Context: an optimization exercise on an open-source flow, tuned for small area. The choices shown serve that exercise and are no tape-out recipe. RTL that was checked went through simulation tests only; none was proved equivalent to the original. The series may have gaps, and a smaller design here may also do less where the tests do not look. For run 5, only the layout was checked, not whether the RTL still works. The clock port is modelled as an ideal driver; clocking choices that lean on that would not hold on a real chip. No activity file was given, so power comes from the tool's default toggle rates.

--- design.v ---
`timescale 1ns / 1ps
module mode(clk_05hz,clk_2hz,sw0, sw1, outyl1, outyl2, train1, train2);
    input clk_05hz,clk_2hz,sw0, sw1;
    output reg outyl1, outyl2, train1, train2;
    always @ (clk_05hz,clk_2hz,sw0,sw1) begin
        if (sw0 == 1) begin
            if (sw1 == 1) begin
                outyl1 <= clk_05hz;
                outyl2 <= clk_05hz;
                train1 <= clk_2hz;
                train2 <= ~clk_2hz;
            end
            else begin
                outyl1 <= clk_05hz;
                outyl2 <= clk_05hz;
                train1 <= 1'b0;
                train2 <= 1'b0;
            end
        end
        else begin
            if (sw1 == 1) begin
                outyl1 <= 1'b0;
                outyl2 <= 1'b0;
                train1 <= clk_2hz;
                train2 <= ~clk_2hz;
            end
            else begin
                outyl1 <= 1'b0;
                outyl2 <= 1'b0;
                train1 <= 1'b0;
                train2 <= 1'b0;
            end
        end
    end
endmodule    
module count_time1(clk,en,G1,Y1,sw0,set,rst,seg,run);
input clk,en,sw0,set,rst,run;
input [7:0] G1,Y1;
output [7:0] seg;
reg [7:0] pre_count,count;
assign seg[7:0] =        count == 8'd100 ? 8'b1010_1010 :
                         count == 8'd88 ?  9'b1000_1000 :
                         count == 8'd30 ?  8'b0011_0000 :
                         count == 8'd29 ?  8'b0010_1001 :
                         count == 8'd28 ?  8'b0010_1000 :
                         count == 8'd27 ?  8'b0010_0111 :
                         count == 8'd26 ?  8'b0010_0110 :
                         count == 8'd25 ?  8'b0010_0101 :
                         count == 8'd24 ?  8'b0010_0100 :
                         count == 8'd23 ?  8'b0010_0011 :
                         count == 8'd22 ?   8'b0010_0010 :
                         count == 8'd21 ?   8'b0010_0001 :
                         count == 8'd20 ?  8'b0010_0000 :
                         count == 8'd19 ?  8'b0001_1001 :
                         count == 8'd18 ?  8'b0001_1000 :
                         count == 8'd17 ?  8'b0001_0111 :
                         count == 8'd16 ?  8'b0001_0110 :
                         count == 8'd15 ?  8'b0001_0101 :
                         count == 8'd14 ?  8'b0001_0100 :
                         count == 8'd13 ?  8'b0001_0011 :
                         count == 8'd12 ?  8'b0001_0010 :
                         count == 8'd11 ? 8'b0001_0001 :
                         count == 8'd10 ? 8'b0001_0000 :
                         count == 8'd9 ?  8'b0000_1001 :
                         count == 8'd8 ?  8'b0000_1000 :
                         count == 8'd7 ?  8'b0000_0111 :
                         count == 8'd6 ?  8'b0000_0110 :
                         count == 8'd5 ?  8'b0000_0101 :
                         count == 8'd4 ?  8'b0000_0100 :
                         count == 8'd3 ?  8'b0000_0011 :
                         count == 8'd2 ?  8'b0000_0010 :
                                         8'b0000_0001 ;
    always @(posedge clk) if (en) begin
    if(rst) begin
    pre_count<= 8'd7;
    count<= 8'd88;
    end
    else if(run) begin
    pre_count<= G1;
    count<=8'd88;
    end
    else if (sw0) begin
    pre_count <= G1;
      count <= 8'd100;
    end
    else if (set) begin
    pre_count <= G1;
      count <= G1;
    end
    else if (count > 1) begin
      if(count==8'd100|| count==8'd88) count<=G1;
      else
      count <= count - 1;
    end
    else begin
        case (pre_count)
        G1+Y1: begin
        count <= G1;
        pre_count<=G1;end
        G1: begin
        count <= Y1;
        pre_count <=Y1;end
        Y1: begin
        count <= G1+Y1;
        pre_count <=G1+Y1;
        end
        default:begin
        pre_count<= G1;
        count<= G1+1;
        end
      endcase
end
end
endmodule
module count_time2(clk,en,G1,Y1,sw0,set,rst,seg,run);
input clk,en,sw0,set,rst,run;
input [7:0] G1,Y1;
output [7:0] seg;
reg [7:0] pre_count,count;
assign seg[7:0] =        count == 8'd100 ? 8'b1010_1010 :
                         count == 8'd88 ?  9'b1000_1000 :
                         count == 8'd30 ?  8'b0011_0000 :
                         count == 8'd29 ?  8'b0010_1001 :
                         count == 8'd28 ?  8'b0010_1000 :
                         count == 8'd27 ?  8'b0010_0111 :
                         count == 8'd26 ?  8'b0010_0110 :
                         count == 8'd25 ?  8'b0010_0101 :
                         count == 8'd24 ?  8'b0010_0100 :
                         count == 8'd23 ?  8'b0010_0011 :
                         count == 8'd22 ?   8'b0010_0010 :
                         count == 8'd21 ?   8'b0010_0001 :
                         count == 8'd20 ?  8'b0010_0000 :
                         count == 8'd19 ?  8'b0001_1001 :
                         count == 8'd18 ?  8'b0001_1000 :
                         count == 8'd17 ?  8'b0001_0111 :
                         count == 8'd16 ?  8'b0001_0110 :
                         count == 8'd15 ?  8'b0001_0101 :
                         count == 8'd14 ?  8'b0001_0100 :
                         count == 8'd13 ?  8'b0001_0011 :
                         count == 8'd12 ?  8'b0001_0010 :
                         count == 8'd11 ? 8'b0001_0001 :
                         count == 8'd10 ? 8'b0001_0000 :
                         count == 8'd9 ?  8'b0000_1001 :
                         count == 8'd8 ?  8'b0000_1000 :
                         count == 8'd7 ?  8'b0000_0111 :
                         count == 8'd6 ?  8'b0000_0110 :
                         count == 8'd5 ?  8'b0000_0101 :
                         count == 8'd4 ?  8'b0000_0100 :
                         count == 8'd3 ?  8'b0000_0011 :
                         count == 8'd2 ?  8'b0000_0010 :
                                         8'b0000_0001 ;
  always @(posedge clk) if (en) begin
    if(rst) begin
    pre_count <= 8'd10;
        count <= 8'd88;
        end
    else if(run) begin
        pre_count <= G1+Y1;
        count <= 8'd88;
    end
    else if (sw0) begin
    pre_count <= G1+Y1;
      count <= 8'd100;
    end
    else if(set) begin
    pre_count <= G1+Y1;
    count <= G1+Y1;
    end
    else if (count > 1) begin
    if(count==8'd100|| count==8'd88) count<=G1+Y1;
    else
      count <= count - 1;
    end
    else begin
        case (pre_count)
        G1+Y1: begin
        count <= G1;
        pre_count<=G1;end
        G1: begin
        count <= Y1;
        pre_count <=Y1;end
        Y1: begin
        count <= G1+Y1;
        pre_count <=G1+Y1;
        end
        default:begin
        pre_count<= G1+Y1;
        count<= G1+Y1+1;
        end
      endcase
    end
  end
  endmodule
module FSM(traffic1,traffic2,clk,en,rst,set,run,sw0,G1,Y1);
input clk,en,set,sw0,rst,run;
input [7:0] G1,Y1;
output reg [2:0] traffic1,traffic2;
reg [2:0] state, next_state;
reg [7:0] counter;
  parameter 
        RED		= 3'b001,
        YELLOW	= 3'b101,
        GREEN	= 3'b100;
    parameter		 
        S0 = 3'd0,	 
        S1 = 3'd1,	 
        S2 = 3'd2,	 
        S3 = 3'd3,	 
        OFF =3'd4;
   always @(state) begin
        case (state)
            S0: begin
                    traffic1 = GREEN;
                    traffic2 = RED;
                end
            S1: begin
                    traffic1 = YELLOW;
                    traffic2 = RED;
                end
            S2: begin
                    traffic1 = RED;
                    traffic2 = GREEN;
                end
            S3: begin
                    traffic1 = RED;
                    traffic2 = YELLOW;
                end
            OFF:begin
                    traffic1 = 3'b000;
                    traffic2 = 3'b000;
                end
            default: begin 
                    traffic1 = 3'b000;
                    traffic2 = 3'b000;
                    end
        endcase
    end
    always @(posedge clk) if (en) begin
          if(rst) begin
                state<=OFF;
                counter<=8'd2;
                  end
          else if(run) begin
                state<=OFF;
                  end
          else if(set) begin
                state<=OFF;
                  end
          else if(sw0) begin
                state<=OFF;
                end
          else begin
                state <= next_state;
                end
    case (state)
        S0:if (counter < G1) begin
                    counter <= counter + 8'd1;
                end else begin
                    next_state <= S1;
                    counter <= 8'd1;
                    end
        S1:if (counter < Y1) begin
                    counter <= counter + 8'd1;
                end else begin
                    next_state <= S2;
                    counter <= 8'd1;
                end
        S2:   if (counter < G1) begin
                    counter <= counter + 8'd1;
                end else begin
                    next_state <= S3;
                    counter <= 8'd1;
                end
        S3:  if (counter < Y1) begin
                    counter <= counter + 8'd1;
                end else begin
                    next_state <= S0;
                    counter <= 8'd1;
                end
        OFF: begin
                    next_state<=S0;
                    counter<=8'd2;
                    end
    endcase
end
endmodule
module clk_divider_1hz(
   input clock_in,
   input rst,
output reg clock_out,
output tick);
reg[7:0] counter;
parameter DIVISOR = 8'd100;
assign tick = ~clock_out & (counter<DIVISOR/2);
always @(posedge clock_in)
begin
 if (rst) begin
  counter <= 8'd0;
  clock_out <= 1'b0;
 end else begin
 counter <= counter + 8'd1;
 if(counter>=(DIVISOR-1))
  counter <= 8'd0;
 clock_out <= (counter<DIVISOR/2)?1'b1:1'b0;
 end
end
endmodule
module clk_divider_05hz(
     input clock_in,
     input rst,
output reg clock_out);
reg[7:0] counter;
parameter DIVISOR = 8'd200;
always @(posedge clock_in)
begin
 if (rst) begin
  counter <= 8'd0;
  clock_out <= 1'b0;
 end else begin
 counter <= counter + 8'd1;
 if(counter>=(DIVISOR-1))
  counter <= 8'd0;
 clock_out <= (counter<DIVISOR/2)?1'b1:1'b0;
 end
end
endmodule
module clk_divider_2hz(
     input clock_in,
     input rst,
output reg clock_out);
reg[7:0] counter;
parameter DIVISOR = 8'd50;
always @(posedge clock_in)
begin
 if (rst) begin
  counter <= 8'd0;
  clock_out <= 1'b0;
 end else begin
 counter <= counter + 8'd1;
 if(counter>=(DIVISOR-1))
  counter <= 8'd0;
 clock_out <= (counter<DIVISOR/2)?1'b1:1'b0;
 end
end
endmodule  
module main_proj ( 
input clk,sw0,sw1,bgreen1,bgreen2,byellow1,byellow2,set,rst,run,
output [7:0] seg1,
output [7:0] seg2,
output [2:0] traffic1,traffic2,
output outyl1,outyl2,
output train1,train2);
wire clk_1hz,clk_2hz,clk_05hz,tick_1hz;
wire en_1hz = rst | tick_1hz;
reg [7:0] Y_to_R_delay;
reg [7:0] G_to_Y_delay;
    clk_divider_05hz divider05(clk,rst,clk_05hz);
    clk_divider_1hz divider1(clk,rst,clk_1hz,tick_1hz);
    clk_divider_2hz divider2(clk,rst,clk_2hz);
    count_time1 c2(.clk(clk),.en(en_1hz),.G1(G_to_Y_delay),.Y1(Y_to_R_delay),.sw0(sw0),.set(set),.seg(seg1),.rst(rst),.run(run));
    count_time2 c1(.clk(clk),.en(en_1hz),.G1(G_to_Y_delay),.Y1(Y_to_R_delay),.sw0(sw0),.set(set),.seg(seg2),.rst(rst),.run(run));
    mode m1(.clk_2hz(clk_2hz),.clk_05hz(clk_05hz),.sw0(sw0), .sw1(sw1), .outyl1(outyl1), .outyl2(outyl2), .train1(train1), .train2(train2));
    FSM f1(.traffic1(traffic1),.traffic2(traffic2),.clk(clk),.en(en_1hz),.rst(rst),.run(run),.set(set),.sw0(sw0),.G1(G_to_Y_delay),.Y1(Y_to_R_delay));
    always @(posedge clk)
    if (en_1hz) begin
    if(rst) begin 
    Y_to_R_delay<=8'd3;
    G_to_Y_delay<=8'd7;
    end
    else if(set) begin
    if(byellow1) Y_to_R_delay<=Y_to_R_delay+8'd1;
    else if(byellow2) Y_to_R_delay<=Y_to_R_delay-8'd1;
    else if(bgreen1) G_to_Y_delay<=G_to_Y_delay+8'd1;
    else if(bgreen2) G_to_Y_delay<=G_to_Y_delay-8'd1;
    end
    end
endmodule
--- constraint.sdc ---
create_clock -name core_clock -period 8.0 [get_ports {clk}]
set_input_delay 1.6000 -clock core_clock [delete_from_list [all_inputs] [get_ports {clk}]]
set_output_delay 1.6000 -clock core_clock [all_outputs]
set_load 0.01 [all_outputs]
--- run.sh ---
#!/bin/bash
# synth_recipe.tcl (not shown) runs the flow's synth.tcl, then flattens the netlist and writes it again
# the make line also repeats each setting of config.mk as NAME=value (left out here)
make -C /OpenROAD-flow-scripts/flow DESIGN_CONFIG=/design/flow/config.mk WORK_HOME=/design/flow/orfs CLKGATE_MAP_FILE= SYNTH_SCRIPT=/design/flow/synth_recipe.tcl finish
--- config.mk ---
export PLATFORM = sky130hd
export DESIGN_NAME = main_proj
export DESIGN_NICKNAME = main_proj
export VERILOG_FILES = /design/flow/design.v
export SDC_FILE = /design/flow/constraint.sdc
export NUM_CORES = 4
export LEC_CHECK = 0
export CAP_MARGIN = 20
export CORE_MARGIN = 2
export CORE_UTILIZATION = 40
export SLEW_MARGIN = 20
Fig. 1: run 1, path with the least slack
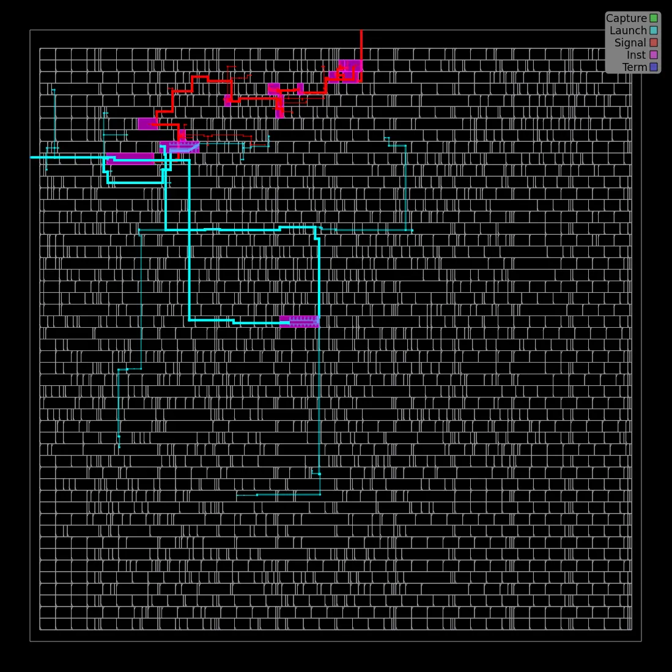
Final Util: 45.2%
final worst slack: 3.12 ns
final non-filler cell total: 1163

Fig. 2: run 1, cell sizes after repair
Drawn at 3 px/um.
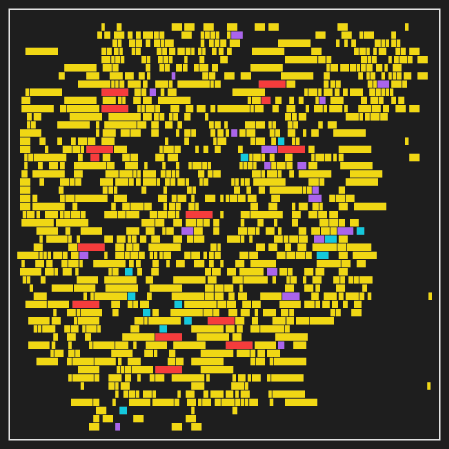
Key: _3 and _4 cells = cyan [cells 12, most used buf_4]; _6 and larger = red [cells 14, most used clkbuf_16]; _2 cells = purple [cells 19, most used or2_2]; _0 and _1 cells = yellow [cells 858, most used nor2_1]
Non-clk bufs: 40
Syn-to-layout area delta: 10.1%

==> reports/results.ini, run 1 <==
[run_status]
status = finished clean

[synth]
netlist_top_cells_area = edfxtp_1, ha_1, dfxtp_1
synth_simple_gate_area_share_pct = 18.2
netlist_top_cells_count = nor2_1, edfxtp_1, xor2_1
yosys.area.top_type = edfxtp_1
synth_top_family_by_area = compound AO/OA/AOI/OAI gates
synth_compound_area_share_pct = 21.3
muxShareOfSynthArea_pct = 0.680
yosys.cell_types.count = 79
yosysWarnings = 8
synth-main-ff-cell = edfxtp_1

[power]
p_seq_uw = 610
total_leakage_power_nw = 3.26
powerDensity_nw_per_um2 = 197
swShare_pct = 36.0
vdd_ir_drop_max_uv = 112
p_comb_uw = 612

[timing]
worstMarginPinSlew_ns = 0.990
min_period_ns = 4.88
timing.fmax_ghz = 0.205
drv_slew = 0
slew_headroom_pct = 33.9

[clocking]
clkLatencyLatePin_ns = 0.35
cts_setup_buffers = 0
tritoncts = yes
clock_sinks = 88

[finish]
multi_input_comb_area_um2 = 4920
clkCellAreaFrac_pct = 3.85
final_cell_mix = nor2_1, edfxtp_1, xor2_1
layout_commonest_cell = nor2_1
fillers = 1848

[global_routing]
antenna_found_initial = 0
grtUsageMet1_pct = 30.0
grt_max_degree = 47
grt_pass1_wl_um = 34400

[floorplanning]
fp.dieW_um = 143
start_util_pct = 41.0
io_pins = 36
nWellTaps = 260

[route]
routed.top_layer = met4
wire_per_inst_um = 18.6
vias = 6800

[critical_path]
slowest_delay_ns = 0.55
crit_cells = 11
setup.worst_path.class = flip-flop to primary output
path_cells = inv_1 > ha_1 > nor2_1 > o21ai_0 > nor2_1 > a22oi_1 > nor2_1 > mux2_2 > nor2_1 > a31oi_1 > clkdlybuf4s50_1
crit_arrival_ns = 3.28
crit_start = c2.count[0]

[place]
placed_area_um2 = 8180

[hold_path]
hold_depth = 1
hp-start = divider1.counter[0]

Fig. 3: run 1, cells coloured by class
Drawn at 3 px/um.
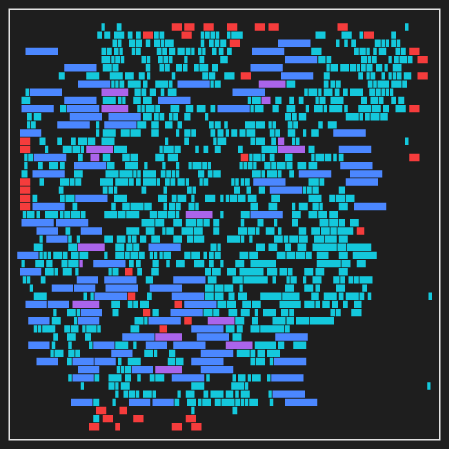
Key: combinational and other logic = cyan [cells 759]; remaining buffers and delay cells = red [cells 40]; clock drivers and dummy loads = purple [cells 16]; sequential cells = blue [cells 88]

Fig. 4: run 1, power grid
Drawn at 3 px/um. Pins as bars on the die edge. Tap cells in grey.
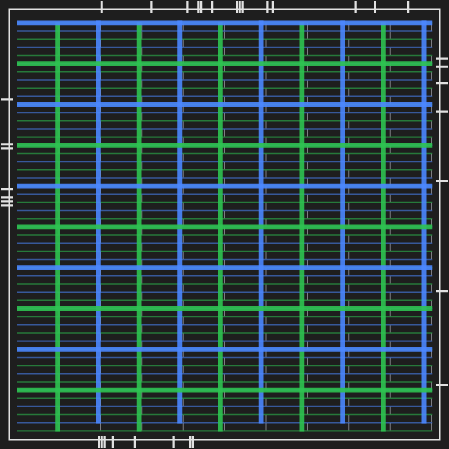

==> run 2: a larger rewrite; changed files in full <==
==> design.v <==
`timescale 1ns / 1ps
module main_proj (
input clk,sw0,sw1,bgreen1,bgreen2,byellow1,byellow2,set,rst,run,
output [7:0] seg1,
output [7:0] seg2,
output [2:0] traffic1,traffic2,
output outyl1,outyl2,
output train1,train2);
reg [4:0] m25;
reg [2:0] ph;
wire m_nz = |m25;
wire m_last = m25[4] & m25[3];           
always @(posedge clk) begin
  if (rst) begin
    m25 <= 5'd0;
    ph  <= 3'd0;
  end else begin
    m25 <= m_last ? 5'd0 : m25 + 5'd1;
    if (m_last) ph <= ph + 3'd1;
  end
end
wire tick    = ~m_nz & ~ph[1] & ~ph[0];         
wire clk_2hz = ph[0] ^ m_nz;                    
wire clk_05hz = ph[2] ^ (ph[1] | ph[0] | m_nz);  
wire en = rst | tick;
assign outyl1 = sw0 & clk_05hz;
assign outyl2 = sw0 & clk_05hz;
assign train1 = sw1 & clk_2hz;
assign train2 = sw1 & ~clk_2hz;
reg [7:0] G, Y;
wire yinc = byellow1;
wire ydec = ~byellow1 & byellow2;
wire ginc = ~byellow1 & ~byellow2 & bgreen1;
wire gdec = ~byellow1 & ~byellow2 & ~bgreen1 & bgreen2;
always @(posedge clk) if (en) begin
  if (rst) begin
    Y <= 8'd3;
    G <= 8'd7;
  end else if (set) begin
    if (yinc) Y <= Y + 8'd1;
    else if (ydec) Y <= Y - 8'd1;
    else if (ginc) G <= G + 8'd1;
    else if (gdec) G <= G - 8'd1;
  end
end
wire [7:0] S  = G + Y;
wire [7:0] G1 = G + 8'd1;
wire [7:0] S1 = S + 8'd1;
wire g0 = (G == 8'd0), g1 = (G == 8'd1), g255 = (G == 8'd255);
wire y0 = (Y == 8'd0), y1 = (Y == 8'd1), y255 = (Y == 8'd255);
wire [7:0] D = G - Y;
wire geqy  = (D == 8'd0);
wire geqy1 = (D == 8'd1);       
wire yeqg1 = (D == 8'd255);     
localparam TG = 3'd0, TY = 3'd1, TS = 3'd2, TM = 3'd3, TP = 3'd4;
reg [7:0] c1, c2;
reg [2:0] t1, t2;
wire c1_big = |c1[7:1];
wire c2_big = |c2[7:1];
wire c1_100 = (c1 == 8'd100), c1_88 = (c1 == 8'd88);
wire c2_100 = (c2 == 8'd100), c2_88 = (c2 == 8'd88);
wire set_step = set;
wire [2:0] t1_set = (set_step & ginc) ? TM : (set_step & gdec) ? TP : TG;
wire [2:0] t2_set = (set_step & (yinc | ginc)) ? TM : (set_step & (ydec | gdec)) ? TP : TS;
reg [1:0] r1, r2;
always @* begin
  case (t1)
    TG: r1 = y0 ? 2'd0 : 2'd1;
    TY: r1 = g0 ? 2'd0 : geqy ? 2'd1 : 2'd2;
    TS: r1 = 2'd0;
    TM: r1 = y255 ? 2'd0 : geqy1 ? 2'd2 : 2'd3;
    default: r1 = y1 ? 2'd0 : yeqg1 ? 2'd2 : 2'd3;
  endcase
  case (t2)
    TS: r2 = 2'd0;
    TG: r2 = y0 ? 2'd0 : 2'd1;
    TY: r2 = g0 ? 2'd0 : geqy ? 2'd1 : 2'd2;
    TM: r2 = y1 ? 2'd1 : g1 ? 2'd2 : 2'd3;
    default: r2 = y255 ? 2'd1 : g255 ? 2'd2 : 2'd3;
  endcase
end
always @(posedge clk) if (en) begin
  if (rst) begin
    t1 <= TG; c1 <= 8'd88;
  end else if (run) begin
    t1 <= t1_set; c1 <= 8'd88;
  end else if (sw0) begin
    t1 <= t1_set; c1 <= 8'd100;
  end else if (set) begin
    t1 <= t1_set; c1 <= G;
  end else if (c1_big) begin
    if (c1_100 | c1_88) c1 <= G;
    else c1 <= c1 - 8'd1;
  end else begin
    case (r1)
      2'd0: begin t1 <= TG; c1 <= G; end
      2'd1: begin t1 <= TY; c1 <= Y; end
      2'd2: begin t1 <= TS; c1 <= S; end
      default: begin t1 <= TG; c1 <= G1; end
    endcase
  end
end
always @(posedge clk) if (en) begin
  if (rst) begin
    t2 <= TS; c2 <= 8'd88;
  end else if (run) begin
    t2 <= t2_set; c2 <= 8'd88;
  end else if (sw0) begin
    t2 <= t2_set; c2 <= 8'd100;
  end else if (set) begin
    t2 <= t2_set; c2 <= S;
  end else if (c2_big) begin
    if (c2_100 | c2_88) c2 <= S;
    else c2 <= c2 - 8'd1;
  end else begin
    case (r2)
      2'd0: begin t2 <= TG; c2 <= G; end
      2'd1: begin t2 <= TY; c2 <= Y; end
      2'd2: begin t2 <= TS; c2 <= S; end
      default: begin t2 <= TS; c2 <= S1; end
    endcase
  end
end
function [7:0] disp(input [7:0] c);
  reg [4:0] v;
  begin
    v = c[4:0];
    if (c == 8'd100) disp = 8'hAA;
    else if (c == 8'd88) disp = 8'h88;
    else if (c[7:5] != 3'd0 || v == 5'd31 || v < 5'd2) disp = 8'h01;
    else if (v >= 5'd30) disp = {4'd3, 4'd0};
    else if (v >= 5'd20) disp = {4'd2, v[3:0] - 4'd4};
    else if (v >= 5'd10) disp = {4'd1, v[3:0] - 4'd10};
    else disp = {4'd0, v[3:0]};
  end
endfunction
assign seg1 = disp(c1);
assign seg2 = disp(c2);
reg st_on;
reg [1:0] st, ns;
reg [7:0] fc;
wire [7:0] tgt = st[0] ? Y : G;
wire lt = fc < tgt;
always @(posedge clk) if (en) begin
  st_on <= ~(rst | run | set | sw0);
  st <= ns;
  if (~st_on) begin
    ns <= 2'd0;
    fc <= 8'd2;
  end else if (lt) begin
    fc <= fc + 8'd1;
  end else begin
    ns <= st + 2'd1;
    fc <= 8'd1;
  end
end
assign traffic1 = {st_on & ~st[1], 1'b0, st_on & (st[1] | st[0])};
assign traffic2 = {st_on & st[1], 1'b0, st_on & (~st[1] | st[0])};
endmodule
==> config.mk <==
export PLATFORM = sky130hd
export DESIGN_NAME = main_proj
export DESIGN_NICKNAME = main_proj
export VERILOG_FILES = /design/flow/design.v
export SDC_FILE = /design/flow/constraint.sdc
export NUM_CORES = 4
export LEC_CHECK = 0
export CAP_MARGIN = 20
export CORE_MARGIN = 2
export CORE_UTILIZATION = 40
export CTS_BUF_LIST = sky130_fd_sc_hd__clkbuf_4
export SLEW_MARGIN = 20
Fig. 5: run 2, power grid
Drawn at 4 px/um. Pins as bars on the die edge. Tap cells in grey.
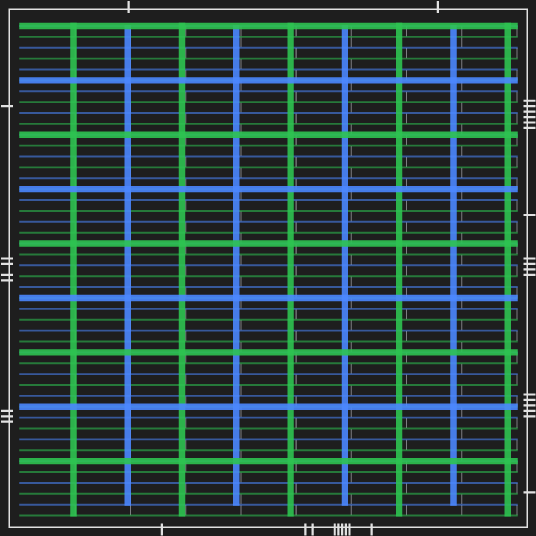
Key: VDD = blue; VSS = green
9 straps on met5. 36 signal pins sit on the boundary.
worst-case vdd ir drop: 123 uV
Die X: 129 um
Core ar.: 15300 um^2
die height: 129 um

Fig. 6: run 2, cells coloured by class
Drawn at 4 px/um.
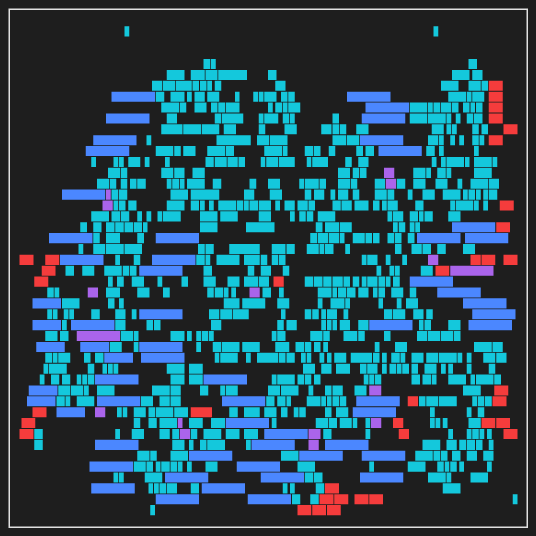
Key: sequential cells = blue [cells 59]; remaining buffers and delay cells = red [cells 37]; combinational and other logic = cyan [cells 651]; clock drivers and dummy loads = purple [cells 16]

Fig. 7: run 2, close-up of the layout
Window x 45 to 85, y 45 to 85 um. Cells in grey, sequential cells in the stronger grey; small squares are vias.
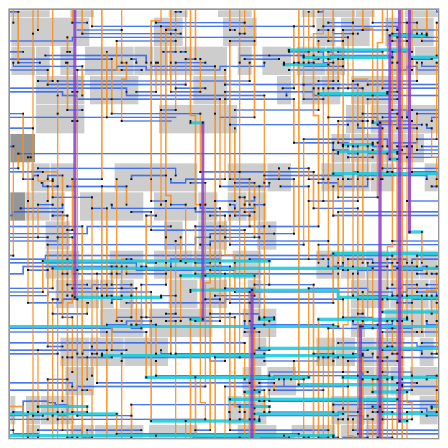
Key: metal 3 = cyan; metal 2 = orange; metal 4 = purple; metal 1 = blue
106 logic cells have their middle in the window. Sequential cells in the window: 0. Most frequent: nor2_1 (14), nand3_1 (10).

==> run 2 against run 1 <==
Against the previous run:
- critical endpoint is now outyl2
- cell count fell by 16%
- sequential cell count fell by 29
- die area fell by 19%
- non-clock buffer count fell by 3
- first-iteration DRC count fell by 17%
- worst setup slack got worse by 0.041 ns
==> reports/results.ini, run 2 <==
[timing]
drv_slew = 0
worstMarginPinSlew_ns = 0.893
slew_headroom_pct = 40.3
min_period_ns = 4.93
tns_ns = 0
hold_viol = 0
timing.fmax_ghz = 0.203
worst_slack_ns = 3.07

[finish]
final_core_util_pct = 44.8
nClkBuffers = 9
buffers_excl_clock = 37
largest_class = multi-input combinational cells
fillers = 1515
clkCellAreaFrac_pct = 2.34
final_cells = 974
fin_nets = 832
layout_commonest_cell = nor2_1
antenna_cells = 0
multi_input_comb_area_um2 = 4200
synthToLayoutAreaGrowth_pct = 9.27
final_cell_mix = nor2_1, ha_1, nand2_1

[power]
top_power_group = combinational logic
powerDensity_nw_per_um2 = 178
p_clk_uw = 248
total_leakage_power_nw = 2.63
p_seq_uw = 438
p_comb_uw = 529

[critical_path]
crit_cells = 4
slowest_delay_ns = 0.67
crit_arrival_ns = 3.33
crit_start = sw0
path_cells = clkdlybuf4s50_1 > inv_1 > nor2_1 > clkdlybuf4s50_1
setup.worst_path.class = input port to primary output
crit_path_frequent_cell = clkdlybuf4s50_1
ff2ff_path_depth = 12

[synth]
yosys.cell_types.count = 86
synth_simple_gate_area_share_pct = 22.1
yosys.area.top_type = edfxtp_1
synth_compound_area_share_pct = 21.3
netlist_top_cells_count = nor2_1, ha_1, nand2_1
synth_adder_area_share_pct = 13.0
synth_xor_area_share_pct = 7.27
synth_top_area_share_pct = 24.5
muxShareOfSynthArea_pct = 3.08
synth_top_family_by_area = simple AND/OR/NAND/NOR gates
yosysWarnings = 1
synth-main-ff-cell = edfxtp_1
synth_most_common_cell = nor2_1
netlist_top_cells_area = edfxtp_1, ha_1, nor2_1

[global_routing]
grt_max_degree = 30
busiest_layer = met2
grt_pass1_wl_um = 28500
antenna_found_initial = 0

[clocking]
clock_sinks = 59
cts_setup_buffers = 0
htreeDepth = 3
tritoncts = yes
clkLatencyLatePin_ns = 0.45

[route]
drt-vias-per-instance = 5.88
routed.top_layer = met4
wire_per_inst_um = 18.3
vias = 5728

[hold_path]
hp-start = ns[0]
hold_depth = 0

[run_status]
status = finished clean

[place]
placed_area_um2 = 6670

[floorplanning]
io_pins = 36
nWellTaps = 211
start_util_pct = 41.0

Fig. 8: run 2, cell sizes after repair
Drawn at 4 px/um.
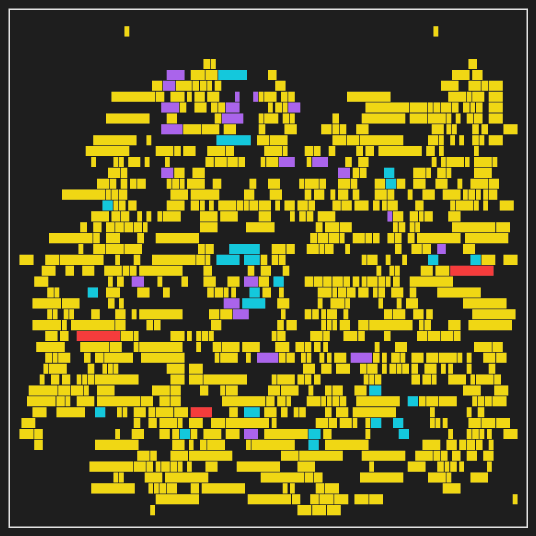

==> run 3: changes to the inputs <==
--- a/config.mk
+++ b/config.mk
@@ -10,3 +10,2 @@
 export CORE_UTILIZATION = 40
-export CTS_BUF_LIST = sky130_fd_sc_hd__clkbuf_4
 export SLEW_MARGIN = 20
Fig. 9: run 3, cell sizes after repair
Drawn at 4 px/um.
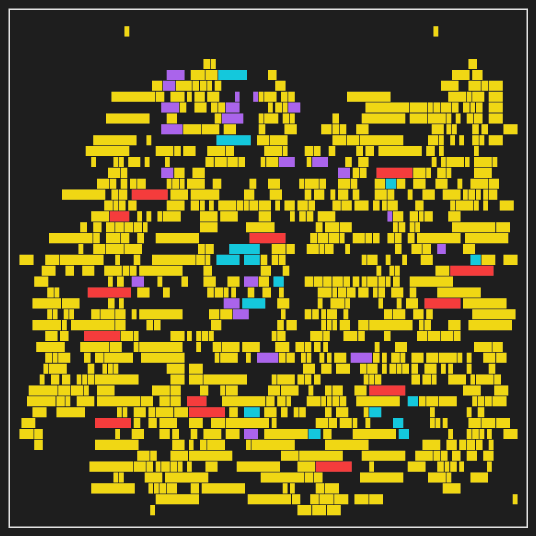
Key: _6 and larger = red [cells 13, most used clkbuf_16]; _2 cells = purple [cells 22, most used inv_2]; _3 and _4 cells = cyan [cells 15, most used buf_4]; _0 and _1 cells = yellow [cells 712, most used nor2_1]

Fig. 10: run 3, path with the least slack
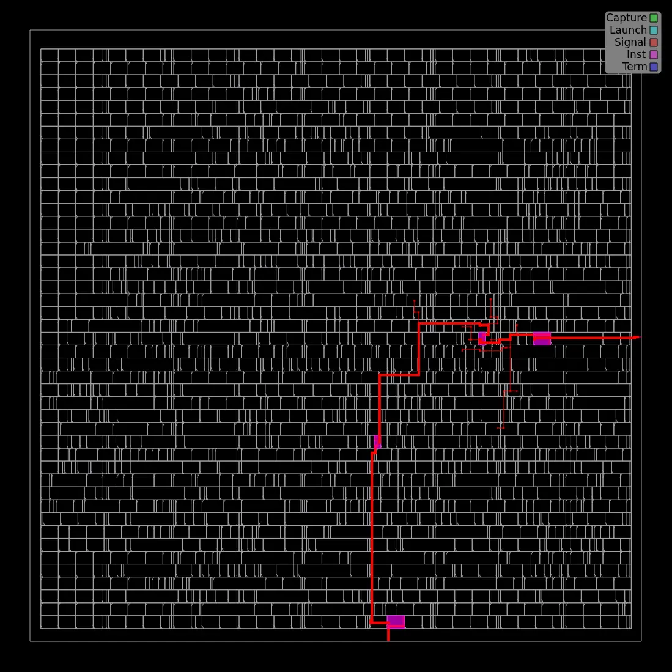
Final Critical Period: 4.93 ns
post-route setup TNS: 0 ns

==> run 3 against run 2 <==
Against the previous run:
- still clean on timing, DRC and antenna
- die area is the same
- clock-buffer cell count increased by 2
- synthesized cell count stayed put
- area after synthesis did not move
- sequential power about the same
- critical path type unchanged
- critical endpoint unchanged
- largest cell class unchanged
- largest power group unchanged
==> reports/results.ini, run 3 <==
[route]
vias = 5743
drt-vias-per-instance = 5.90
wire_per_inst_um = 18.3
routed.top_layer = met4

[timing]
slew_headroom_pct = 31.3
worstMarginPinSlew_ns = 1.02
timing.fmax_ghz = 0.203
hold_viol = 0
drv_slew = 0
hold_ws_ns = 0.420
setup_viol = 0
worst_slack_ns = 3.07

[floorplanning]
core_um2 = 15300
die_y_um = 129
fp.dieW_um = 129
nWellTaps = 211
start_util_pct = 41.0

[finish]
clkCellAreaFrac_pct = 4.82
seq_cells = 59
layout_commonest_cell = nor2_1
synthToLayoutAreaGrowth_pct = 11.9
buffers_excl_clock = 36
antenna_cells = 0
stdcell_area_um2 = 7000
nClkBuffers = 11
final_core_util_pct = 45.9
multi_input_comb_area_um2 = 4200
final_cell_mix = nor2_1, ha_1, nand2_1
largest_class = multi-input combinational cells
final_cells = 973
fillers = 1488
fin_nets = 831

[power]
p_clk_uw = 434
p_comb_uw = 527
p_seq_uw = 440
top_power_group = combinational logic
powerDensity_nw_per_um2 = 200
total_leakage_power_nw = 2.70
vdd_ir_drop_max_uv = 114
swShare_pct = 37.4

[place]
routabilityCongestion = 0.970
hpwl_um = 13500
placed_area_um2 = 6670

[critical_path]
crit_arrival_ns = 3.33
crit_cells = 4
crit_end = outyl2
critical_path.slowest_cell = clkdlybuf4s50_1
path_cells = clkdlybuf4s50_1 > inv_1 > nor2_1 > clkdlybuf4s50_1
setup.worst_path.class = input port to primary output
r2r_start = Y[3]
crit_path_frequent_cell = clkdlybuf4s50_1
ff2ff_path_depth = 10
slowest_delay_ns = 0.67
crit_start = sw0

[synth]
netlist_top_cells_area = edfxtp_1, ha_1, nor2_1
netlist_top_cells_count = nor2_1, ha_1, nand2_1
synth_top_family_by_area = simple AND/OR/NAND/NOR gates
synth_top_area_share_pct = 24.5
yosys.area.top_type = edfxtp_1
synth-main-ff-cell = edfxtp_1
syn-cell-area_um2 = 6260
yosys.cell_types.count = 86
synth_simple_gate_area_share_pct = 22.1
synth_most_common_cell = nor2_1
muxShareOfSynthArea_pct = 3.08
synth_xor_area_share_pct = 7.27
synth_compound_area_share_pct = 21.3
synth_adder_area_share_pct = 13.0

[clocking]
htreeDepth = 3
cts_setup_buffers = 0
tritoncts = yes
clock_sinks = 59
clkLatencyLatePin_ns = 0.35

[global_routing]
grt_max_degree = 30
first_global_vias = 5455
antenna_found_initial = 0
grt_pass1_wl_um = 28700
busiest_layer = met2
grtUsageMet3_pct = 4.09

[hold_path]
hp-start = ns[0]
hold_depth = 0

[run_status]
status = finished clean

Fig. 11: run 3, close-up of the layout
Window x 45 to 85, y 45 to 85 um. Cells in grey, sequential cells in the stronger grey; small squares are vias.
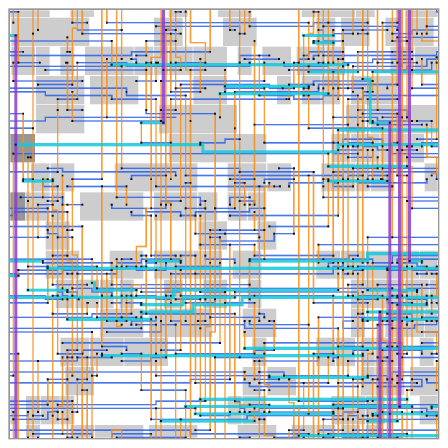
Key: metal 3 = cyan; metal 1 = blue; metal 4 = purple; metal 2 = orange
Most frequent: nor2_1 (14), nand3_1 (10). 106 logic cells have their middle in the window. Sequential cells in the window: 0.

==> run 4: changes to the inputs <==
--- a/config.mk
+++ b/config.mk
@@ -10,2 +10,4 @@
 export CORE_UTILIZATION = 40
+export CTS_BUF_LIST = sky130_fd_sc_hd__clkbuf_2 sky130_fd_sc_hd__clkbuf_4
+export CTS_CLUSTER_SIZE = 30
 export SLEW_MARGIN = 20
Fig. 12: run 4, path with the least slack
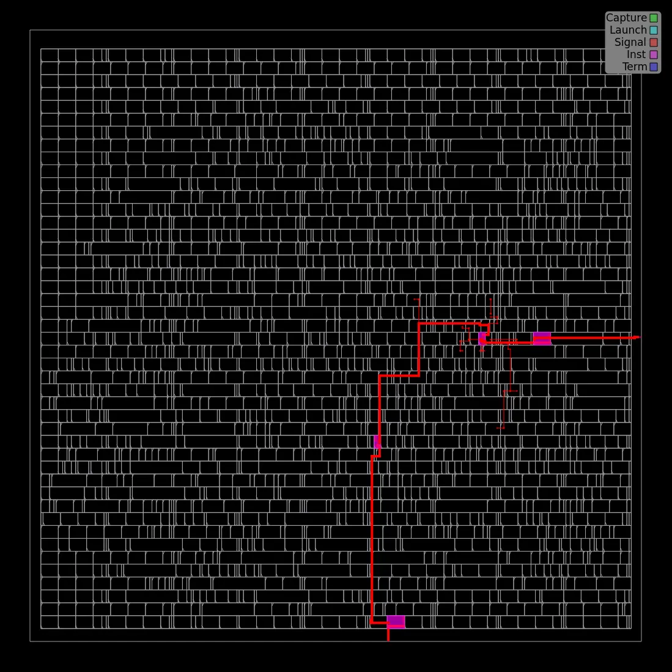
final worst slack: 3.07 ns
Final Util: 44.8%
final non-filler cell total: 974

==> run 4 against run 3 <==
Against the previous run:
- area after synthesis is the same
- highest routed layer unchanged
- synthesized cell count unchanged
- clock skew grew 0.010 ns
- worst setup slack better by 0.0021 ns
- utilization shrank 1.1 points
- still clean on timing, DRC and antenna
- critical path depth unchanged
- register-to-register slack worse by 0.03 ns
- global-route usage shrank 0.063 points
- maximum frequency is essentially flat
- combinational power hardly changed
==> reports/results.ini, run 4 <==
[run_status]
status = finished clean

[timing]
tns_ns = 0
min_period_ns = 4.93
setup_viol = 0
slew_headroom_pct = 40.3
worstMarginPinSlew_ns = 0.893
hold_viol = 0

[power]
p_clk_uw = 248
powerDensity_nw_per_um2 = 178
p_seq_uw = 438
total_leakage_power_nw = 2.63
vdd_ir_drop_max_uv = 123
p_comb_uw = 529

[finish]
stdcell_area_um2 = 6840
layout_commonest_cell = nor2_1
fin_nets = 832
seq_cells = 59
nClkBuffers = 9
antenna_cells = 0
buffers_excl_clock = 37
multi_input_comb_area_um2 = 4200
fillers = 1515
synthToLayoutAreaGrowth_pct = 9.27
clkCellAreaFrac_pct = 2.34
largest_class = multi-input combinational cells

[clocking]
clock_sinks = 59
tritoncts = yes
htreeDepth = 3
clkLatencyLatePin_ns = 0.45

[place]
placed_area_um2 = 6670
routabilityCongestion = 0.970
hpwl_um = 13500

[hold_path]
hp-start = ns[0]
hold_depth = 0

[critical_path]
crit_path_frequent_cell = clkdlybuf4s50_1
crit_arrival_ns = 3.33
r2r_start = Y[3]
slowest_delay_ns = 0.67
crit_cells = 4
path_cells = clkdlybuf4s50_1 > inv_1 > nor2_1 > clkdlybuf4s50_1
critical_path.slowest_cell = clkdlybuf4s50_1
setup.worst_path.class = input port to primary output

[global_routing]
grt_pass1_wl_um = 28500
grtUsageMet1_pct = 29.4
antenna_found_initial = 0
first_global_vias = 5437
grtUsageMet3_pct = 4.71

[synth]
yosys.area.top_type = edfxtp_1
synth_xor_area_share_pct = 7.27
yosys.cell_types.count = 86
synth_compound_area_share_pct = 21.3
muxShareOfSynthArea_pct = 3.08
synth-main-ff-cell = edfxtp_1
syn-cell-area_um2 = 6260
synth_most_common_cell = nor2_1
synth_adder_area_share_pct = 13.0

[floorplanning]
fp.dieW_um = 129
die_y_um = 129
start_util_pct = 41.0
core_um2 = 15300
io_pins = 36

[route]
wire_per_inst_um = 18.3
vias = 5728

==> run 5: changes to the inputs <==
--- a/design.v
+++ b/design.v
@@ -34,2 +34,6 @@
 wire gdec = ~byellow1 & ~byellow2 & ~bgreen1 & bgreen2;
+wire ysel = set & (byellow1 | byellow2);
+wire dn = set & ~byellow1 & (byellow2 | ~bgreen1);
+wire [7:0] op = ysel ? Y : G;
+wire [7:0] G1 = op + {{7{dn}}, 1'b1};
 always @(posedge clk) if (en) begin
@@ -39,6 +43,4 @@
   end else if (set) begin
-    if (yinc) Y <= Y + 8'd1;
-    else if (ydec) Y <= Y - 8'd1;
-    else if (ginc) G <= G + 8'd1;
-    else if (gdec) G <= G - 8'd1;
+    if (ysel) Y <= G1;
+    else if (bgreen1 | bgreen2) G <= G1;
   end
@@ -46,3 +48,2 @@
 wire [7:0] S  = G + Y;
-wire [7:0] G1 = G + 8'd1;
 wire [7:0] S1 = S + 8'd1;
==> flow/run.sh (new file) <==
#!/bin/bash
# Own layout flow: the standard synthesis, then its combinational logic re-mapped by ABC with
# an area script (registers untouched, proven equal), then the standard layout steps with
# small port buffers and a clock tree without dummy loads.
set -euo pipefail
here=$(pwd)
YOSYS=$(command -v yosys || echo "$FLOW_HOME/../tools/install/yosys/bin/yosys")
R=$here/orfs/results/$FLOW_PLATFORM/main_proj/base
LIB=$FLOW_HOME/platforms/$FLOW_PLATFORM/lib/sky130_fd_sc_hd__tt_025C_1v80.lib

bash standard.sh synth > $here/1_standard_synth.log 2>&1

cp $R/1_2_yosys.v $here/1_2_yosys_standard.v
export RESYN_LIB=$LIB RESYN_IN=$here/1_2_yosys_standard.v RESYN_OUT=$here/1_2_yosys_resyn.v RESYN_ABC=$here/flow/abc.scr
if "$YOSYS" -c $here/flow/resyn.tcl > $here/2_resyn.log 2>&1 && \
   "$YOSYS" -c $here/flow/eqv.tcl > $here/3_resyn_equiv.log 2>&1; then
  cp $here/1_2_yosys_resyn.v $R/1_2_yosys.v
  echo "using re-mapped netlist" > $here/resyn_choice.txt
else
  echo "using standard netlist" > $here/resyn_choice.txt
fi
rm -f $R/1_synth.odb $R/1_synth.sdc
touch $R/1_2_yosys.v

bash standard.sh finish \
  "BUFFER_PORTS_ARGS=-buffer_cell sky130_fd_sc_hd__buf_1" \
  "CTS_ARGS=-sink_clustering_enable -repair_clock_nets -dont_use_dummy_load -buf_list sky130_fd_sc_hd__clkbuf_4" \
  > $here/4_standard_finish.log 2>&1
==> flow/abc.scr (new file) <==
strash
balance -l; resub -K 6 -l; rewrite -l; resub -K 6 -N 2 -l; refactor -l; resub -K 8 -l; balance -l; resub -K 8 -N 2 -l; rewrite -l; resub -K 10 -l; rewrite -z -l; resub -K 10 -N 2 -l; balance -l; resub -K 12 -l; refactor -z -l; resub -K 12 -N 2 -l; rewrite -z -l; balance -l
dch -f
amap
strash
balance -l; resub -K 6 -l; rewrite -l; resub -K 6 -N 2 -l; refactor -l; resub -K 8 -l; balance -l; resub -K 8 -N 2 -l; rewrite -l; resub -K 10 -l; rewrite -z -l; resub -K 10 -N 2 -l; balance -l; resub -K 12 -l; refactor -z -l; resub -K 12 -N 2 -l; rewrite -z -l; balance -l
dch -f
amap
strash
dch -f
amap
topo
==> flow/eqv.tcl (new file) <==
# Prove the re-mapped netlist equal to the standard one (registers paired by name).
yosys -import
set lib $::env(RESYN_LIB)
read_liberty -ignore_miss_func $lib
read_verilog $::env(RESYN_IN)
yosys rename main_proj gold
read_verilog $::env(RESYN_OUT)
yosys rename main_proj gate
flatten gold gate
yosys rename -hide gold/w:_* gate/w:_* gold/c:_* gate/c:_*
opt_clean
equiv_make gold gate eq
hierarchy -top eq
equiv_simple -seq 2
equiv_induct
equiv_status -assert
==> flow/resyn.tcl (new file) <==
# Re-map the combinational logic of the standard synthesis netlist with an area-oriented ABC
# script. Every register instance (name, cell type, connections) is kept as it is.
yosys -import
set lib $::env(RESYN_LIB)
set in $::env(RESYN_IN)
set out $::env(RESYN_OUT)
set scr $::env(RESYN_ABC)
read_liberty -ignore_miss_func $lib
read_verilog $in
hierarchy -top main_proj
set ffs [exec grep -oE {sky130_fd_sc_hd__(e?dfxtp|dfxbp|dfrtp|dfstp|dfrbp|dfsbp|dfbbp|sdf|sedf|dl)\w*} $in]
foreach f [lsort -unique $ffs] {
  setattr -mod -set keep_hierarchy 1 $f
}
flatten
opt_clean -purge
abc -liberty $lib -dont_use sky130_fd_sc_hd__probe_p_8 -dont_use sky130_fd_sc_hd__probec_p_8 -dont_use *lpflow* -script $scr main_proj
opt_clean -purge
hilomap -singleton -hicell sky130_fd_sc_hd__conb_1 HI -locell sky130_fd_sc_hd__conb_1 LO main_proj
splitnets main_proj
opt_clean -purge
select main_proj
write_verilog -noattr -nohex -nodec -selected $out
==> standard.sh (new file) <==
#!/bin/bash
# synth_recipe.tcl (not shown) runs the flow's synth.tcl, then flattens the netlist and writes it again
# the make line also repeats each setting of config.mk as NAME=value (left out here)
make -C /OpenROAD-flow-scripts/flow DESIGN_CONFIG=/design/flow/config.mk WORK_HOME=/design/flow/orfs CLKGATE_MAP_FILE= SYNTH_SCRIPT=/design/flow/synth_recipe.tcl "${@:-finish}"
--- a/config.mk
+++ b/config.mk
@@ -10,4 +10,2 @@
 export CORE_UTILIZATION = 40
-export CTS_BUF_LIST = sky130_fd_sc_hd__clkbuf_2 sky130_fd_sc_hd__clkbuf_4
-export CTS_CLUSTER_SIZE = 30
 export SLEW_MARGIN = 20
removed: run.sh
Fig. 13: run 5, close-up of the layout
Window x 35 to 75, y 35 to 75 um. Cells in grey, sequential cells in the stronger grey; small squares are vias.
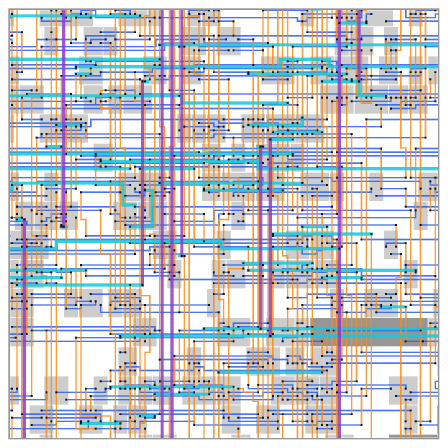
Key: metal 3 = cyan; metal 1 = blue; metal 2 = orange; metal 4 = purple
Sequential cells in the window: 1. Netlist names of flops here include c1 (1). 121 logic cells have their middle in the window. Most frequent: o22ai_1 (24), clkinv_1 (17), o21ai_0 (14).

Fig. 14: run 5, cell sizes after repair
Drawn at 4 px/um.
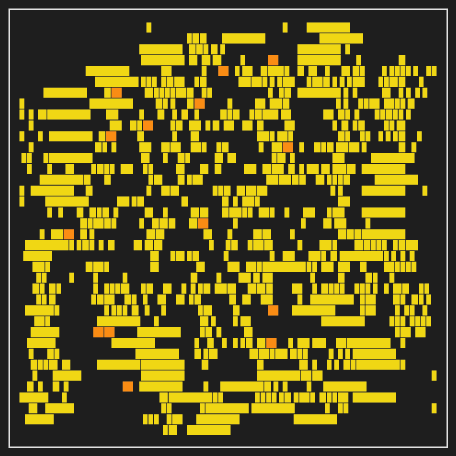
Key: _0 and _1 cells = yellow [cells 634, most used nor2_1]; _3 and _4 cells = orange [cells 14, most used clkbuf_4]

Fig. 15: run 5, cells coloured by class
Drawn at 4 px/um.
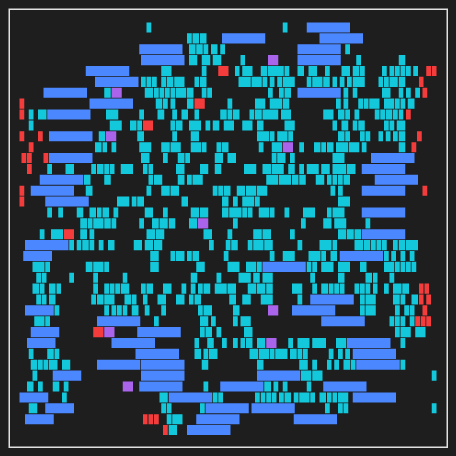
Key: combinational and other logic = cyan [cells 544]; clock drivers = purple [cells 9]; remaining buffers and delay cells = red [cells 36]; sequential cells = blue [cells 59]

==> run 5 against run 4 <==
Against the previous run:
- power fell by 21%
- maximum frequency decreased by 16%
- utilization down 0.12 points
- routed wire length down 20%
- clock skew increased by 0.026 ns
- sequential cell count stayed put
- global-route usage is 3.7 points higher
- sequential power is 4.8% lower
- register-to-register slack got worse by 1.7 ns
- combinational power shrank 26%
- critical path type is now input port to flip-flop
- highest routed layer unchanged
==> reports/results.ini, run 5 <==
[clocking]
clk_pin_slew_ns = 0.12
htreeDepth = 3
clock_sinks = 59
clockBufferDepth = 2
clkLatencyLatePin_ns = 0.44
cts_setup_buffers = 0
cts_resized = 0
tritoncts = yes

[critical_path]
crit_cells = 24
slowest_delay_ns = 0.54
path_cells = buf_1 > clkinv_1 > nor2_1 > clkinv_1 > o22ai_1 > nor2_1 > a21oi_1 > nand2_1 > o21ai_0 > o21ai_0 > nand2_1 > nand2_1 > nand2_1 > nand2_1 > nand2_1 > nand2_1 > nor2_1 > nand2_1 > o21ai_0 > a21oi_1 > or2_0 > a32oi_1 > a21oi_1 > a211oi_1
crit_end = c1[7]
cp_max_fo = 13
crit_start = set
r2r_start = G[2]
crit_family = simple AND/OR/NAND/NOR gates
setup.worst_path.class = input port to flip-flop
critical_path.slowest_cell = nor2_1
crit_arrival_ns = 6.13
crit_path_frequent_cell = nand2_1
worstPathRequired_ns = 8.25
ff2ff_path_depth = 28

[timing]
min_period_ns = 5.88
drv_slew = 0
setup_viol = 0
hold_ws_ns = 0.429
worst_slack_ns = 2.12
timing.fmax_ghz = 0.170
worstMarginPinSlew_ns = 0.970
slew_headroom_pct = 35.0
hold_viol = 0
tns_ns = 0

[synth]
postSynthAreaPerCell_um2 = 7.36
yosysWarnings = 1
syn-cell-area_um2 = 4420
synth_cells = 600

[floorplanning]
start_util_pct = 40.9
die_y_um = 109
nWellTaps = 140
core_um2 = 10800
io_pins = 36
fp.dieW_um = 109

[finish]
seq_area_um2 = 1690
final_cells = 788
fin_nets = 660
final_core_util_pct = 44.7
antenna_cells = 0
clkCellAreaFrac_pct = 1.40
fillers = 1131
nClkBuffers = 9
seq_cells = 59
stdcell_area_um2 = 4830
comb.multi_input.count = 461
synthToLayoutAreaGrowth_pct = 9.23
final_cell_mix = nor2_1, clkinv_1, nand2_1
multi_input_comb_area_um2 = 2430
layout_commonest_cell = nor2_1
largest_class = multi-input combinational cells
buffer_area_share_pct = 3.19
buffers_excl_clock = 36

[global_routing]
grt_pass1_wl_um = 23100
grt.total_usage_pct = 25.5
first_global_vias = 4417
busiest_layer = met2
antenna_found_initial = 0
grtUsageMet1_pct = 34.5
grt_max_degree = 28
grtUsageMet3_pct = 3.53

[power]
p_clk_uw = 149
top_power_group = registers
total_leakage_power_nw = 1.56
vdd_ir_drop_max_uv = 80.1
swShare_pct = 42.4
p_comb_uw = 393
clkPwrFrac_pct = 15.6
p_seq_uw = 417
powerDensity_nw_per_um2 = 199

[route]
wl_met2_um = 6490
wl_met3_um = 856
wire_per_inst_um = 18.1
dr.pass1.iters = 5
routed.top_layer = met4
vias = 4750
wirelength_met1_um = 6470
drc_errors = 0
drt-vias-per-instance = 6.03

[run_status]
status = finished clean

[hold_path]
hold_depth = 0
hp-start = ns[1]

[place]
placed_area_um2 = 4760
dp_slack_ns = 1.90
routabilityCongestion = 1.05
hpwl_um = 11100

Fig. 16: run 5, path with the least slack
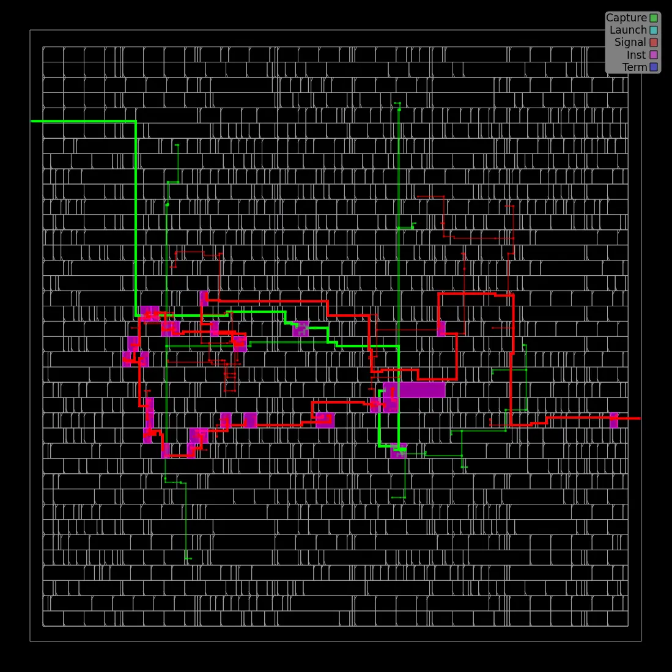

==> run 6: changes to the inputs <==
--- a/design.v
+++ b/design.v
@@ -82,2 +82,14 @@
 end
+wire c1_case = ~run & ~sw0 & ~set & ~c1_big;
+wire c2_case = ~run & ~sw0 & ~set & ~c2_big;
+wire a1g = ~c1_case | (r1 != 2'd1);
+wire a1y = c1_case & (r1 == 2'd1 || r1 == 2'd2);
+wire a1c = c1_case & (r1 == 2'd3);
+wire d1 = ~run & ~sw0 & ~set & c1_big & ~(c1_100 | c1_88);
+wire [7:0] L1 = (d1 ? c1 : a1g ? G : 8'd0) + (d1 ? 8'hFF : a1y ? Y : 8'd0) + {7'd0, a1c};
+wire a2g = ~c2_case | (r2 != 2'd1);
+wire a2y = ~c2_case | (r2 != 2'd0);
+wire a2c = c2_case & (r2 == 2'd3);
+wire d2 = ~run & ~sw0 & ~set & c2_big & ~(c2_100 | c2_88);
+wire [7:0] L2 = (d2 ? c2 : a2g ? G : 8'd0) + (d2 ? 8'hFF : a2y ? Y : 8'd0) + {7'd0, a2c};
 always @(posedge clk) if (en) begin
@@ -90,12 +102,13 @@
   end else if (set) begin
-    t1 <= t1_set; c1 <= G;
+    t1 <= t1_set; c1 <= L1;
   end else if (c1_big) begin
-    if (c1_100 | c1_88) c1 <= G;
-    else c1 <= c1 - 8'd1;
+    if (c1_100 | c1_88) c1 <= L1;
+    else c1 <= L1;
   end else begin
+    c1 <= L1;
     case (r1)
-      2'd0: begin t1 <= TG; c1 <= G; end
-      2'd1: begin t1 <= TY; c1 <= Y; end
-      2'd2: begin t1 <= TS; c1 <= S; end
-      default: begin t1 <= TG; c1 <= G1; end
+      2'd0: t1 <= TG;
+      2'd1: t1 <= TY;
+      2'd2: t1 <= TS;
+      default: t1 <= TG;
     endcase
@@ -111,12 +124,13 @@
   end else if (set) begin
-    t2 <= t2_set; c2 <= S;
+    t2 <= t2_set; c2 <= L2;
   end else if (c2_big) begin
-    if (c2_100 | c2_88) c2 <= S;
-    else c2 <= c2 - 8'd1;
+    if (c2_100 | c2_88) c2 <= L2;
+    else c2 <= L2;
   end else begin
+    c2 <= L2;
     case (r2)
-      2'd0: begin t2 <= TG; c2 <= G; end
-      2'd1: begin t2 <= TY; c2 <= Y; end
-      2'd2: begin t2 <= TS; c2 <= S; end
-      default: begin t2 <= TS; c2 <= S1; end
+      2'd0: t2 <= TG;
+      2'd1: t2 <= TY;
+      2'd2: t2 <= TS;
+      default: t2 <= TS;
     endcase
Fig. 17: run 6, path with the least slack
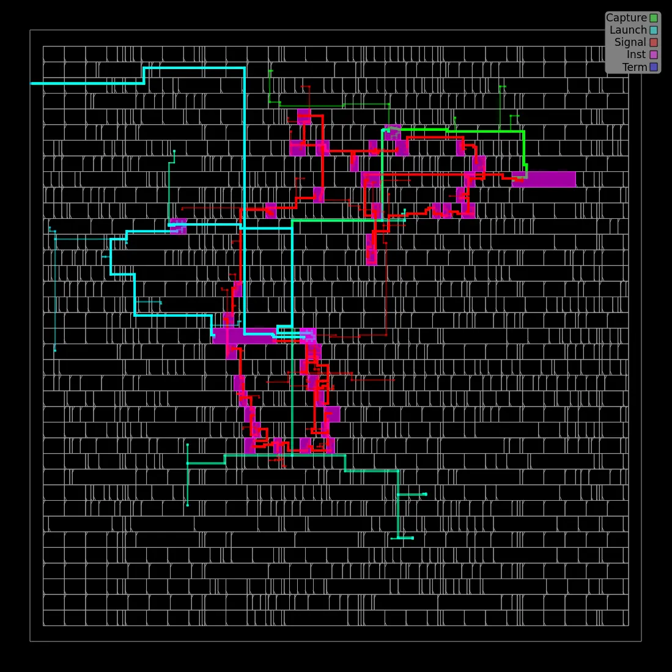
final worst slack: 1.37 ns
Final Util: 44.8%
Final Critical Period: 6.63 ns
final non-filler cell total: 744

Fig. 18: run 6, cell sizes after repair
Drawn at 4 px/um.
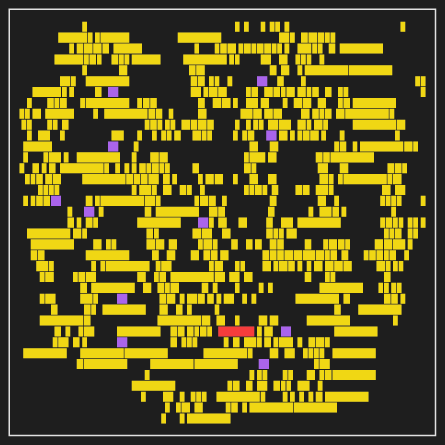
Key: _6 and larger = red [cells 1, most used clkbuf_16]; _3 and _4 cells = purple [cells 11, most used clkbuf_4]; _0 and _1 cells = yellow [cells 596, most used nor2_1]
Syn-to-layout area delta: 9.70%
Finished Cell Area: 4580 um^2
Non-clk bufs: 34

Fig. 19: run 6, close-up of the layout
Window x 33 to 73, y 33 to 73 um. Cells in grey, sequential cells in the stronger grey; small squares are vias.
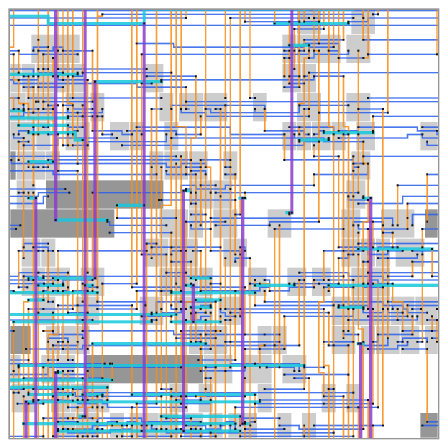
Key: metal 3 = cyan; metal 1 = blue; metal 4 = purple; metal 2 = orange
Netlist names of flops here include Y (2), G (1). Sequential cells in the window: 3. Most frequent: nor2_1 (19), o21ai_0 (17), clkinv_1 (14). 123 logic cells have their middle in the window.

==> run 6 against run 5 <==
Against the previous run:
- routed wire length shrank 14%
- clock skew shrank 0.010 ns
- clock power grew 5%
- power shrank 12%
- critical endpoint is now c2[7]
- worst setup slack lost 0.75 ns
- critical path depth grew 12
- first-iteration DRC count shrank 6.2%
- synthesized cell count shrank 6.3%
- clock-buffer cell count is the same
- sequential cell count is the same
- still clean
==> reports/results.ini, run 6 <==
[timing]
timing.fmax_ghz = 0.151
setup_viol = 0
hold_ws_ns = 0.395
worstMarginPinSlew_ns = 0.942
drv_slew = 0

[synth]
synth_cells = 562
yosysWarnings = 1
syn-cell-area_um2 = 4180

[floorplanning]
io_pins = 36
start_util_pct = 40.8
fp.dieW_um = 106

[route]
wl_met3_um = 712
wl_met2_um = 5370

[clocking]
cts_setup_buffers = 0
clockBufferDepth = 2
htreeDepth = 3
clkLatencyLatePin_ns = 0.43
cts_resized = 0

[finish]
fillers = 1062
clkCellAreaFrac_pct = 1.47
comb.multi_input.count = 436
nClkBuffers = 9
antenna_cells = 0
final_cell_mix = nor2_1, clkinv_1, edfxtp_1

[critical_path]
crit_arrival_ns = 6.77
crit_cells = 36
worstPathRequired_ns = 8.14
crit_family = compound AO/OA/AOI/OAI gates
cp_max_fo = 10
ff2ff_path_depth = 36
critical_path.slowest_cell = o21ai_0
crit_end = c2[7]
crit_path_frequent_cell = nand2_1

[place]
placed_area_um2 = 4490
routabilityCongestion = 0.928
hpwl_um = 9560

[global_routing]
grt_pass1_wl_um = 20200
grt_max_degree = 28
grt.total_usage_pct = 23.0

[power]
p_comb_uw = 278
swShare_pct = 38.5
clkPwrFrac_pct = 18.4

[hold_path]
hp-start = ns[1]

[run_status]
status = finished clean

Fig. 20: run 6, cells coloured by class
Drawn at 4 px/um.
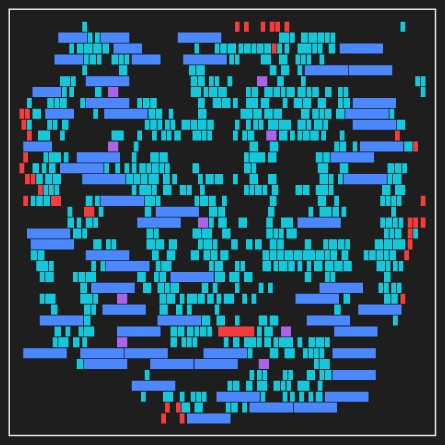

==> run 7: changes to the inputs <==
==> design.v (replaced) <==
`timescale 1ns / 1ps
module main_proj (
input clk,sw0,sw1,bgreen1,bgreen2,byellow1,byellow2,set,rst,run,
output [7:0] seg1,
output [7:0] seg2,
output [2:0] traffic1,traffic2,
output outyl1,outyl2,
output train1,train2);
reg [4:0] m25;
reg [2:0] ph;
wire m_nz = |m25;
wire m_last = m25[4] & m25[3];           
always @(posedge clk) begin
  if (rst) begin
    m25 <= 5'd0;
    ph  <= 3'd0;
  end else begin
    m25 <= m_last ? 5'd0 : m25 + 5'd1;
    if (m_last) ph <= ph + 3'd1;
  end
end
wire tick     = ~m_nz & ~ph[1] & ~ph[0];          
wire clk_2hz  = ph[0] ^ m_nz;                     
wire clk_05hz = ph[2] ^ (ph[1] | ph[0] | m_nz);   
wire en = rst | tick;
assign outyl1 = sw0 & clk_05hz;
assign outyl2 = sw0 & clk_05hz;
assign train1 = sw1 & clk_2hz;
assign train2 = sw1 & ~clk_2hz;
reg [7:0] G, Y;
wire yinc = byellow1;
wire ydec = ~byellow1 & byellow2;
wire ginc = ~byellow1 & ~byellow2 & bgreen1;
wire gdec = ~byellow1 & ~byellow2 & ~bgreen1 & bgreen2;
wire step = en & ~rst & set;
wire yi = step & (yinc | ydec), yd = step & ydec;
wire gi = step & (ginc | gdec), gd = step & gdec;
always @(posedge clk) begin
  if (rst) begin
    Y <= 8'd3;
    G <= 8'd7;
  end else begin
    Y <= Y + {{7{yd}}, yi};
    G <= G + {{7{gd}}, gi};
  end
end
wire gz = ~|G[7:1], yz = ~|Y[7:1];
wire g0 = gz & ~G[0], g1 = gz & G[0], g255 = &G;
wire y0 = yz & ~Y[0], y1 = yz & Y[0], y255 = &Y;
wire geqy = (G == Y);
localparam TG = 2'd0, TY = 2'd1, TS = 2'd2, TD = 2'd3;
reg [7:0] c1, c2;
reg [1:0] t1, t2;
wire c1_big = |c1[7:1];
wire c2_big = |c2[7:1];
wire c1_100 = (c1 == 8'd100), c1_88 = (c1 == 8'd88);
wire c2_100 = (c2 == 8'd100), c2_88 = (c2 == 8'd88);
wire [1:0] t1_set = ~set ? TG :
                    ginc ? (y255 ? TS : geqy ? TY : TD) :
                    gdec ? (y1   ? TS : geqy ? TY : TD) : TG;
wire [1:0] t2_set = ~set ? TS :
                    yinc ? (y0 ? TG : g1   ? TY : TD) :
                    ydec ? (y0 ? TG : g255 ? TY : TD) :
                    ginc ? (y1   ? TG : g0 ? TY : TD) :
                    gdec ? (y255 ? TG : g0 ? TY : TD) : TS;
function [1:0] res(input [1:0] t, input y0, input g0, input geqy);
  case (t)
    TG: res = y0 ? 2'd0 : 2'd1;
    TY: res = g0 ? 2'd0 : geqy ? 2'd1 : 2'd2;
    TS: res = 2'd0;
    default: res = 2'd3;
  endcase
endfunction
wire [1:0] r1 = res(t1, y0, g0, geqy);
wire [1:0] r2 = res(t2, y0, g0, geqy);
wire ctl  = ~rst & ~run & ~sw0 & ~set;
wire k1   = en & (rst | run);                  
wire h1   = en & ~rst & ~run & sw0;            
wire dec1 = en & ctl & c1_big & ~(c1_100 | c1_88);
wire cs1  = en & ctl & ~c1_big;                
wire dec2 = en & ctl & c2_big & ~(c2_100 | c2_88);
wire cs2  = en & ctl & ~c2_big;
wire ld1  = en & ~rst & ~run & ~sw0 & (set | c1_big);
wire ld2  = en & ~rst & ~run & ~sw0 & (set | c2_big);
wire a1c  = ~en | dec1;                        
wire a1g  = (ld1 & ~dec1) | (cs1 & (r1 != 2'd1));
wire a1y  = cs1 & (r1 == 2'd1 || r1 == 2'd2);
wire a1i  = cs1 & (r1 == 2'd3);
wire [7:0] L1 = (a1c ? c1 : a1g ? G : 8'd0) + (dec1 ? 8'hFF : a1y ? Y : 8'd0) + {7'd0, a1i};
wire a2c  = ~en | dec2;
wire a2g  = (ld2 & ~dec2) | (cs2 & (r2 != 2'd1));
wire a2y  = (ld2 & ~dec2) | (cs2 & (r2 != 2'd0));
wire a2i  = cs2 & (r2 == 2'd3);
wire [7:0] L2 = (a2c ? c2 : a2g ? G : 8'd0) + (dec2 ? 8'hFF : a2y ? Y : 8'd0) + {7'd0, a2i};
always @(posedge clk) begin
  c1 <= k1 ? 8'd88 : h1 ? 8'd100 : L1;
  c2 <= k1 ? 8'd88 : h1 ? 8'd100 : L2;
end
always @(posedge clk) if (en) begin
  if (rst) begin
    t1 <= TG; t2 <= TS;
  end else if (run | sw0 | set) begin
    t1 <= t1_set; t2 <= t2_set;
  end else begin
    if (~c1_big)
      case (r1)
        2'd1: t1 <= TY;
        2'd2: t1 <= TS;
        default: t1 <= TG;
      endcase
    if (~c2_big)
      case (r2)
        2'd0: t2 <= TG;
        2'd1: t2 <= TY;
        default: t2 <= TS;
      endcase
  end
end
function [7:0] disp(input [7:0] c);
  reg [4:0] v;
  begin
    v = c[4:0];
    if (c == 8'd100) disp = 8'hAA;
    else if (c == 8'd88) disp = 8'h88;
    else if (c[7:5] != 3'd0 || v == 5'd31 || v < 5'd2) disp = 8'h01;
    else if (v >= 5'd30) disp = {4'd3, 4'd0};
    else if (v >= 5'd20) disp = {4'd2, v[3:0] - 4'd4};
    else if (v >= 5'd10) disp = {4'd1, v[3:0] - 4'd10};
    else disp = {4'd0, v[3:0]};
  end
endfunction
assign seg1 = disp(c1);
assign seg2 = disp(c2);
reg st_on;
reg [1:0] st, ns;
reg [7:0] fc;
wire [7:0] tgt = st[0] ? Y : G;
wire lt = fc < tgt;
always @(posedge clk) if (en) begin
  st_on <= ~(rst | run | set | sw0);
  st <= ns;
  if (~st_on) ns <= 2'd0;
  else if (~lt) ns <= st + 2'd1;
end
wire f_ld = en & ~(st_on & lt);
always @(posedge clk)
  fc <= f_ld ? {~st_on, st_on} : fc + {7'd0, en & st_on & lt};
assign traffic1 = {st_on & ~st[1], 1'b0, st_on & (st[1] | st[0])};
assign traffic2 = {st_on & st[1], 1'b0, st_on & (~st[1] | st[0])};
endmodule
Fig. 21: run 7, cells coloured by class
Drawn at 4 px/um.
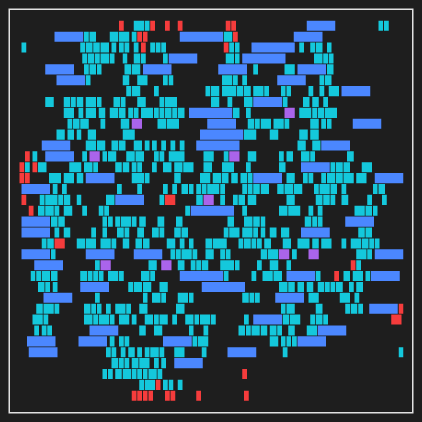
Key: combinational and other logic = cyan [cells 502]; sequential cells = blue [cells 57]; remaining buffers and delay cells = red [cells 34]; clock drivers = purple [cells 9]

Fig. 22: run 7, cell sizes after repair
Drawn at 4 px/um.
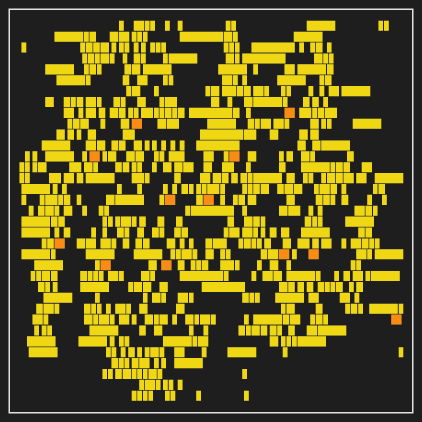
Key: _3 and _4 cells = orange [cells 12, most used clkbuf_4]; _0 and _1 cells = yellow [cells 590, most used nor2_1]

Fig. 23: run 7, power grid
Drawn at 4 px/um. Pins as bars on the die edge. Tap cells in grey.
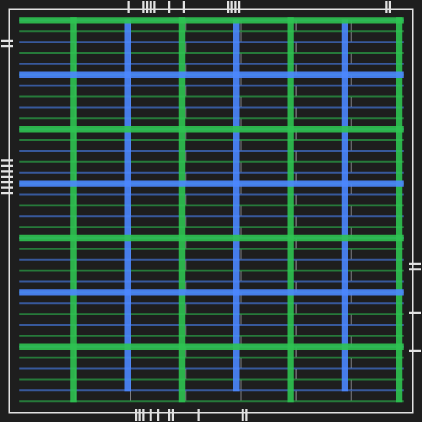
Key: VSS = green; VDD = blue
36 signal pins sit on the boundary. 7 straps on met5.
Core ar.: 9150 um^2
die height: 101 um
worst-case vdd ir drop: 108 uV
Die X: 101 um

==> run 7 against run 6 <==
Against the previous run:
- combinational power fell by 28%
- clock-buffer cell count stayed put
- non-clock buffer count stayed put
- area after synthesis fell by 11%
- utilization down 0.19 points
- worst hold slack improved by 0.032 ns
- synthesized cell count decreased by 1.1%
- highest routed layer unchanged
- maximum frequency rose by 15%
- clock skew is 0.0015 ns higher
- still clean on timing, DRC and antenna
- worst setup slack improved by 0.88 ns
- sequential power shrank 18%
==> reports/results.ini, run 7 <==
[power]
clkPwrFrac_pct = 22.0
top_power_group = registers
total_leakage_power_nw = 1.43
p_clk_uw = 152
powerDensity_nw_per_um2 = 169

[floorplanning]
nWellTaps = 111
start_util_pct = 40.7

[route]
wl_met2_um = 4970
drc_errors = 0

[hold_path]
hp-start = ns[0]

[place]
hpwl_um = 8100

[finish]
synthToLayoutAreaGrowth_pct = 9.57
seq_cells = 57
buffer_area_share_pct = 3.40
nClkBuffers = 9
multi_input_comb_area_um2 = 2220
largest_class = multi-input combinational cells
final_cell_mix = nor2_1, clkinv_1, o21ai_0
final_core_util_pct = 44.6

[critical_path]
crit_family = simple AND/OR/NAND/NOR gates
r2r_start = Y[5]
crit_arrival_ns = 6.04
cp_max_fo = 13
slowest_delay_ns = 0.71
crit_path_frequent_cell = nor2_1
worstPathRequired_ns = 8.28
crit_cells = 20
setup.worst_path.class = input port to flip-flop
crit_start = rst

[timing]
worstMarginPinSlew_ns = 0.837
timing.fmax_ghz = 0.174

[run_status]
status = finished clean

[global_routing]
first_global_vias = 3620
grt_pass1_wl_um = 17200
busiest_layer = met2
grtUsageMet1_pct = 28.4
grtUsageMet3_pct = 4.85

[clocking]
clockBufferDepth = 2
cts_setup_buffers = 0

[synth]
postSynthAreaPerCell_um2 = 6.70
synth_cells = 556
syn-cell-area_um2 = 3730

Fig. 24: run 7, close-up of the layout
Window x 30 to 70, y 30 to 70 um. Cells in grey, sequential cells in the stronger grey; small squares are vias.
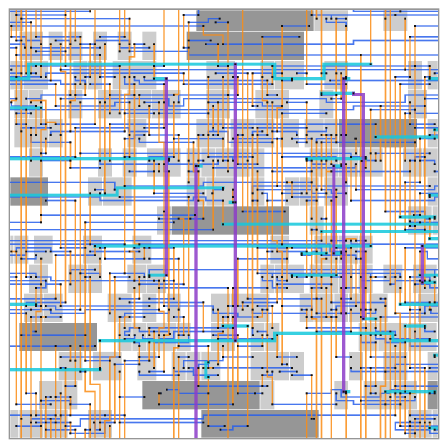

==> run 8: changes to the inputs <==
==> flow/run.sh (replaced) <==
#!/bin/bash
# Own layout flow: the standard synthesis; then its combinational logic re-mapped by ABC with
# a few area scripts (registers untouched), each proven equal to the standard netlist, and the
# smallest kept; then the standard layout steps, with small port buffers and a clock tree
# without dummy loads.
set -euo pipefail
here=$(pwd)
YOSYS=$(command -v yosys || echo "$FLOW_HOME/../tools/install/yosys/bin/yosys")
R=$here/orfs/results/$FLOW_PLATFORM/main_proj/base
LIB=$FLOW_HOME/platforms/$FLOW_PLATFORM/lib/sky130_fd_sc_hd__tt_025C_1v80.lib

bash standard.sh synth > $here/1_standard_synth.log 2>&1
cp $R/1_2_yosys.v $here/1_2_yosys_standard.v
export RESYN_LIB=$LIB RESYN_IN=$here/1_2_yosys_standard.v

for c in a b c; do
  ( export RESYN_OUT=$here/1_2_yosys_resyn_$c.v RESYN_ABC=$here/flow/abc_$c.scr RESYN_AREA=$here/area_$c.txt
    if "$YOSYS" -c $here/flow/resyn.tcl > $here/2_resyn_$c.log 2>&1 && \
       "$YOSYS" -c $here/flow/eqv.tcl > $here/3_resyn_equiv_$c.log 2>&1 && \
       "$YOSYS" -c $here/flow/area.tcl > $here/3_area_$c.log 2>&1; then
      echo ok > $here/resyn_ok_$c
    fi ) &
done
wait

best=""; bestarea=""
for c in a b c; do
  [[ -f $here/resyn_ok_$c ]] || continue
  a=$(grep -oE "Chip area for module '.main_proj': [0-9.]+" $here/area_$c.txt | awk '{print $NF}')
  [[ -n "$a" ]] || continue
  if [[ -z "$bestarea" ]] || awk -v x="$a" -v y="$bestarea" 'BEGIN{exit !(x<y)}'; then best=$c; bestarea=$a; fi
done
if [[ -n "$best" ]]; then
  cp $here/1_2_yosys_resyn_$best.v $R/1_2_yosys.v
  echo "using re-mapped netlist $best ($bestarea um2)" > $here/resyn_choice.txt
else
  echo "using standard netlist" > $here/resyn_choice.txt
fi
rm -f $R/1_synth.odb $R/1_synth.sdc
touch $R/1_2_yosys.v

bash standard.sh finish \
  "BUFFER_PORTS_ARGS=-buffer_cell sky130_fd_sc_hd__buf_1" \
  "CTS_ARGS=-sink_clustering_enable -repair_clock_nets -dont_use_dummy_load -buf_list sky130_fd_sc_hd__clkbuf_4" \
  > $here/4_standard_finish.log 2>&1
==> flow/abc_a.scr (new file) <==
strash
balance -l; resub -K 6 -l; rewrite -l; resub -K 6 -N 2 -l; refactor -l; resub -K 8 -l; balance -l; resub -K 8 -N 2 -l; rewrite -l; resub -K 10 -l; rewrite -z -l; resub -K 10 -N 2 -l; balance -l; resub -K 12 -l; refactor -z -l; resub -K 12 -N 2 -l; rewrite -z -l; balance -l
dch -f
amap
strash
balance -l; resub -K 6 -l; rewrite -l; resub -K 6 -N 2 -l; refactor -l; resub -K 8 -l; balance -l; resub -K 8 -N 2 -l; rewrite -l; resub -K 10 -l; rewrite -z -l; resub -K 10 -N 2 -l; balance -l; resub -K 12 -l; refactor -z -l; resub -K 12 -N 2 -l; rewrite -z -l; balance -l
dch -f
amap
strash
dch -f
amap
topo
==> flow/abc_b.scr (new file) <==
strash; &get -n; &deepsyn -T 60; &put; dch -f; amap; strash; dch -f; amap; topo
==> flow/abc_c.scr (new file) <==
strash; &get -n; &deepsyn -T 60 -S 7; &put; dch -f; amap; strash; dch -f; amap; topo
==> flow/area.tcl (new file) <==
# Standard-cell area of a netlist.
yosys -import
read_liberty -lib $::env(RESYN_LIB)
read_verilog $::env(RESYN_OUT)
hierarchy -top main_proj
tee -o $::env(RESYN_AREA) stat -liberty $::env(RESYN_LIB)
--- a/config.mk
+++ b/config.mk
@@ -7,5 +7,6 @@
 export LEC_CHECK = 0
-export CAP_MARGIN = 20
+export CAP_MARGIN = 0
 export CORE_MARGIN = 2
 export CORE_UTILIZATION = 40
-export SLEW_MARGIN = 20
+export GPL_TIMING_DRIVEN = 0
+export SLEW_MARGIN = 0
removed: flow/abc.scr
Fig. 25: run 8, close-up of the layout
Window x 29 to 69, y 29 to 69 um. Cells in grey, sequential cells in the stronger grey; small squares are vias.
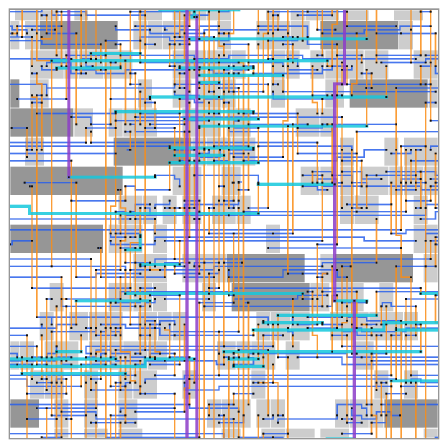
Key: metal 2 = orange; metal 3 = cyan; metal 1 = blue; metal 4 = purple
Netlist names of flops here include G (5), Y (2), c2 (2). 135 logic cells have their middle in the window. Most frequent: nor2_1 (36), o21ai_0 (18), clkinv_1 (14). Sequential cells in the window: 11.

Fig. 26: run 8, power grid
Drawn at 4 px/um. Pins as bars on the die edge. Tap cells in grey.
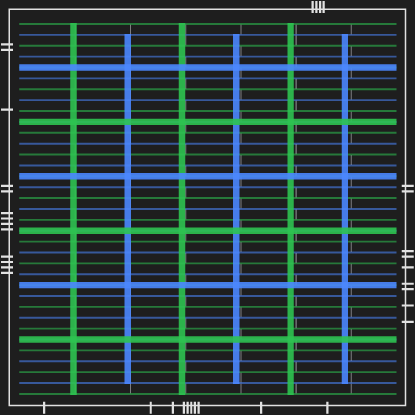
Key: VDD = blue; VSS = green
35 met1 rails follow the rows. 6 straps on met4.
die height: 98.7 um
worst-case vdd ir drop: 64.2 uV
Die X: 98.7 um

==> run 8 against run 7 <==
Against the previous run:
- utilization is 0.31 points higher
- worst hold slack worse by 0.0065 ns
- critical endpoint is now c2[7]
- largest cell class unchanged
- still clean on timing, DRC and antenna
- clock power is 3% lower
- routed wire length is 3.5% lower
- design area is 4.0% lower
- cell count is 4.2% lower
- die area is 3.6% lower
- clock skew hardly changed
- non-clock buffer count is 3 lower
- highest routed layer unchanged
- synthesized cell count is 4.3% lower
==> reports/results.ini, run 8 <==
[power]
p_clk_uw = 147
powerDensity_nw_per_um2 = 175
total_leakage_power_nw = 1.32
p_total_uw = 684
swShare_pct = 36.4
p_seq_uw = 347
seqPwrFrac_pct = 50.8
top_power_group = registers
clkPwrFrac_pct = 21.5

[finish]
antenna_cells = 0
buffers_excl_clock = 31
layout_commonest_cell = nor2_1
final_core_util_pct = 44.9
final_cell_mix = nor2_1, clkinv_1, o21ai_0
fin_nets = 587
comb.multi_input.count = 412
final_cells = 683
clkCellAreaFrac_pct = 1.72
buffer_area_share_pct = 2.97
synthToLayoutAreaGrowth_pct = 9.21
seq_area_um2 = 1230
stdcell_area_um2 = 3920
nClkBuffers = 9
largest_class = multi-input combinational cells
seq_cells = 57
fillers = 922
multi_input_comb_area_um2 = 2120

[route]
wl_met2_um = 4390
drc_errors = 0
wire_per_inst_um = 15.2
wl_met3_um = 783
routed.top_layer = met4
wirelength_met1_um = 4970
drt-vias-per-instance = 5.82
ant_nets = 0
dr.pass1.iters = 6

[critical_path]
crit_start = rst
reg2reg_to = c2[7]
ff2ff_path_depth = 25
r2r_start = m25[0]
setup.worst_path.class = input port to flip-flop
slowest_delay_ns = 0.43
crit_end = c2[7]
worstPathRequired_ns = 8.33
cp_max_fo = 19
crit_family = simple AND/OR/NAND/NOR gates
crit_cells = 26
crit_arrival_ns = 6.34
critical_path.slowest_cell = nor4_1

[clocking]
cts_root_buf = clkbuf_4
tritoncts = yes
htreeDepth = 3
clkLatencyLatePin_ns = 0.41
clock_sinks = 57
clk_pin_slew_ns = 0.11
clockBufferDepth = 2
cts_hold_buf = 0
cts_setup_buffers = 0

[timing]
slew_headroom_pct = 25.7
hold_ws_ns = 0.421
worst_slack_ns = 1.98
timing.fmax_ghz = 0.166
setup_viol = 0
drv_slew = 0
tns_ns = 0
min_period_ns = 6.02
worstMarginPinSlew_ns = 1.10
hold_viol = 0

[global_routing]
antenna_found_initial = 0
busiest_layer = met2
grtUsageMet1_pct = 31.5
grtUsageMet3_pct = 3.90
grt_max_degree = 20
grt.total_usage_pct = 21.9
first_global_vias = 3580

[floorplanning]
core_um2 = 8720
nWellTaps = 108
start_util_pct = 41.1
io_pins = 36

[synth]
syn-cell-area_um2 = 3590
yosysWarnings = 1
synth_cells = 532
postSynthAreaPerCell_um2 = 6.74

[hold_path]
hold_depth = 0
hp-start = ns[0]
hold_path.class = flip-flop to flip-flop
min_to = st[0]

[place]
routabilityCongestion = 0.956
hpwl_um = 7960
dp_slack_ns = 1.77
placed_area_um2 = 3850

[run_status]
status = finished clean

Fig. 27: run 8, cell sizes after repair
Drawn at 4 px/um.
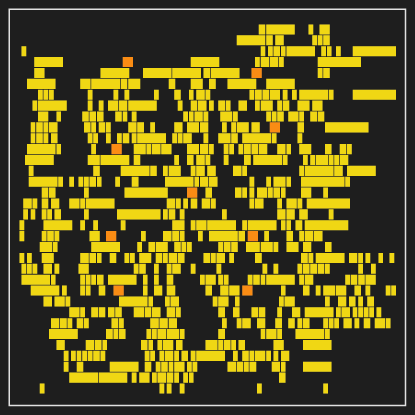
Key: _0 and _1 cells = yellow [cells 566, most used nor2_1]; _3 and _4 cells = orange [cells 9, most used clkbuf_4]

Fig. 28: run 8, cells coloured by class
Drawn at 4 px/um.
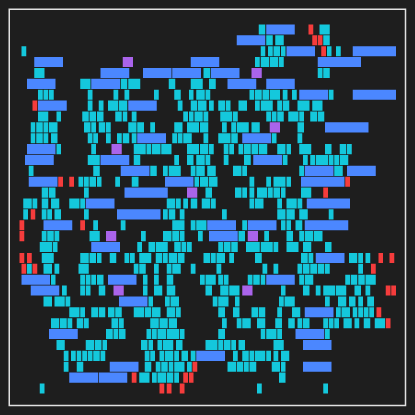

==> run 9: changes to the inputs <==
--- a/config.mk
+++ b/config.mk
@@ -7,6 +7,5 @@
 export LEC_CHECK = 0
-export CAP_MARGIN = 0
+export CAP_MARGIN = 20
 export CORE_MARGIN = 2
 export CORE_UTILIZATION = 40
-export GPL_TIMING_DRIVEN = 0
-export SLEW_MARGIN = 0
+export SLEW_MARGIN = 20
Fig. 29: run 9, cells coloured by class
Drawn at 4 px/um.
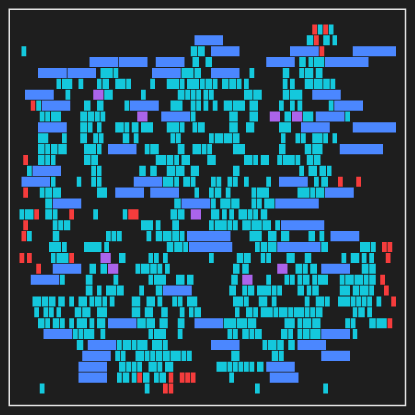
Key: remaining buffers and delay cells = red [cells 32]; combinational and other logic = cyan [cells 478]; sequential cells = blue [cells 57]; clock drivers = purple [cells 9]
Seq/total area: 31.3%
Core ar.: 8720 um^2
Final Util: 45.1%

Fig. 30: run 9, close-up of the layout
Window x 29 to 69, y 29 to 69 um. Cells in grey, sequential cells in the stronger grey; small squares are vias.
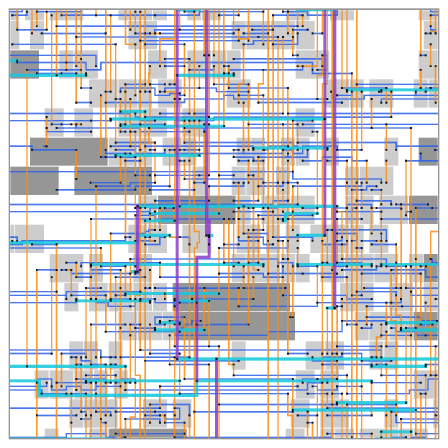
Key: metal 3 = cyan; metal 4 = purple; metal 2 = orange; metal 1 = blue
Sequential cells in the window: 6. 119 logic cells have their middle in the window. Most frequent: nor2_1 (28), o21ai_0 (14), clkinv_1 (12). Netlist names of flops here include G (2), Y (2), t1 (2).

==> run 9 against run 8 <==
Against the previous run:
- register-to-register slack better by 0.12 ns
- die area unchanged
- combinational power about the same
- cell count up 0.15%
- sequential share of layout area down 0.11 points
- sequential cell count unchanged
- clock power up 5%
- largest cell class unchanged
- critical path type unchanged
- sequential power about the same
- synthesized cell count unchanged
==> reports/results.ini, run 9 <==
[timing]
hold_ws_ns = 0.411
min_period_ns = 5.67
hold_viol = 0
tns_ns = 0
setup_viol = 0
timing.fmax_ghz = 0.176
slew_headroom_pct = 37.8

[clocking]
cts_resized = 0
cts_setup_buffers = 0
cts_hold_buf = 0
clockBufferDepth = 2
clk_pin_slew_ns = 0.10
clock_sinks = 57
tritoncts = yes
cts_root_buf = clkbuf_4

[finish]
multi_input_comb_area_um2 = 2130
fillers = 912
seq_cells = 57
buffers_excl_clock = 32
seq_area_um2 = 1230
synthToLayoutAreaGrowth_pct = 9.59
largest_class = multi-input combinational cells
fin_nets = 588
antenna_cells = 0
clkCellAreaFrac_pct = 1.72
final_cells = 684
layout_commonest_cell = nor2_1
nClkBuffers = 9
buffer_area_share_pct = 3.15

[power]
vdd_ir_drop_max_uv = 92.3
swShare_pct = 37.0
clkPwrFrac_pct = 22.3
seqPwrFrac_pct = 50.1
p_total_uw = 691
powerDensity_nw_per_um2 = 176
total_leakage_power_nw = 1.33
p_seq_uw = 346

[synth]
syn-cell-area_um2 = 3590
yosysWarnings = 1

[route]
ant_nets = 0
wl_met3_um = 659
wl_met2_um = 4770
vias = 3976
drc_errors = 0
wirelength_met1_um = 5060
drt-vias-per-instance = 5.81
routed.top_layer = met4

[critical_path]
cp_max_fo = 19
reg2reg_to = c2[7]
crit_cells = 26
crit_arrival_ns = 6.01
slowest_delay_ns = 0.38
crit_start = rst
setup.worst_path.class = input port to flip-flop
crit_path_frequent_cell = nor2_1
worstPathRequired_ns = 8.33

[hold_path]
hp-start = ns[1]

[global_routing]
grt_pass1_wl_um = 17600
antenna_found_initial = 0
grt.total_usage_pct = 22.6
busiest_layer = met2

[floorplanning]
start_util_pct = 41.1
nWellTaps = 108
die_y_um = 98.7
fp.dieW_um = 98.7
io_pins = 36

[place]
hpwl_um = 8140

[run_status]
status = finished clean

Fig. 31: run 9, cell sizes after repair
Drawn at 4 px/um.
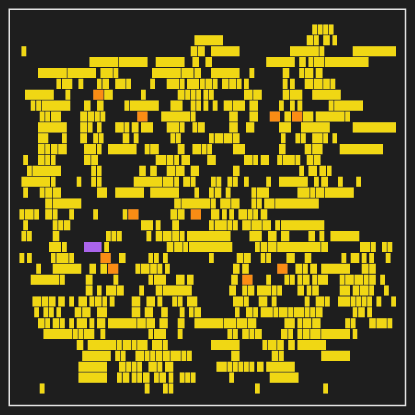
Key: _2 cells = purple [cells 1, most used nor4_2]; _0 and _1 cells = yellow [cells 565, most used nor2_1]; _3 and _4 cells = orange [cells 10, most used clkbuf_4]

Fig. 32: run 9, path with the least slack
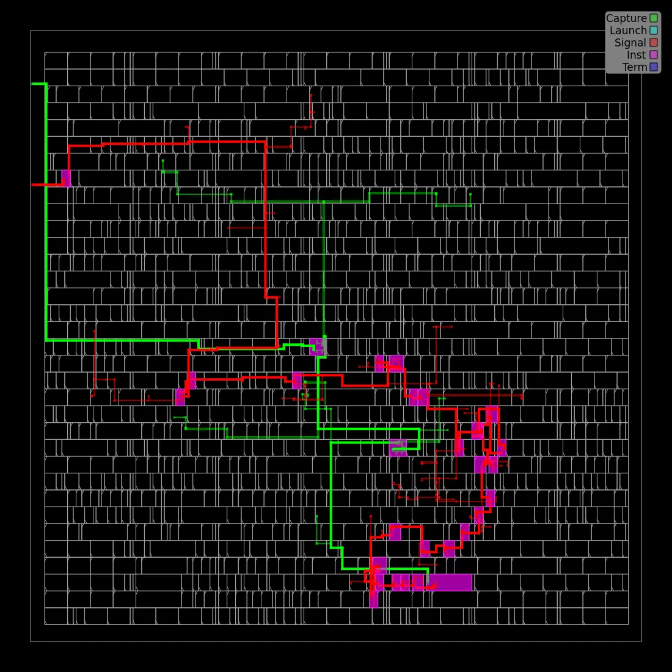

==> run 10: changes to the inputs <==
--- a/flow/run.sh
+++ b/flow/run.sh
@@ -2,3 +2,3 @@
 # Own layout flow: the standard synthesis; then its combinational logic re-mapped by ABC with
-# a few area scripts (registers untouched), each proven equal to the standard netlist, and the
+# a few area scripts (one plain, four deepsyn seeds) (registers untouched), each proven equal to the standard netlist, and the
 # smallest kept; then the standard layout steps, with small port buffers and a clock tree
@@ -15,3 +15,3 @@
 
-for c in a b c; do
+for c in a s1 s2 s3 s4; do
   ( export RESYN_OUT=$here/1_2_yosys_resyn_$c.v RESYN_ABC=$here/flow/abc_$c.scr RESYN_AREA=$here/area_$c.txt
@@ -26,3 +26,3 @@
 best=""; bestarea=""
-for c in a b c; do
+for c in a s1 s2 s3 s4; do
   [[ -f $here/resyn_ok_$c ]] || continue
==> flow/abc_s1.scr (new file) <==
strash; &get -n; &deepsyn -T 90 -S 1; &put; dch -f; amap; strash; dch -f; amap; topo
==> flow/abc_s2.scr (new file) <==
strash; &get -n; &deepsyn -T 90 -S 2; &put; dch -f; amap; strash; dch -f; amap; topo
==> flow/abc_s3.scr (new file) <==
strash; &get -n; &deepsyn -T 90 -S 3; &put; dch -f; amap; strash; dch -f; amap; topo
==> flow/abc_s4.scr (new file) <==
strash; &get -n; &deepsyn -T 90 -S 4; &put; dch -f; amap; strash; dch -f; amap; topo
--- a/config.mk
+++ b/config.mk
@@ -7,5 +7,6 @@
 export LEC_CHECK = 0
-export CAP_MARGIN = 20
+export CAP_MARGIN = 0
 export CORE_MARGIN = 2
 export CORE_UTILIZATION = 40
-export SLEW_MARGIN = 20
+export GPL_TIMING_DRIVEN = 0
+export SLEW_MARGIN = 0
removed: flow/abc_b.scr
removed: flow/abc_c.scr
Fig. 33: run 10, path with the least slack
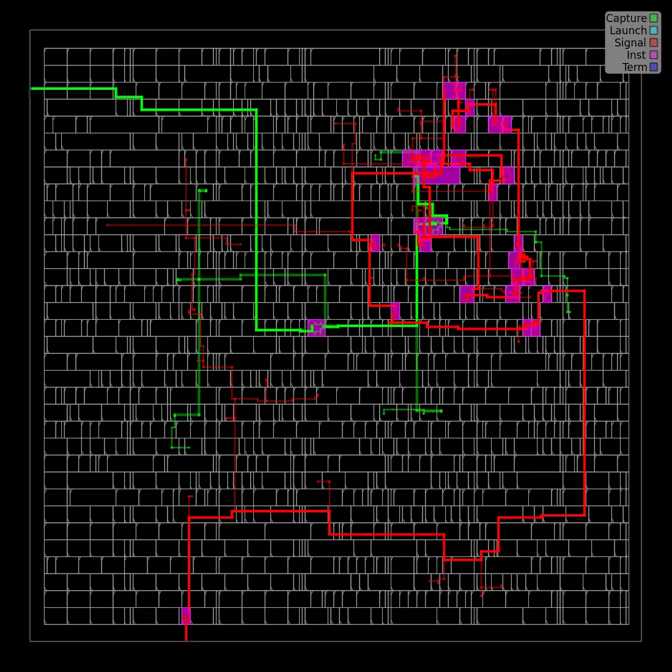
final non-filler cell total: 676
Final Util: 44.7%
final worst slack: 0.972 ns
Final Critical Period: 7.03 ns

Fig. 34: run 10, cell sizes after repair
Drawn at 4 px/um.
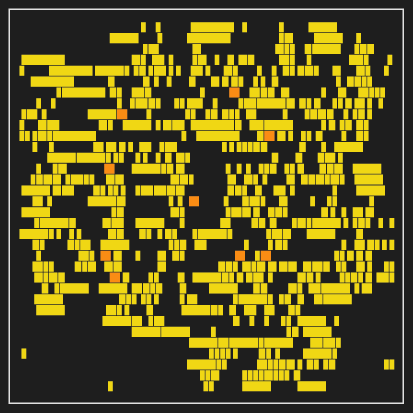
Key: _0 and _1 cells = yellow [cells 559, most used nor2_1]; _3 and _4 cells = orange [cells 9, most used clkbuf_4]

==> run 10 against run 9 <==
Against the previous run:
- still clean
- sequential cell count stayed put
- sequential share of layout area is 0.44 points higher
- design area is 1.4% lower
- cell count is 1.2% lower
==> reports/results.ini, run 10 <==
[critical_path]
crit_cells = 26
worstPathRequired_ns = 8.27
r2r_start = c1[2]
cp_max_fo = 19
critical_path.slowest_cell = nor3_1
crit_path_frequent_cell = nor2_1

[place]
hpwl_um = 7970
placed_area_um2 = 3810
dp_slack_ns = 0.588

[power]
vdd_ir_drop_max_uv = 89.4
p_comb_uw = 267
seqPwrFrac_pct = 46.9
clkPwrFrac_pct = 18.9
top_power_group = registers
p_total_uw = 782

[global_routing]
grt_max_degree = 20
first_global_vias = 3579
antenna_found_initial = 0
grt.total_usage_pct = 22.1
grtUsageMet3_pct = 4.51
busiest_layer = met2
grtUsageMet1_pct = 28.7

[timing]
hold_viol = 0
drv_slew = 0
tns_ns = 0

[synth]
syn-cell-area_um2 = 3550
postSynthAreaPerCell_um2 = 6.75
yosysWarnings = 1
synth_cells = 525

[route]
vias = 3891
routed.top_layer = met4
wirelength_met1_um = 4640
wl_met2_um = 4750
dr.pass1.iters = 6

[finish]
buffer_area_share_pct = 3.00
fillers = 940
antenna_cells = 0
seq_area_um2 = 1230
final_cell_mix = nor2_1, clkinv_1, o21ai_0
largest_class = multi-input combinational cells
layout_commonest_cell = nor2_1
comb.multi_input.count = 402
clkCellAreaFrac_pct = 1.74

[floorplanning]
nWellTaps = 108
io_pins = 36
fp.dieW_um = 98.2
start_util_pct = 40.9

[clocking]
cts_setup_buffers = 0
cts_hold_buf = 0
cts_resized = 0
cts_root_buf = clkbuf_4
tritoncts = yes
htreeDepth = 3

[run_status]
status = finished clean

[hold_path]
hold_depth = 0
hp-start = ns[1]
min_to = st[1]
hold_path.class = flip-flop to flip-flop

Fig. 35: run 10, cells coloured by class
Drawn at 4 px/um.
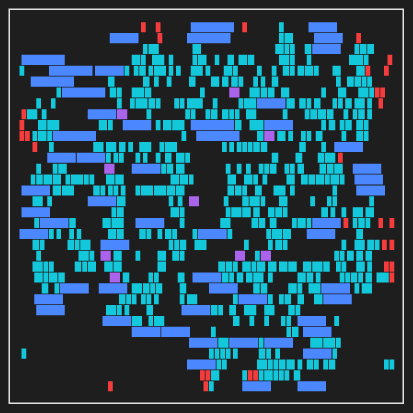
Key: remaining buffers and delay cells = red [cells 31]; clock drivers = purple [cells 9]; sequential cells = blue [cells 57]; combinational and other logic = cyan [cells 471]
Seq/total area: 31.8%
Core ar.: 8680 um^2
Finished Cell Area: 3880 um^2
# rows: 34

Fig. 36: run 10, close-up of the layout
Window x 29 to 69, y 29 to 69 um. Cells in grey, sequential cells in the stronger grey; small squares are vias.
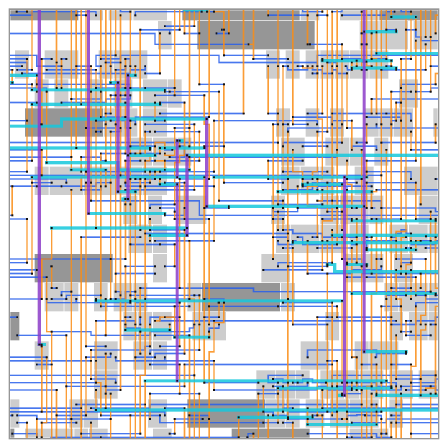

==> run 11: changes to the inputs <==
--- a/design.v
+++ b/design.v
@@ -50,3 +50,3 @@
 wire geqy = (G == Y);
-localparam TG = 2'd0, TY = 2'd1, TS = 2'd2, TD = 2'd3;
+localparam TG = 2'd0, TY = 2'd2, TS = 2'd1, TD = 2'd3;
 reg [7:0] c1, c2;
Fig. 37: run 11, close-up of the layout
Window x 29 to 69, y 29 to 69 um. Cells in grey, sequential cells in the stronger grey; small squares are vias.
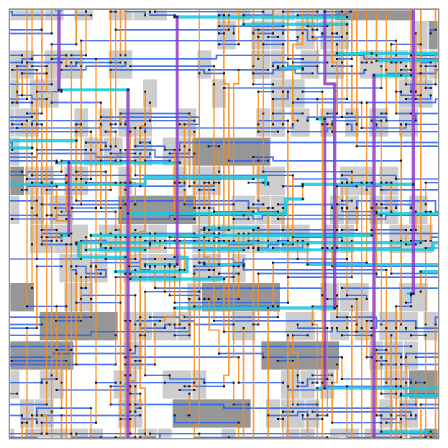
Key: metal 4 = purple; metal 3 = cyan; metal 1 = blue; metal 2 = orange
Netlist names of flops here include G (3), Y (3). 126 logic cells have their middle in the window. Most frequent: nor2_1 (22), clkinv_1 (19), o21ai_0 (16). Sequential cells in the window: 7.

Fig. 38: run 11, cell sizes after repair
Drawn at 4 px/um.
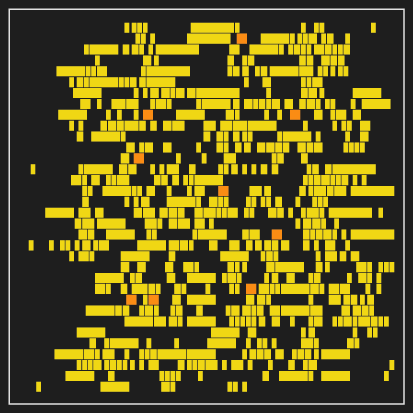
Key: _0 and _1 cells = yellow [cells 555, most used nor2_1]; _3 and _4 cells = orange [cells 9, most used clkbuf_4]
Non-clk bufs: 31
Finished Cell Area: 3890 um^2
final worst slack: 0.834 ns

Fig. 39: run 11, power grid
Drawn at 4 px/um. Pins as bars on the die edge. Tap cells in grey.
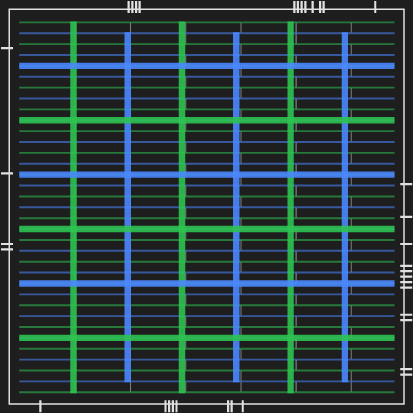
Key: VSS = green; VDD = blue
36 signal pins sit on the boundary. 35 met1 rails follow the rows. 6 straps on met5. The core has 34 rows.

==> run 11 against run 10 <==
Against the previous run:
- still clean on timing, DRC and antenna
- largest cell class unchanged
- sequential cell count is the same
- global-route usage shrank 0.15 points
- via count is essentially flat
- combinational power shrank 26%
- sequential share of layout area shrank 0.10 points
==> reports/results.ini, run 11 <==
[run_status]
status = finished clean

[synth]
yosysWarnings = 1
synth_cells = 521
syn-cell-area_um2 = 3560
postSynthAreaPerCell_um2 = 6.83

[floorplanning]
die_y_um = 98.3
start_util_pct = 41.0
nWellTaps = 108
row_count = 34
core_um2 = 8680
fp.dieW_um = 98.3
io_pins = 36

[finish]
antenna_cells = 1
fillers = 940
synthToLayoutAreaGrowth_pct = 9.36
seq_cells = 57
multi_input_area_share_pct = 52.8
final_core_util_pct = 44.8
clkCellAreaFrac_pct = 1.74
final_cells = 673
largest_class = multi-input combinational cells
nClkBuffers = 9
comb.multi_input.count = 392
sh_seq_area_pct = 31.7
final_cell_mix = nor2_1, clkinv_1, nand2_1
fin_nets = 576
multi_input_comb_area_um2 = 2050
layout_commonest_cell = nor2_1
buffer_area_share_pct = 2.99
seq_area_um2 = 1230

[route]
drc_errors = 0
drt-vias-per-instance = 5.79
wl_met3_um = 698
dr.pass1.iters = 5
wirelength_met1_um = 4720
ant_nets = 0
routed.top_layer = met4
vias = 3894
wire_per_inst_um = 15.2
wl_met2_um = 4440

[power]
total_leakage_power_nw = 1.29
swShare_pct = 36.8
vdd_ir_drop_max_uv = 45.7
comb_power_share_pct = 28.5
p_comb_uw = 197
p_clk_uw = 154
p_sw_uw = 254
top_power_group = registers
p_seq_uw = 339
p_total_uw = 690
clkPwrFrac_pct = 22.3
powerDensity_nw_per_um2 = 178
seqPwrFrac_pct = 49.1

[global_routing]
grtUsageMet3_pct = 5.30
grt_max_degree = 19
antenna_found_initial = 0
first_global_vias = 3647
gr-total-overflow = 0
busiest_layer = met2
grtUsageMet1_pct = 29.3
grt.total_usage_pct = 21.9
grt_pass1_wl_um = 17100

[critical_path]
slowest_delay_ns = 0.53
critical_path.slowest_cell = nor2_1
crit_end = c2[7]
setup.worst_path.class = input port to flip-flop
crit_start = rst
cp_max_fo = 18
cp-end-kind = flip-flop
crit_arrival_ns = 7.47
reg2reg_to = c2[7]
crit_path_frequent_cell = nand2_1
r2r_start = m25[0]
crit_cells = 32
worstPathRequired_ns = 8.30
crit_family = simple AND/OR/NAND/NOR gates
ff2ff_path_depth = 31

[clocking]
cts_setup_buffers = 0
cts_resized = 0
cts_root_buf = clkbuf_4
clock_sinks = 57
clkLatencyLatePin_ns = 0.42
htreeDepth = 3
cts_hold_buf = 0
clk_pin_slew_ns = 0.08
tritoncts = yes
clockBufferDepth = 2

[hold_path]
hold_path.class = flip-flop to flip-flop
hold_depth = 0
min_to = st[0]
hp-start = ns[0]

[place]
routabilityCongestion = 0.930
numPortBuffers = 31
dp_slack_ns = 0.568
placed_area_um2 = 3820
hpwl_um = 7740

[timing]
setup_viol = 0
drv_slew = 0
tns_ns = 0
min_period_ns = 7.17
fin_skew_ns = 0.0206
timing.fmax_ghz = 0.140
slew_headroom_pct = 18.1
rsz0062_at_grt = false
hold_viol = 0
worstMarginPinSlew_ns = 1.22
hold_ws_ns = 0.433

Fig. 40: run 11, path with the least slack
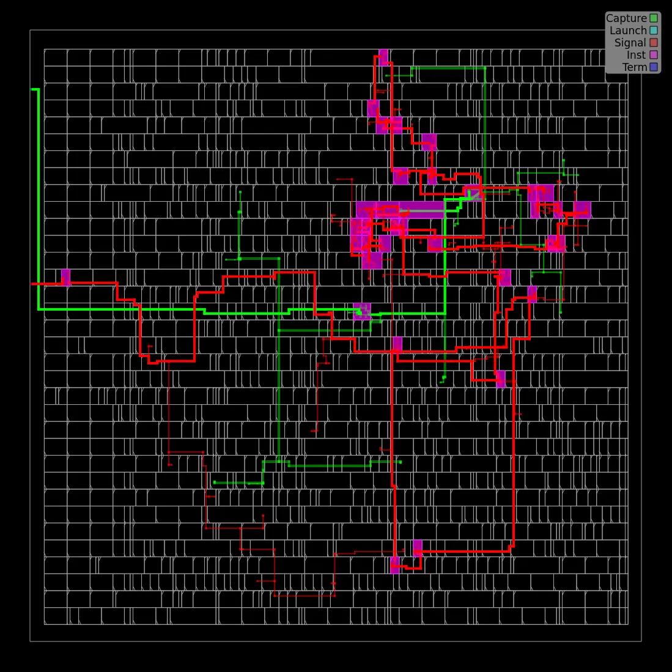

==> run 12: changes to the inputs <==
--- a/design.v
+++ b/design.v
@@ -50,3 +50,3 @@
 wire geqy = (G == Y);
-localparam TG = 2'd0, TY = 2'd2, TS = 2'd1, TD = 2'd3;
+localparam TG = 2'd0, TY = 2'd1, TS = 2'd2, TD = 2'd3;
 reg [7:0] c1, c2;
--- a/flow/run.sh
+++ b/flow/run.sh
@@ -3,4 +3,4 @@
 # a few area scripts (one plain, four deepsyn seeds) (registers untouched), each proven equal to the standard netlist, and the
-# smallest kept; then the standard layout steps, with small port buffers and a clock tree
-# without dummy loads.
+# smallest kept; then the standard layout steps, with small port buffers, one tie cell for the constant
+# outputs, and a clock tree without dummy loads.
 set -euo pipefail
@@ -44,2 +44,3 @@
   "CTS_ARGS=-sink_clustering_enable -repair_clock_nets -dont_use_dummy_load -buf_list sky130_fd_sc_hd__clkbuf_4" \
+  "SKIP_REPAIR_TIE_FANOUT=1" \
   > $here/4_standard_finish.log 2>&1
Fig. 41: run 12, path with the least slack
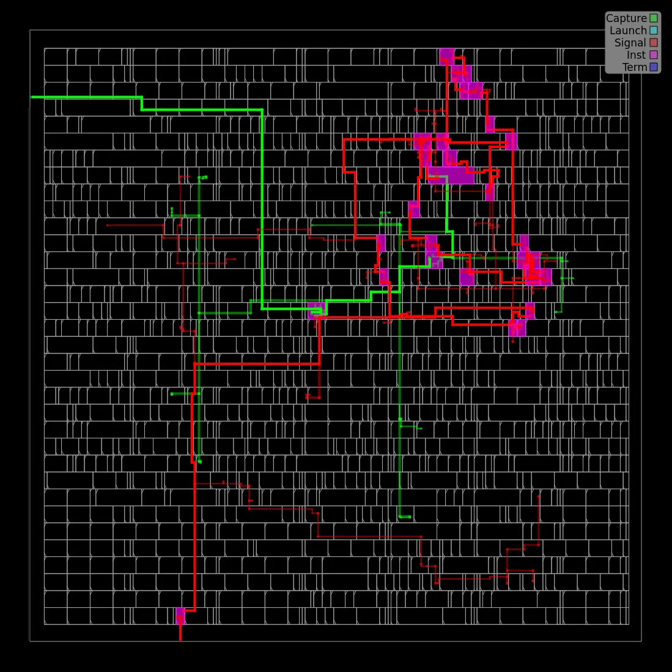
Final Util: 44.5%
Final Critical Period: 7.10 ns
final non-filler cell total: 673
final worst slack: 0.900 ns

Fig. 42: run 12, cell sizes after repair
Drawn at 4 px/um.
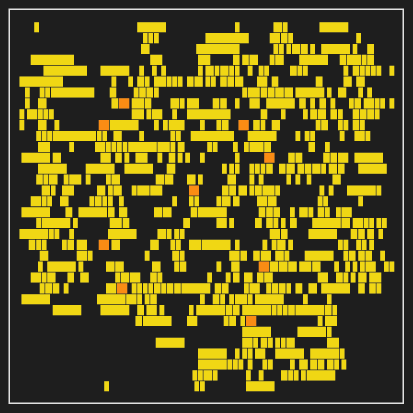
Key: _3 and _4 cells = orange [cells 9, most used clkbuf_4]; _0 and _1 cells = yellow [cells 556, most used nor2_1]

Fig. 43: run 12, power grid
Drawn at 4 px/um. Pins as bars on the die edge. Tap cells in grey.
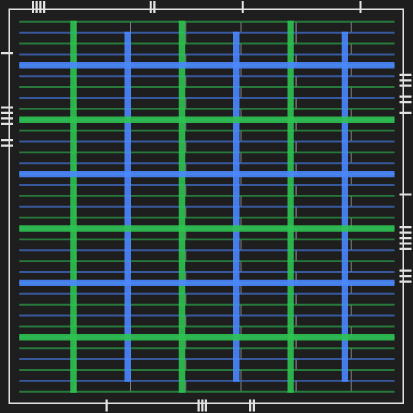
Key: VDD = blue; VSS = green
6 straps on met4. 35 met1 rails follow the rows. 108 tap cells.

==> run 12 against run 11 <==
Against the previous run:
- still clean
- cell count unchanged
- worst hold slack lost 0.0074 ns
- sequential cell count stayed put
- non-clock buffer count stayed put
==> reports/results.ini, run 12 <==
[place]
dp_slack_ns = 0.581
hpwl_um = 7970
routabilityCongestion = 0.935
numPortBuffers = 31
placed_area_um2 = 3800

[finish]
seq_cells = 57
buffers_excl_clock = 31
fillers = 941
fin_nets = 577
layout_commonest_cell = nor2_1
synthToLayoutAreaGrowth_pct = 9.00
clkCellAreaFrac_pct = 1.75
largest_class = multi-input combinational cells
sh_seq_area_pct = 31.9
multi_input_comb_area_um2 = 2060
stdcell_area_um2 = 3860
seq_area_um2 = 1230
final_cell_mix = nor2_1, clkinv_1, o21ai_0
nClkBuffers = 9
multi_input_area_share_pct = 53.2
buffer_area_share_pct = 3.01

[critical_path]
crit_arrival_ns = 7.38
cp-end-kind = flip-flop
reg2reg_to = c1[7]
crit_end = c1[7]
setup.worst_path.class = input port to flip-flop
crit_start = rst
slowest_delay_ns = 1.00
crit_cells = 26
worstPathRequired_ns = 8.28
ff2ff_path_depth = 26
crit_path_frequent_cell = nor2_1
critical_path.slowest_cell = nor3_1
cp_max_fo = 19

[hold_path]
min_to = st[1]
hold_depth = 0
hp-start = ns[1]
hold_path.class = flip-flop to flip-flop

[power]
seqPwrFrac_pct = 46.7
p_comb_uw = 268
p_clk_uw = 150
total_leakage_power_nw = 1.31
swShare_pct = 40.2
clkPwrFrac_pct = 19.1
powerDensity_nw_per_um2 = 203
comb_power_share_pct = 34.1
p_seq_uw = 367
p_sw_uw = 316
p_total_uw = 785
top_power_group = registers

[route]
ant_nets = 0
drc_errors = 0
wire_per_inst_um = 15.4
drt-vias-per-instance = 5.78
wl_met2_um = 4740
wirelength_met1_um = 4720
routed.top_layer = met4
dr.pass1.iters = 5
wl_met3_um = 676

[clocking]
cts_setup_buffers = 0
tritoncts = yes
cts_hold_buf = 0
cts_resized = 0
cts_root_buf = clkbuf_4
clock_sinks = 57
clk_pin_slew_ns = 0.08
clockBufferDepth = 2
htreeDepth = 3

[run_status]
status = finished clean

[global_routing]
grtUsageMet1_pct = 29.1
grt.total_usage_pct = 22.0
antenna_found_initial = 0
grt_pass1_wl_um = 17100
first_global_vias = 3573
busiest_layer = met2
grt_max_degree = 20
gr-total-overflow = 0

[timing]
slew_headroom_pct = 14.7
tns_ns = 0
hold_ws_ns = 0.426
setup_viol = 0
rsz0062_at_grt = false
hold_viol = 0
worstMarginPinSlew_ns = 1.28
fin_skew_ns = 0.0279
timing.fmax_ghz = 0.141
drv_slew = 0

[floorplanning]
io_pins = 36
row_count = 34
fp.dieW_um = 98.2
core_um2 = 8680
start_util_pct = 40.9
die_y_um = 98.2
nWellTaps = 108

[synth]
postSynthAreaPerCell_um2 = 6.75
synth_cells = 525
yosysWarnings = 1

Fig. 44: run 12, cells coloured by class
Drawn at 4 px/um.
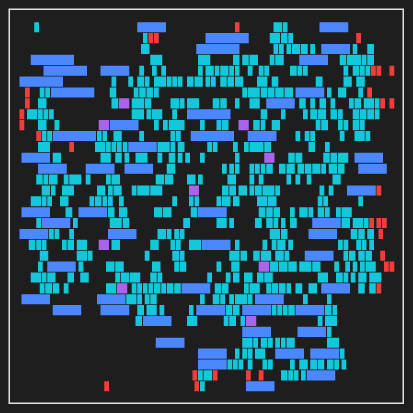

==> run 13: changes to the inputs <==
--- a/design.v
+++ b/design.v
@@ -50,3 +50,3 @@
 wire geqy = (G == Y);
-localparam TG = 2'd0, TY = 2'd1, TS = 2'd2, TD = 2'd3;
+localparam TG = 2'd0, TY = 2'd2, TS = 2'd1, TD = 2'd3;
 reg [7:0] c1, c2;
--- a/flow/run.sh
+++ b/flow/run.sh
@@ -4,3 +4,3 @@
 # smallest kept; then the standard layout steps, with small port buffers, one tie cell for the constant
-# outputs, and a clock tree without dummy loads.
+# outputs, and a clock tree without dummy loads whose buffers are downsized where slew allows.
 set -euo pipefail
@@ -44,2 +44,3 @@
   "CTS_ARGS=-sink_clustering_enable -repair_clock_nets -dont_use_dummy_load -buf_list sky130_fd_sc_hd__clkbuf_4" \
+  "POST_CTS_TCL=$here/flow/clkdown.tcl" \
   "SKIP_REPAIR_TIE_FANOUT=1" \
==> flow/clkdown.tcl (new file) <==
# Run after CTS: downsize clock-tree buffers one at a time (clkbuf_4 -> clkbuf_2 -> clkbuf_1)
# where the largest flip-flop clock-pin slew, as estimated from placement, stays at most 120 ps.
set_propagated_clock [all_clocks]
proc clk_max_slew {} {
  estimate_parasitics -placement
  set mx 0
  foreach p [get_pins -hierarchical */CLK] {
    set s [get_property $p slew_max]
    if {$s > $mx} { set mx $s }
  }
  return $mx
}
set limit 0.120
puts "clock slew before downsizing: [clk_max_slew]"
foreach inst [get_cells clkbuf_*] {
  set m [get_property $inst ref_name]
  foreach small {sky130_fd_sc_hd__clkbuf_2 sky130_fd_sc_hd__clkbuf_1} {
    replace_cell $inst $small
    if {[clk_max_slew] > $limit} {
      replace_cell $inst $m
      break
    }
    puts "[get_property $inst name]: $m -> $small"
    set m $small
  }
}
puts "clock slew after downsizing: [clk_max_slew]"
estimate_parasitics -placement
--- a/config.mk
+++ b/config.mk
@@ -9,3 +9,3 @@
 export CORE_MARGIN = 2
-export CORE_UTILIZATION = 40
+export CORE_UTILIZATION = 55
 export GPL_TIMING_DRIVEN = 0
Fig. 45: run 13, cells coloured by class
Drawn at 6 px/um.
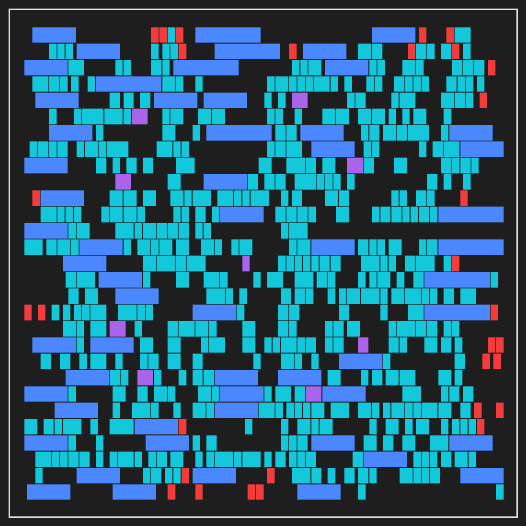
Key: remaining buffers and delay cells = red [cells 31]; clock drivers = purple [cells 9]; sequential cells = blue [cells 57]; combinational and other logic = cyan [cells 464]
Final Util: 60.7%
Finished Cell Area: 3830 um^2
Core ar.: 6310 um^2
Seq/total area: 32.1%
# rows: 29

Fig. 46: run 13, path with the least slack
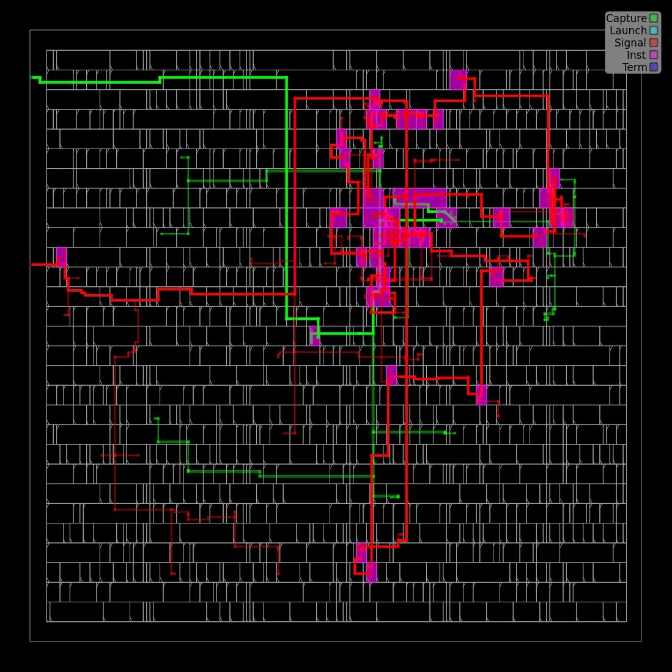
Final Critical Period: 6.78 ns
final non-filler cell total: 638
final worst slack: 1.22 ns

==> run 13 against run 12 <==
Against the previous run:
- critical path depth increased by 8
- combinational power down 27%
- clock power is 5% lower
- power down 14%
- sequential share of layout area is 0.29 points higher
==> reports/results.ini, run 13 <==
[run]
drv_cap = 0

[timing]
fin_skew_ns = 0.0611
worstMarginPinSlew_ns = 1.23
slew_headroom_pct = 18.0
hold_viol = 0
drv_slew = 0
tns_ns = 0
post-route-period-util_pct = 84.7
setup_viol = 0
timing.fmax_ghz = 0.148
rsz0062_at_grt = false
hold_ws_ns = 0.439

[clocking]
tritoncts = yes
clk_pin_slew_ns = 0.10
clock_sinks = 57
clkLatencyLatePin_ns = 0.71

[global_routing]
first_global_vias = 3376
antenna_found_initial = 0
grt.total_usage_pct = 28.3
grtUsageMet1_pct = 39.8
busiest_layer = met2
grtUsageMet3_pct = 6.98
grt_util_met2_pct = 41.1
grt_max_degree = 19
gr-total-overflow = 0
grt_pass1_wl_um = 16100

[critical_path]
r2r_start = m25[0]
crit_family = simple AND/OR/NAND/NOR gates
crit_start = rst
cp-start-kind = input port
ff2ff_path_depth = 33
crit_arrival_ns = 7.37
critical_path.slowest_cell = nor2_1
setup.worst_path.class = input port to flip-flop
reg2reg_to = c2[7]
reg2reg_slack_ns = 1.83
worstPathRequired_ns = 8.60
slowest_delay_ns = 0.51
crit_end = c2[7]
cp-end-kind = flip-flop
cp_max_fo = 18
crit_path_frequent_cell = nand2_1
crit_cells = 34

[hold_path]
hold_path.class = flip-flop to flip-flop
hp-start = ns[1]
min_to = st[1]
hold_depth = 0

[power]
swShare_pct = 36.7
comb_power_share_pct = 28.9
intPower_uw = 429
top_power_group = registers
p_comb_uw = 196
seqPwrFrac_pct = 50.0
p_clk_uw = 142
vdd_ir_drop_max_uv = 98.8
p_total_uw = 678
p_seq_uw = 339
clkPwrFrac_pct = 21.0
total_leakage_power_nw = 1.28
p_sw_uw = 248
powerDensity_nw_per_um2 = 177

[synth]
postSynthAreaPerCell_um2 = 6.83
yosysWarnings = 1
syn-cell-area_um2 = 3560
synth_cells = 521

[route]
drt-vias-per-instance = 6.05
wirelength_met1_um = 4620
drc_errors = 0
dr.pass1.iters = 5
wl_met2_um = 4090
initialDrtViolationCount = 387
wire_per_inst_um = 15.3
wl_met3_um = 697
vias = 3859
ant_nets = 0
routed.top_layer = met4

[finish]
seq_area_um2 = 1230
antenna_cells = 0
largest_class = multi-input combinational cells
seq_cells = 57
buffer_area_share_pct = 3.04
multi_input_area_share_pct = 53.3
clkCellAreaFrac_pct = 1.60
fin_nets = 573
final_cell_mix = nor2_1, clkinv_1, nand2_1
buffers_excl_clock = 31
multi_input_comb_area_um2 = 2040
nClkBuffers = 9
comb.multi_input.count = 389
layout_commonest_cell = nor2_1
fillers = 612
synthToLayoutAreaGrowth_pct = 7.71

[place]
hpwl_um = 7320
numPortBuffers = 31
placed_area_um2 = 3770
dp_slack_ns = 0.721
routabilityCongestion = 0.933

[floorplanning]
start_util_pct = 56.3
nWellTaps = 77
dieArea_um2 = 7120
io_pins = 36

[run_status]
status = finished clean

Fig. 47: run 13, power grid
Drawn at 6 px/um. Pins as bars on the die edge. Tap cells in grey.
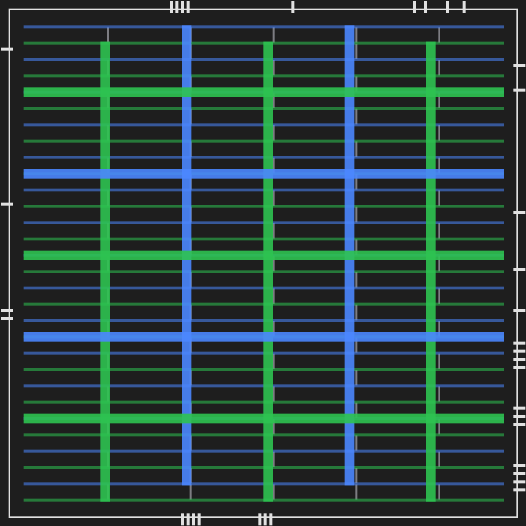
Key: VSS = green; VDD = blue
5 straps on met4. 30 met1 rails follow the rows. 77 tap cells. The core has 29 rows.
die height: 84.4 um
Die X: 84.4 um

Fig. 48: run 13, cell sizes after repair
Drawn at 6 px/um.
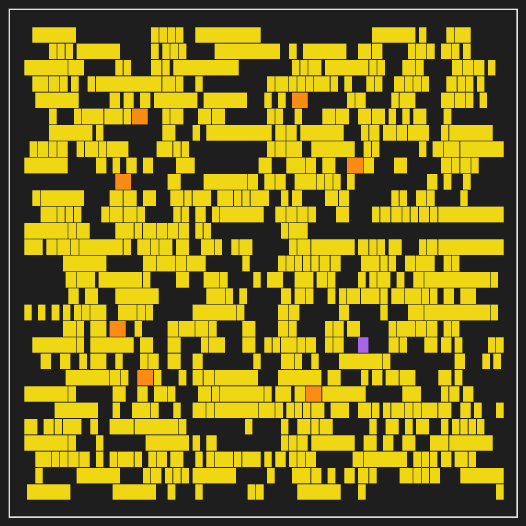

==> run 14: changes to the inputs <==
--- a/config.mk
+++ b/config.mk
@@ -9,3 +9,3 @@
 export CORE_MARGIN = 2
-export CORE_UTILIZATION = 55
+export CORE_UTILIZATION = 40
 export GPL_TIMING_DRIVEN = 0
Fig. 49: run 14, cell sizes after repair
Drawn at 4 px/um.
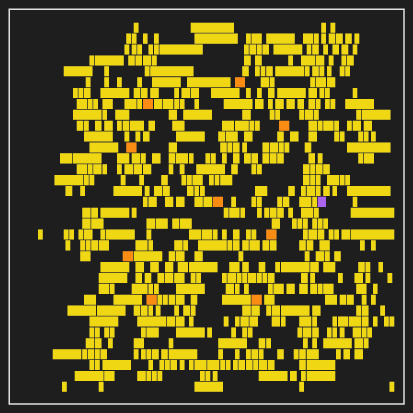
Key: _0 and _1 cells = yellow [cells 551, most used nor2_1]; _2 cells = purple [cells 1, most used nor2_2]; _3 and _4 cells = orange [cells 9, most used clkbuf_4]

Fig. 50: run 14, path with the least slack
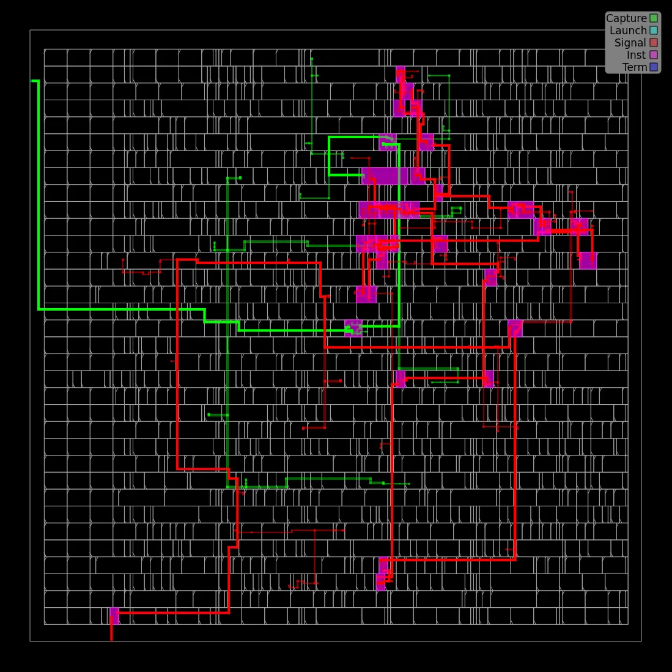
final non-filler cell total: 670
Final Util: 44.7%
Final Critical Period: 6.99 ns
final worst slack: 1.01 ns

Fig. 51: run 14, close-up of the layout
Window x 29 to 69, y 29 to 69 um. Cells in grey, sequential cells in the stronger grey; small squares are vias.
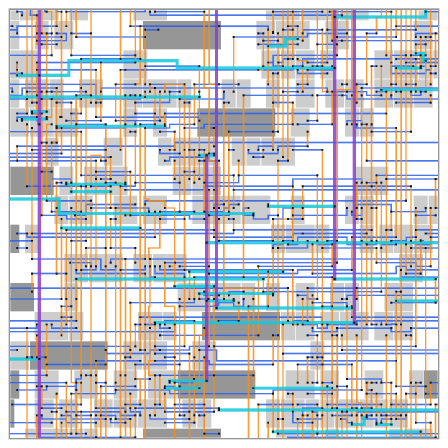
Key: metal 3 = cyan; metal 2 = orange; metal 1 = blue; metal 4 = purple
Sequential cells in the window: 6. Most frequent: nor2_1 (24), o21ai_0 (18), o22ai_1 (17). Netlist names of flops here include Y (4), G (2). 131 logic cells have their middle in the window.

==> run 14 against run 13 <==
Against the previous run:
- clock power grew 8%
- cell count up 5.0%
- design area up 1.3%
- clock skew down 0.016 ns
- non-clock buffer count did not move
- sequential power is essentially flat
- utilization shrank 16 points
- first-iteration DRC count down 53%
- die area rose by 36%
- critical endpoint unchanged
==> reports/results.ini, run 14 <==
[run_status]
status = finished clean

[critical_path]
setup.worst_path.class = input port to flip-flop
cp-end-kind = flip-flop
crit_arrival_ns = 7.31
slowest_delay_ns = 0.42
critical_path.slowest_cell = nor2_2
cp-start-kind = input port
crit_end = c2[7]
crit_start = rst
crit_family = simple AND/OR/NAND/NOR gates
reg2reg_slack_ns = 1.78
crit_path_frequent_cell = nand2_1
reg2reg_to = c2[7]
cp_max_fo = 18
r2r_start = m25[0]
worstPathRequired_ns = 8.32

[timing]
slew_headroom_pct = 15.8
timing.fmax_ghz = 0.143
fin_skew_ns = 0.0448
worstMarginPinSlew_ns = 1.26
tns_ns = 0
hold_viol = 0
rsz0062_at_grt = false
hold_ws_ns = 0.436
post-route-period-util_pct = 87.4
drv_slew = 0
setup_viol = 0

[route]
drt-vias-per-instance = 5.77
wirelength_met1_um = 4870
initialDrtViolationCount = 183
wl_met3_um = 582
drc_errors = 0
vias = 3869
ant_nets = 0
routed.top_layer = met4
wire_per_inst_um = 15.5
wl_met2_um = 4610

[global_routing]
grt_util_met2_pct = 34.2
grtUsageMet1_pct = 30.2
grt_pass1_wl_um = 17400
antenna_found_initial = 0
first_global_vias = 3641
grt_max_degree = 19
busiest_layer = met2
gr-total-overflow = 0
grtUsageMet3_pct = 4.87

[floorplanning]
dieArea_um2 = 9660
io_pins = 36
start_util_pct = 41.0
fp.dieW_um = 98.3
row_count = 34
nWellTaps = 108
core_um2 = 8680

[place]
numPortBuffers = 31
hpwl_um = 7910
placed_area_um2 = 3810
routabilityCongestion = 0.885

[hold_path]
hold_depth = 0
hp-start = ns[0]
min_to = st[0]
hold_path.class = flip-flop to flip-flop

[run]
drv_cap = 0

[power]
p_sw_uw = 253
vdd_ir_drop_max_uv = 49.1
total_leakage_power_nw = 1.28
p_total_uw = 690
powerDensity_nw_per_um2 = 178
comb_power_share_pct = 28.7
top_power_group = registers
swShare_pct = 36.7
clkPwrFrac_pct = 22.1
intPower_uw = 436
p_comb_uw = 198
p_clk_uw = 153

[finish]
final_cell_mix = nor2_1, clkinv_1, nand2_1
sh_seq_area_pct = 31.7
nClkBuffers = 9
largest_class = multi-input combinational cells
multi_input_area_share_pct = 52.7
layout_commonest_cell = nor2_1
antenna_cells = 1
multi_input_comb_area_um2 = 2050
fillers = 925
synthToLayoutAreaGrowth_pct = 9.11
seq_area_um2 = 1230
clkCellAreaFrac_pct = 1.74

[synth]
synth_cells = 521
postSynthAreaPerCell_um2 = 6.83
syn-cell-area_um2 = 3560

[clocking]
clkLatencyLatePin_ns = 0.44
clock_sinks = 57
tritoncts = yes
clk_pin_slew_ns = 0.10

==> afterwards: timing with drivers on the ports <==
How much do the figures lean on ideal ports? The routed layouts below were timed once more, with nothing changed but the port constraints.
Step 1, drivers: a clkbuf_16 drives clk and a buf_2 each remaining input, both assumed.
Step 2 moves the port delays by t, midway between the first and last clock arrival at a register: inputs arrive t later, outputs are due t later. That takes back most of the time a late clock gives input paths.
Slacks: ideal / step 1 / step 2; pairs: ideal / step 1.
run | t, ns | setup WS [ns] | worst hold slack (ns) | latest minus earliest clock arrival (ns) | slew at the worst register clock pin (ns)
run 1 | 0.386 | 3.116 / 3.077 / 3.233 | 0.446 / 0.446 / 0.446 | 0.011 / 0.011 | 0.07 / 0.07
run 2 | 0.478 | 3.075 / 3.040 / 3.040 | 0.438 / 0.438 / 0.438 | 0.016 / 0.017 | 0.11 / 0.11
run 3 | 0.384 | 3.073 / 3.038 / 3.038 | 0.420 / 0.420 / 0.420 | 0.007 / 0.007 | 0.06 / 0.06
run 4 | 0.478 | 3.075 / 3.040 / 3.040 | 0.438 / 0.438 / 0.438 | 0.016 / 0.017 | 0.11 / 0.11
run 5 | 0.447 | 2.121 / 2.126 / 1.679 | 0.429 / 0.429 / 0.429 | 0.042 / 0.042 | 0.12 / 0.12
run 6 | 0.445 | 1.368 / 1.368 / 1.253 | 0.395 / 0.395 / 0.395 | 0.032 / 0.032 | 0.11 / 0.11
run 7 | 0.427 | 2.247 / 2.259 / 1.832 | 0.428 / 0.428 / 0.428 | 0.034 / 0.034 | 0.11 / 0.11
run 8 | 0.422 | 1.983 / 1.991 / 1.569 | 0.421 / 0.421 / 0.421 | 0.034 / 0.034 | 0.11 / 0.11
run 9 | 0.423 | 2.326 / 2.334 / 1.910 | 0.411 / 0.411 / 0.411 | 0.014 / 0.015 | 0.10 / 0.10
run 10 | 0.430 | 0.972 / 0.983 / 0.553 | 0.426 / 0.426 / 0.426 | 0.029 / 0.029 | 0.11 / 0.11
run 11 | 0.444 | 0.834 / 0.844 / 0.400 | 0.433 / 0.433 / 0.433 | 0.020 / 0.021 | 0.10 / 0.10
run 12 | 0.429 | 0.900 / 0.912 / 0.483 | 0.426 / 0.426 / 0.426 | 0.028 / 0.028 | 0.10 / 0.10
run 13 | 0.714 | 1.224 / 1.234 / 0.520 | 0.439 / 0.439 / 0.439 | 0.061 / 0.061 | 0.11 / 0.11
run 14 | 0.449 | 1.006 / 1.018 / 0.569 | 0.436 / 0.436 / 0.436 | 0.045 / 0.045 | 0.12 / 0.12
After both steps setup and hold are still met in every run listed. The setup slack of run 13, which loses most, moves by +0.010 ns with the drivers and by -0.704 ns with both steps.
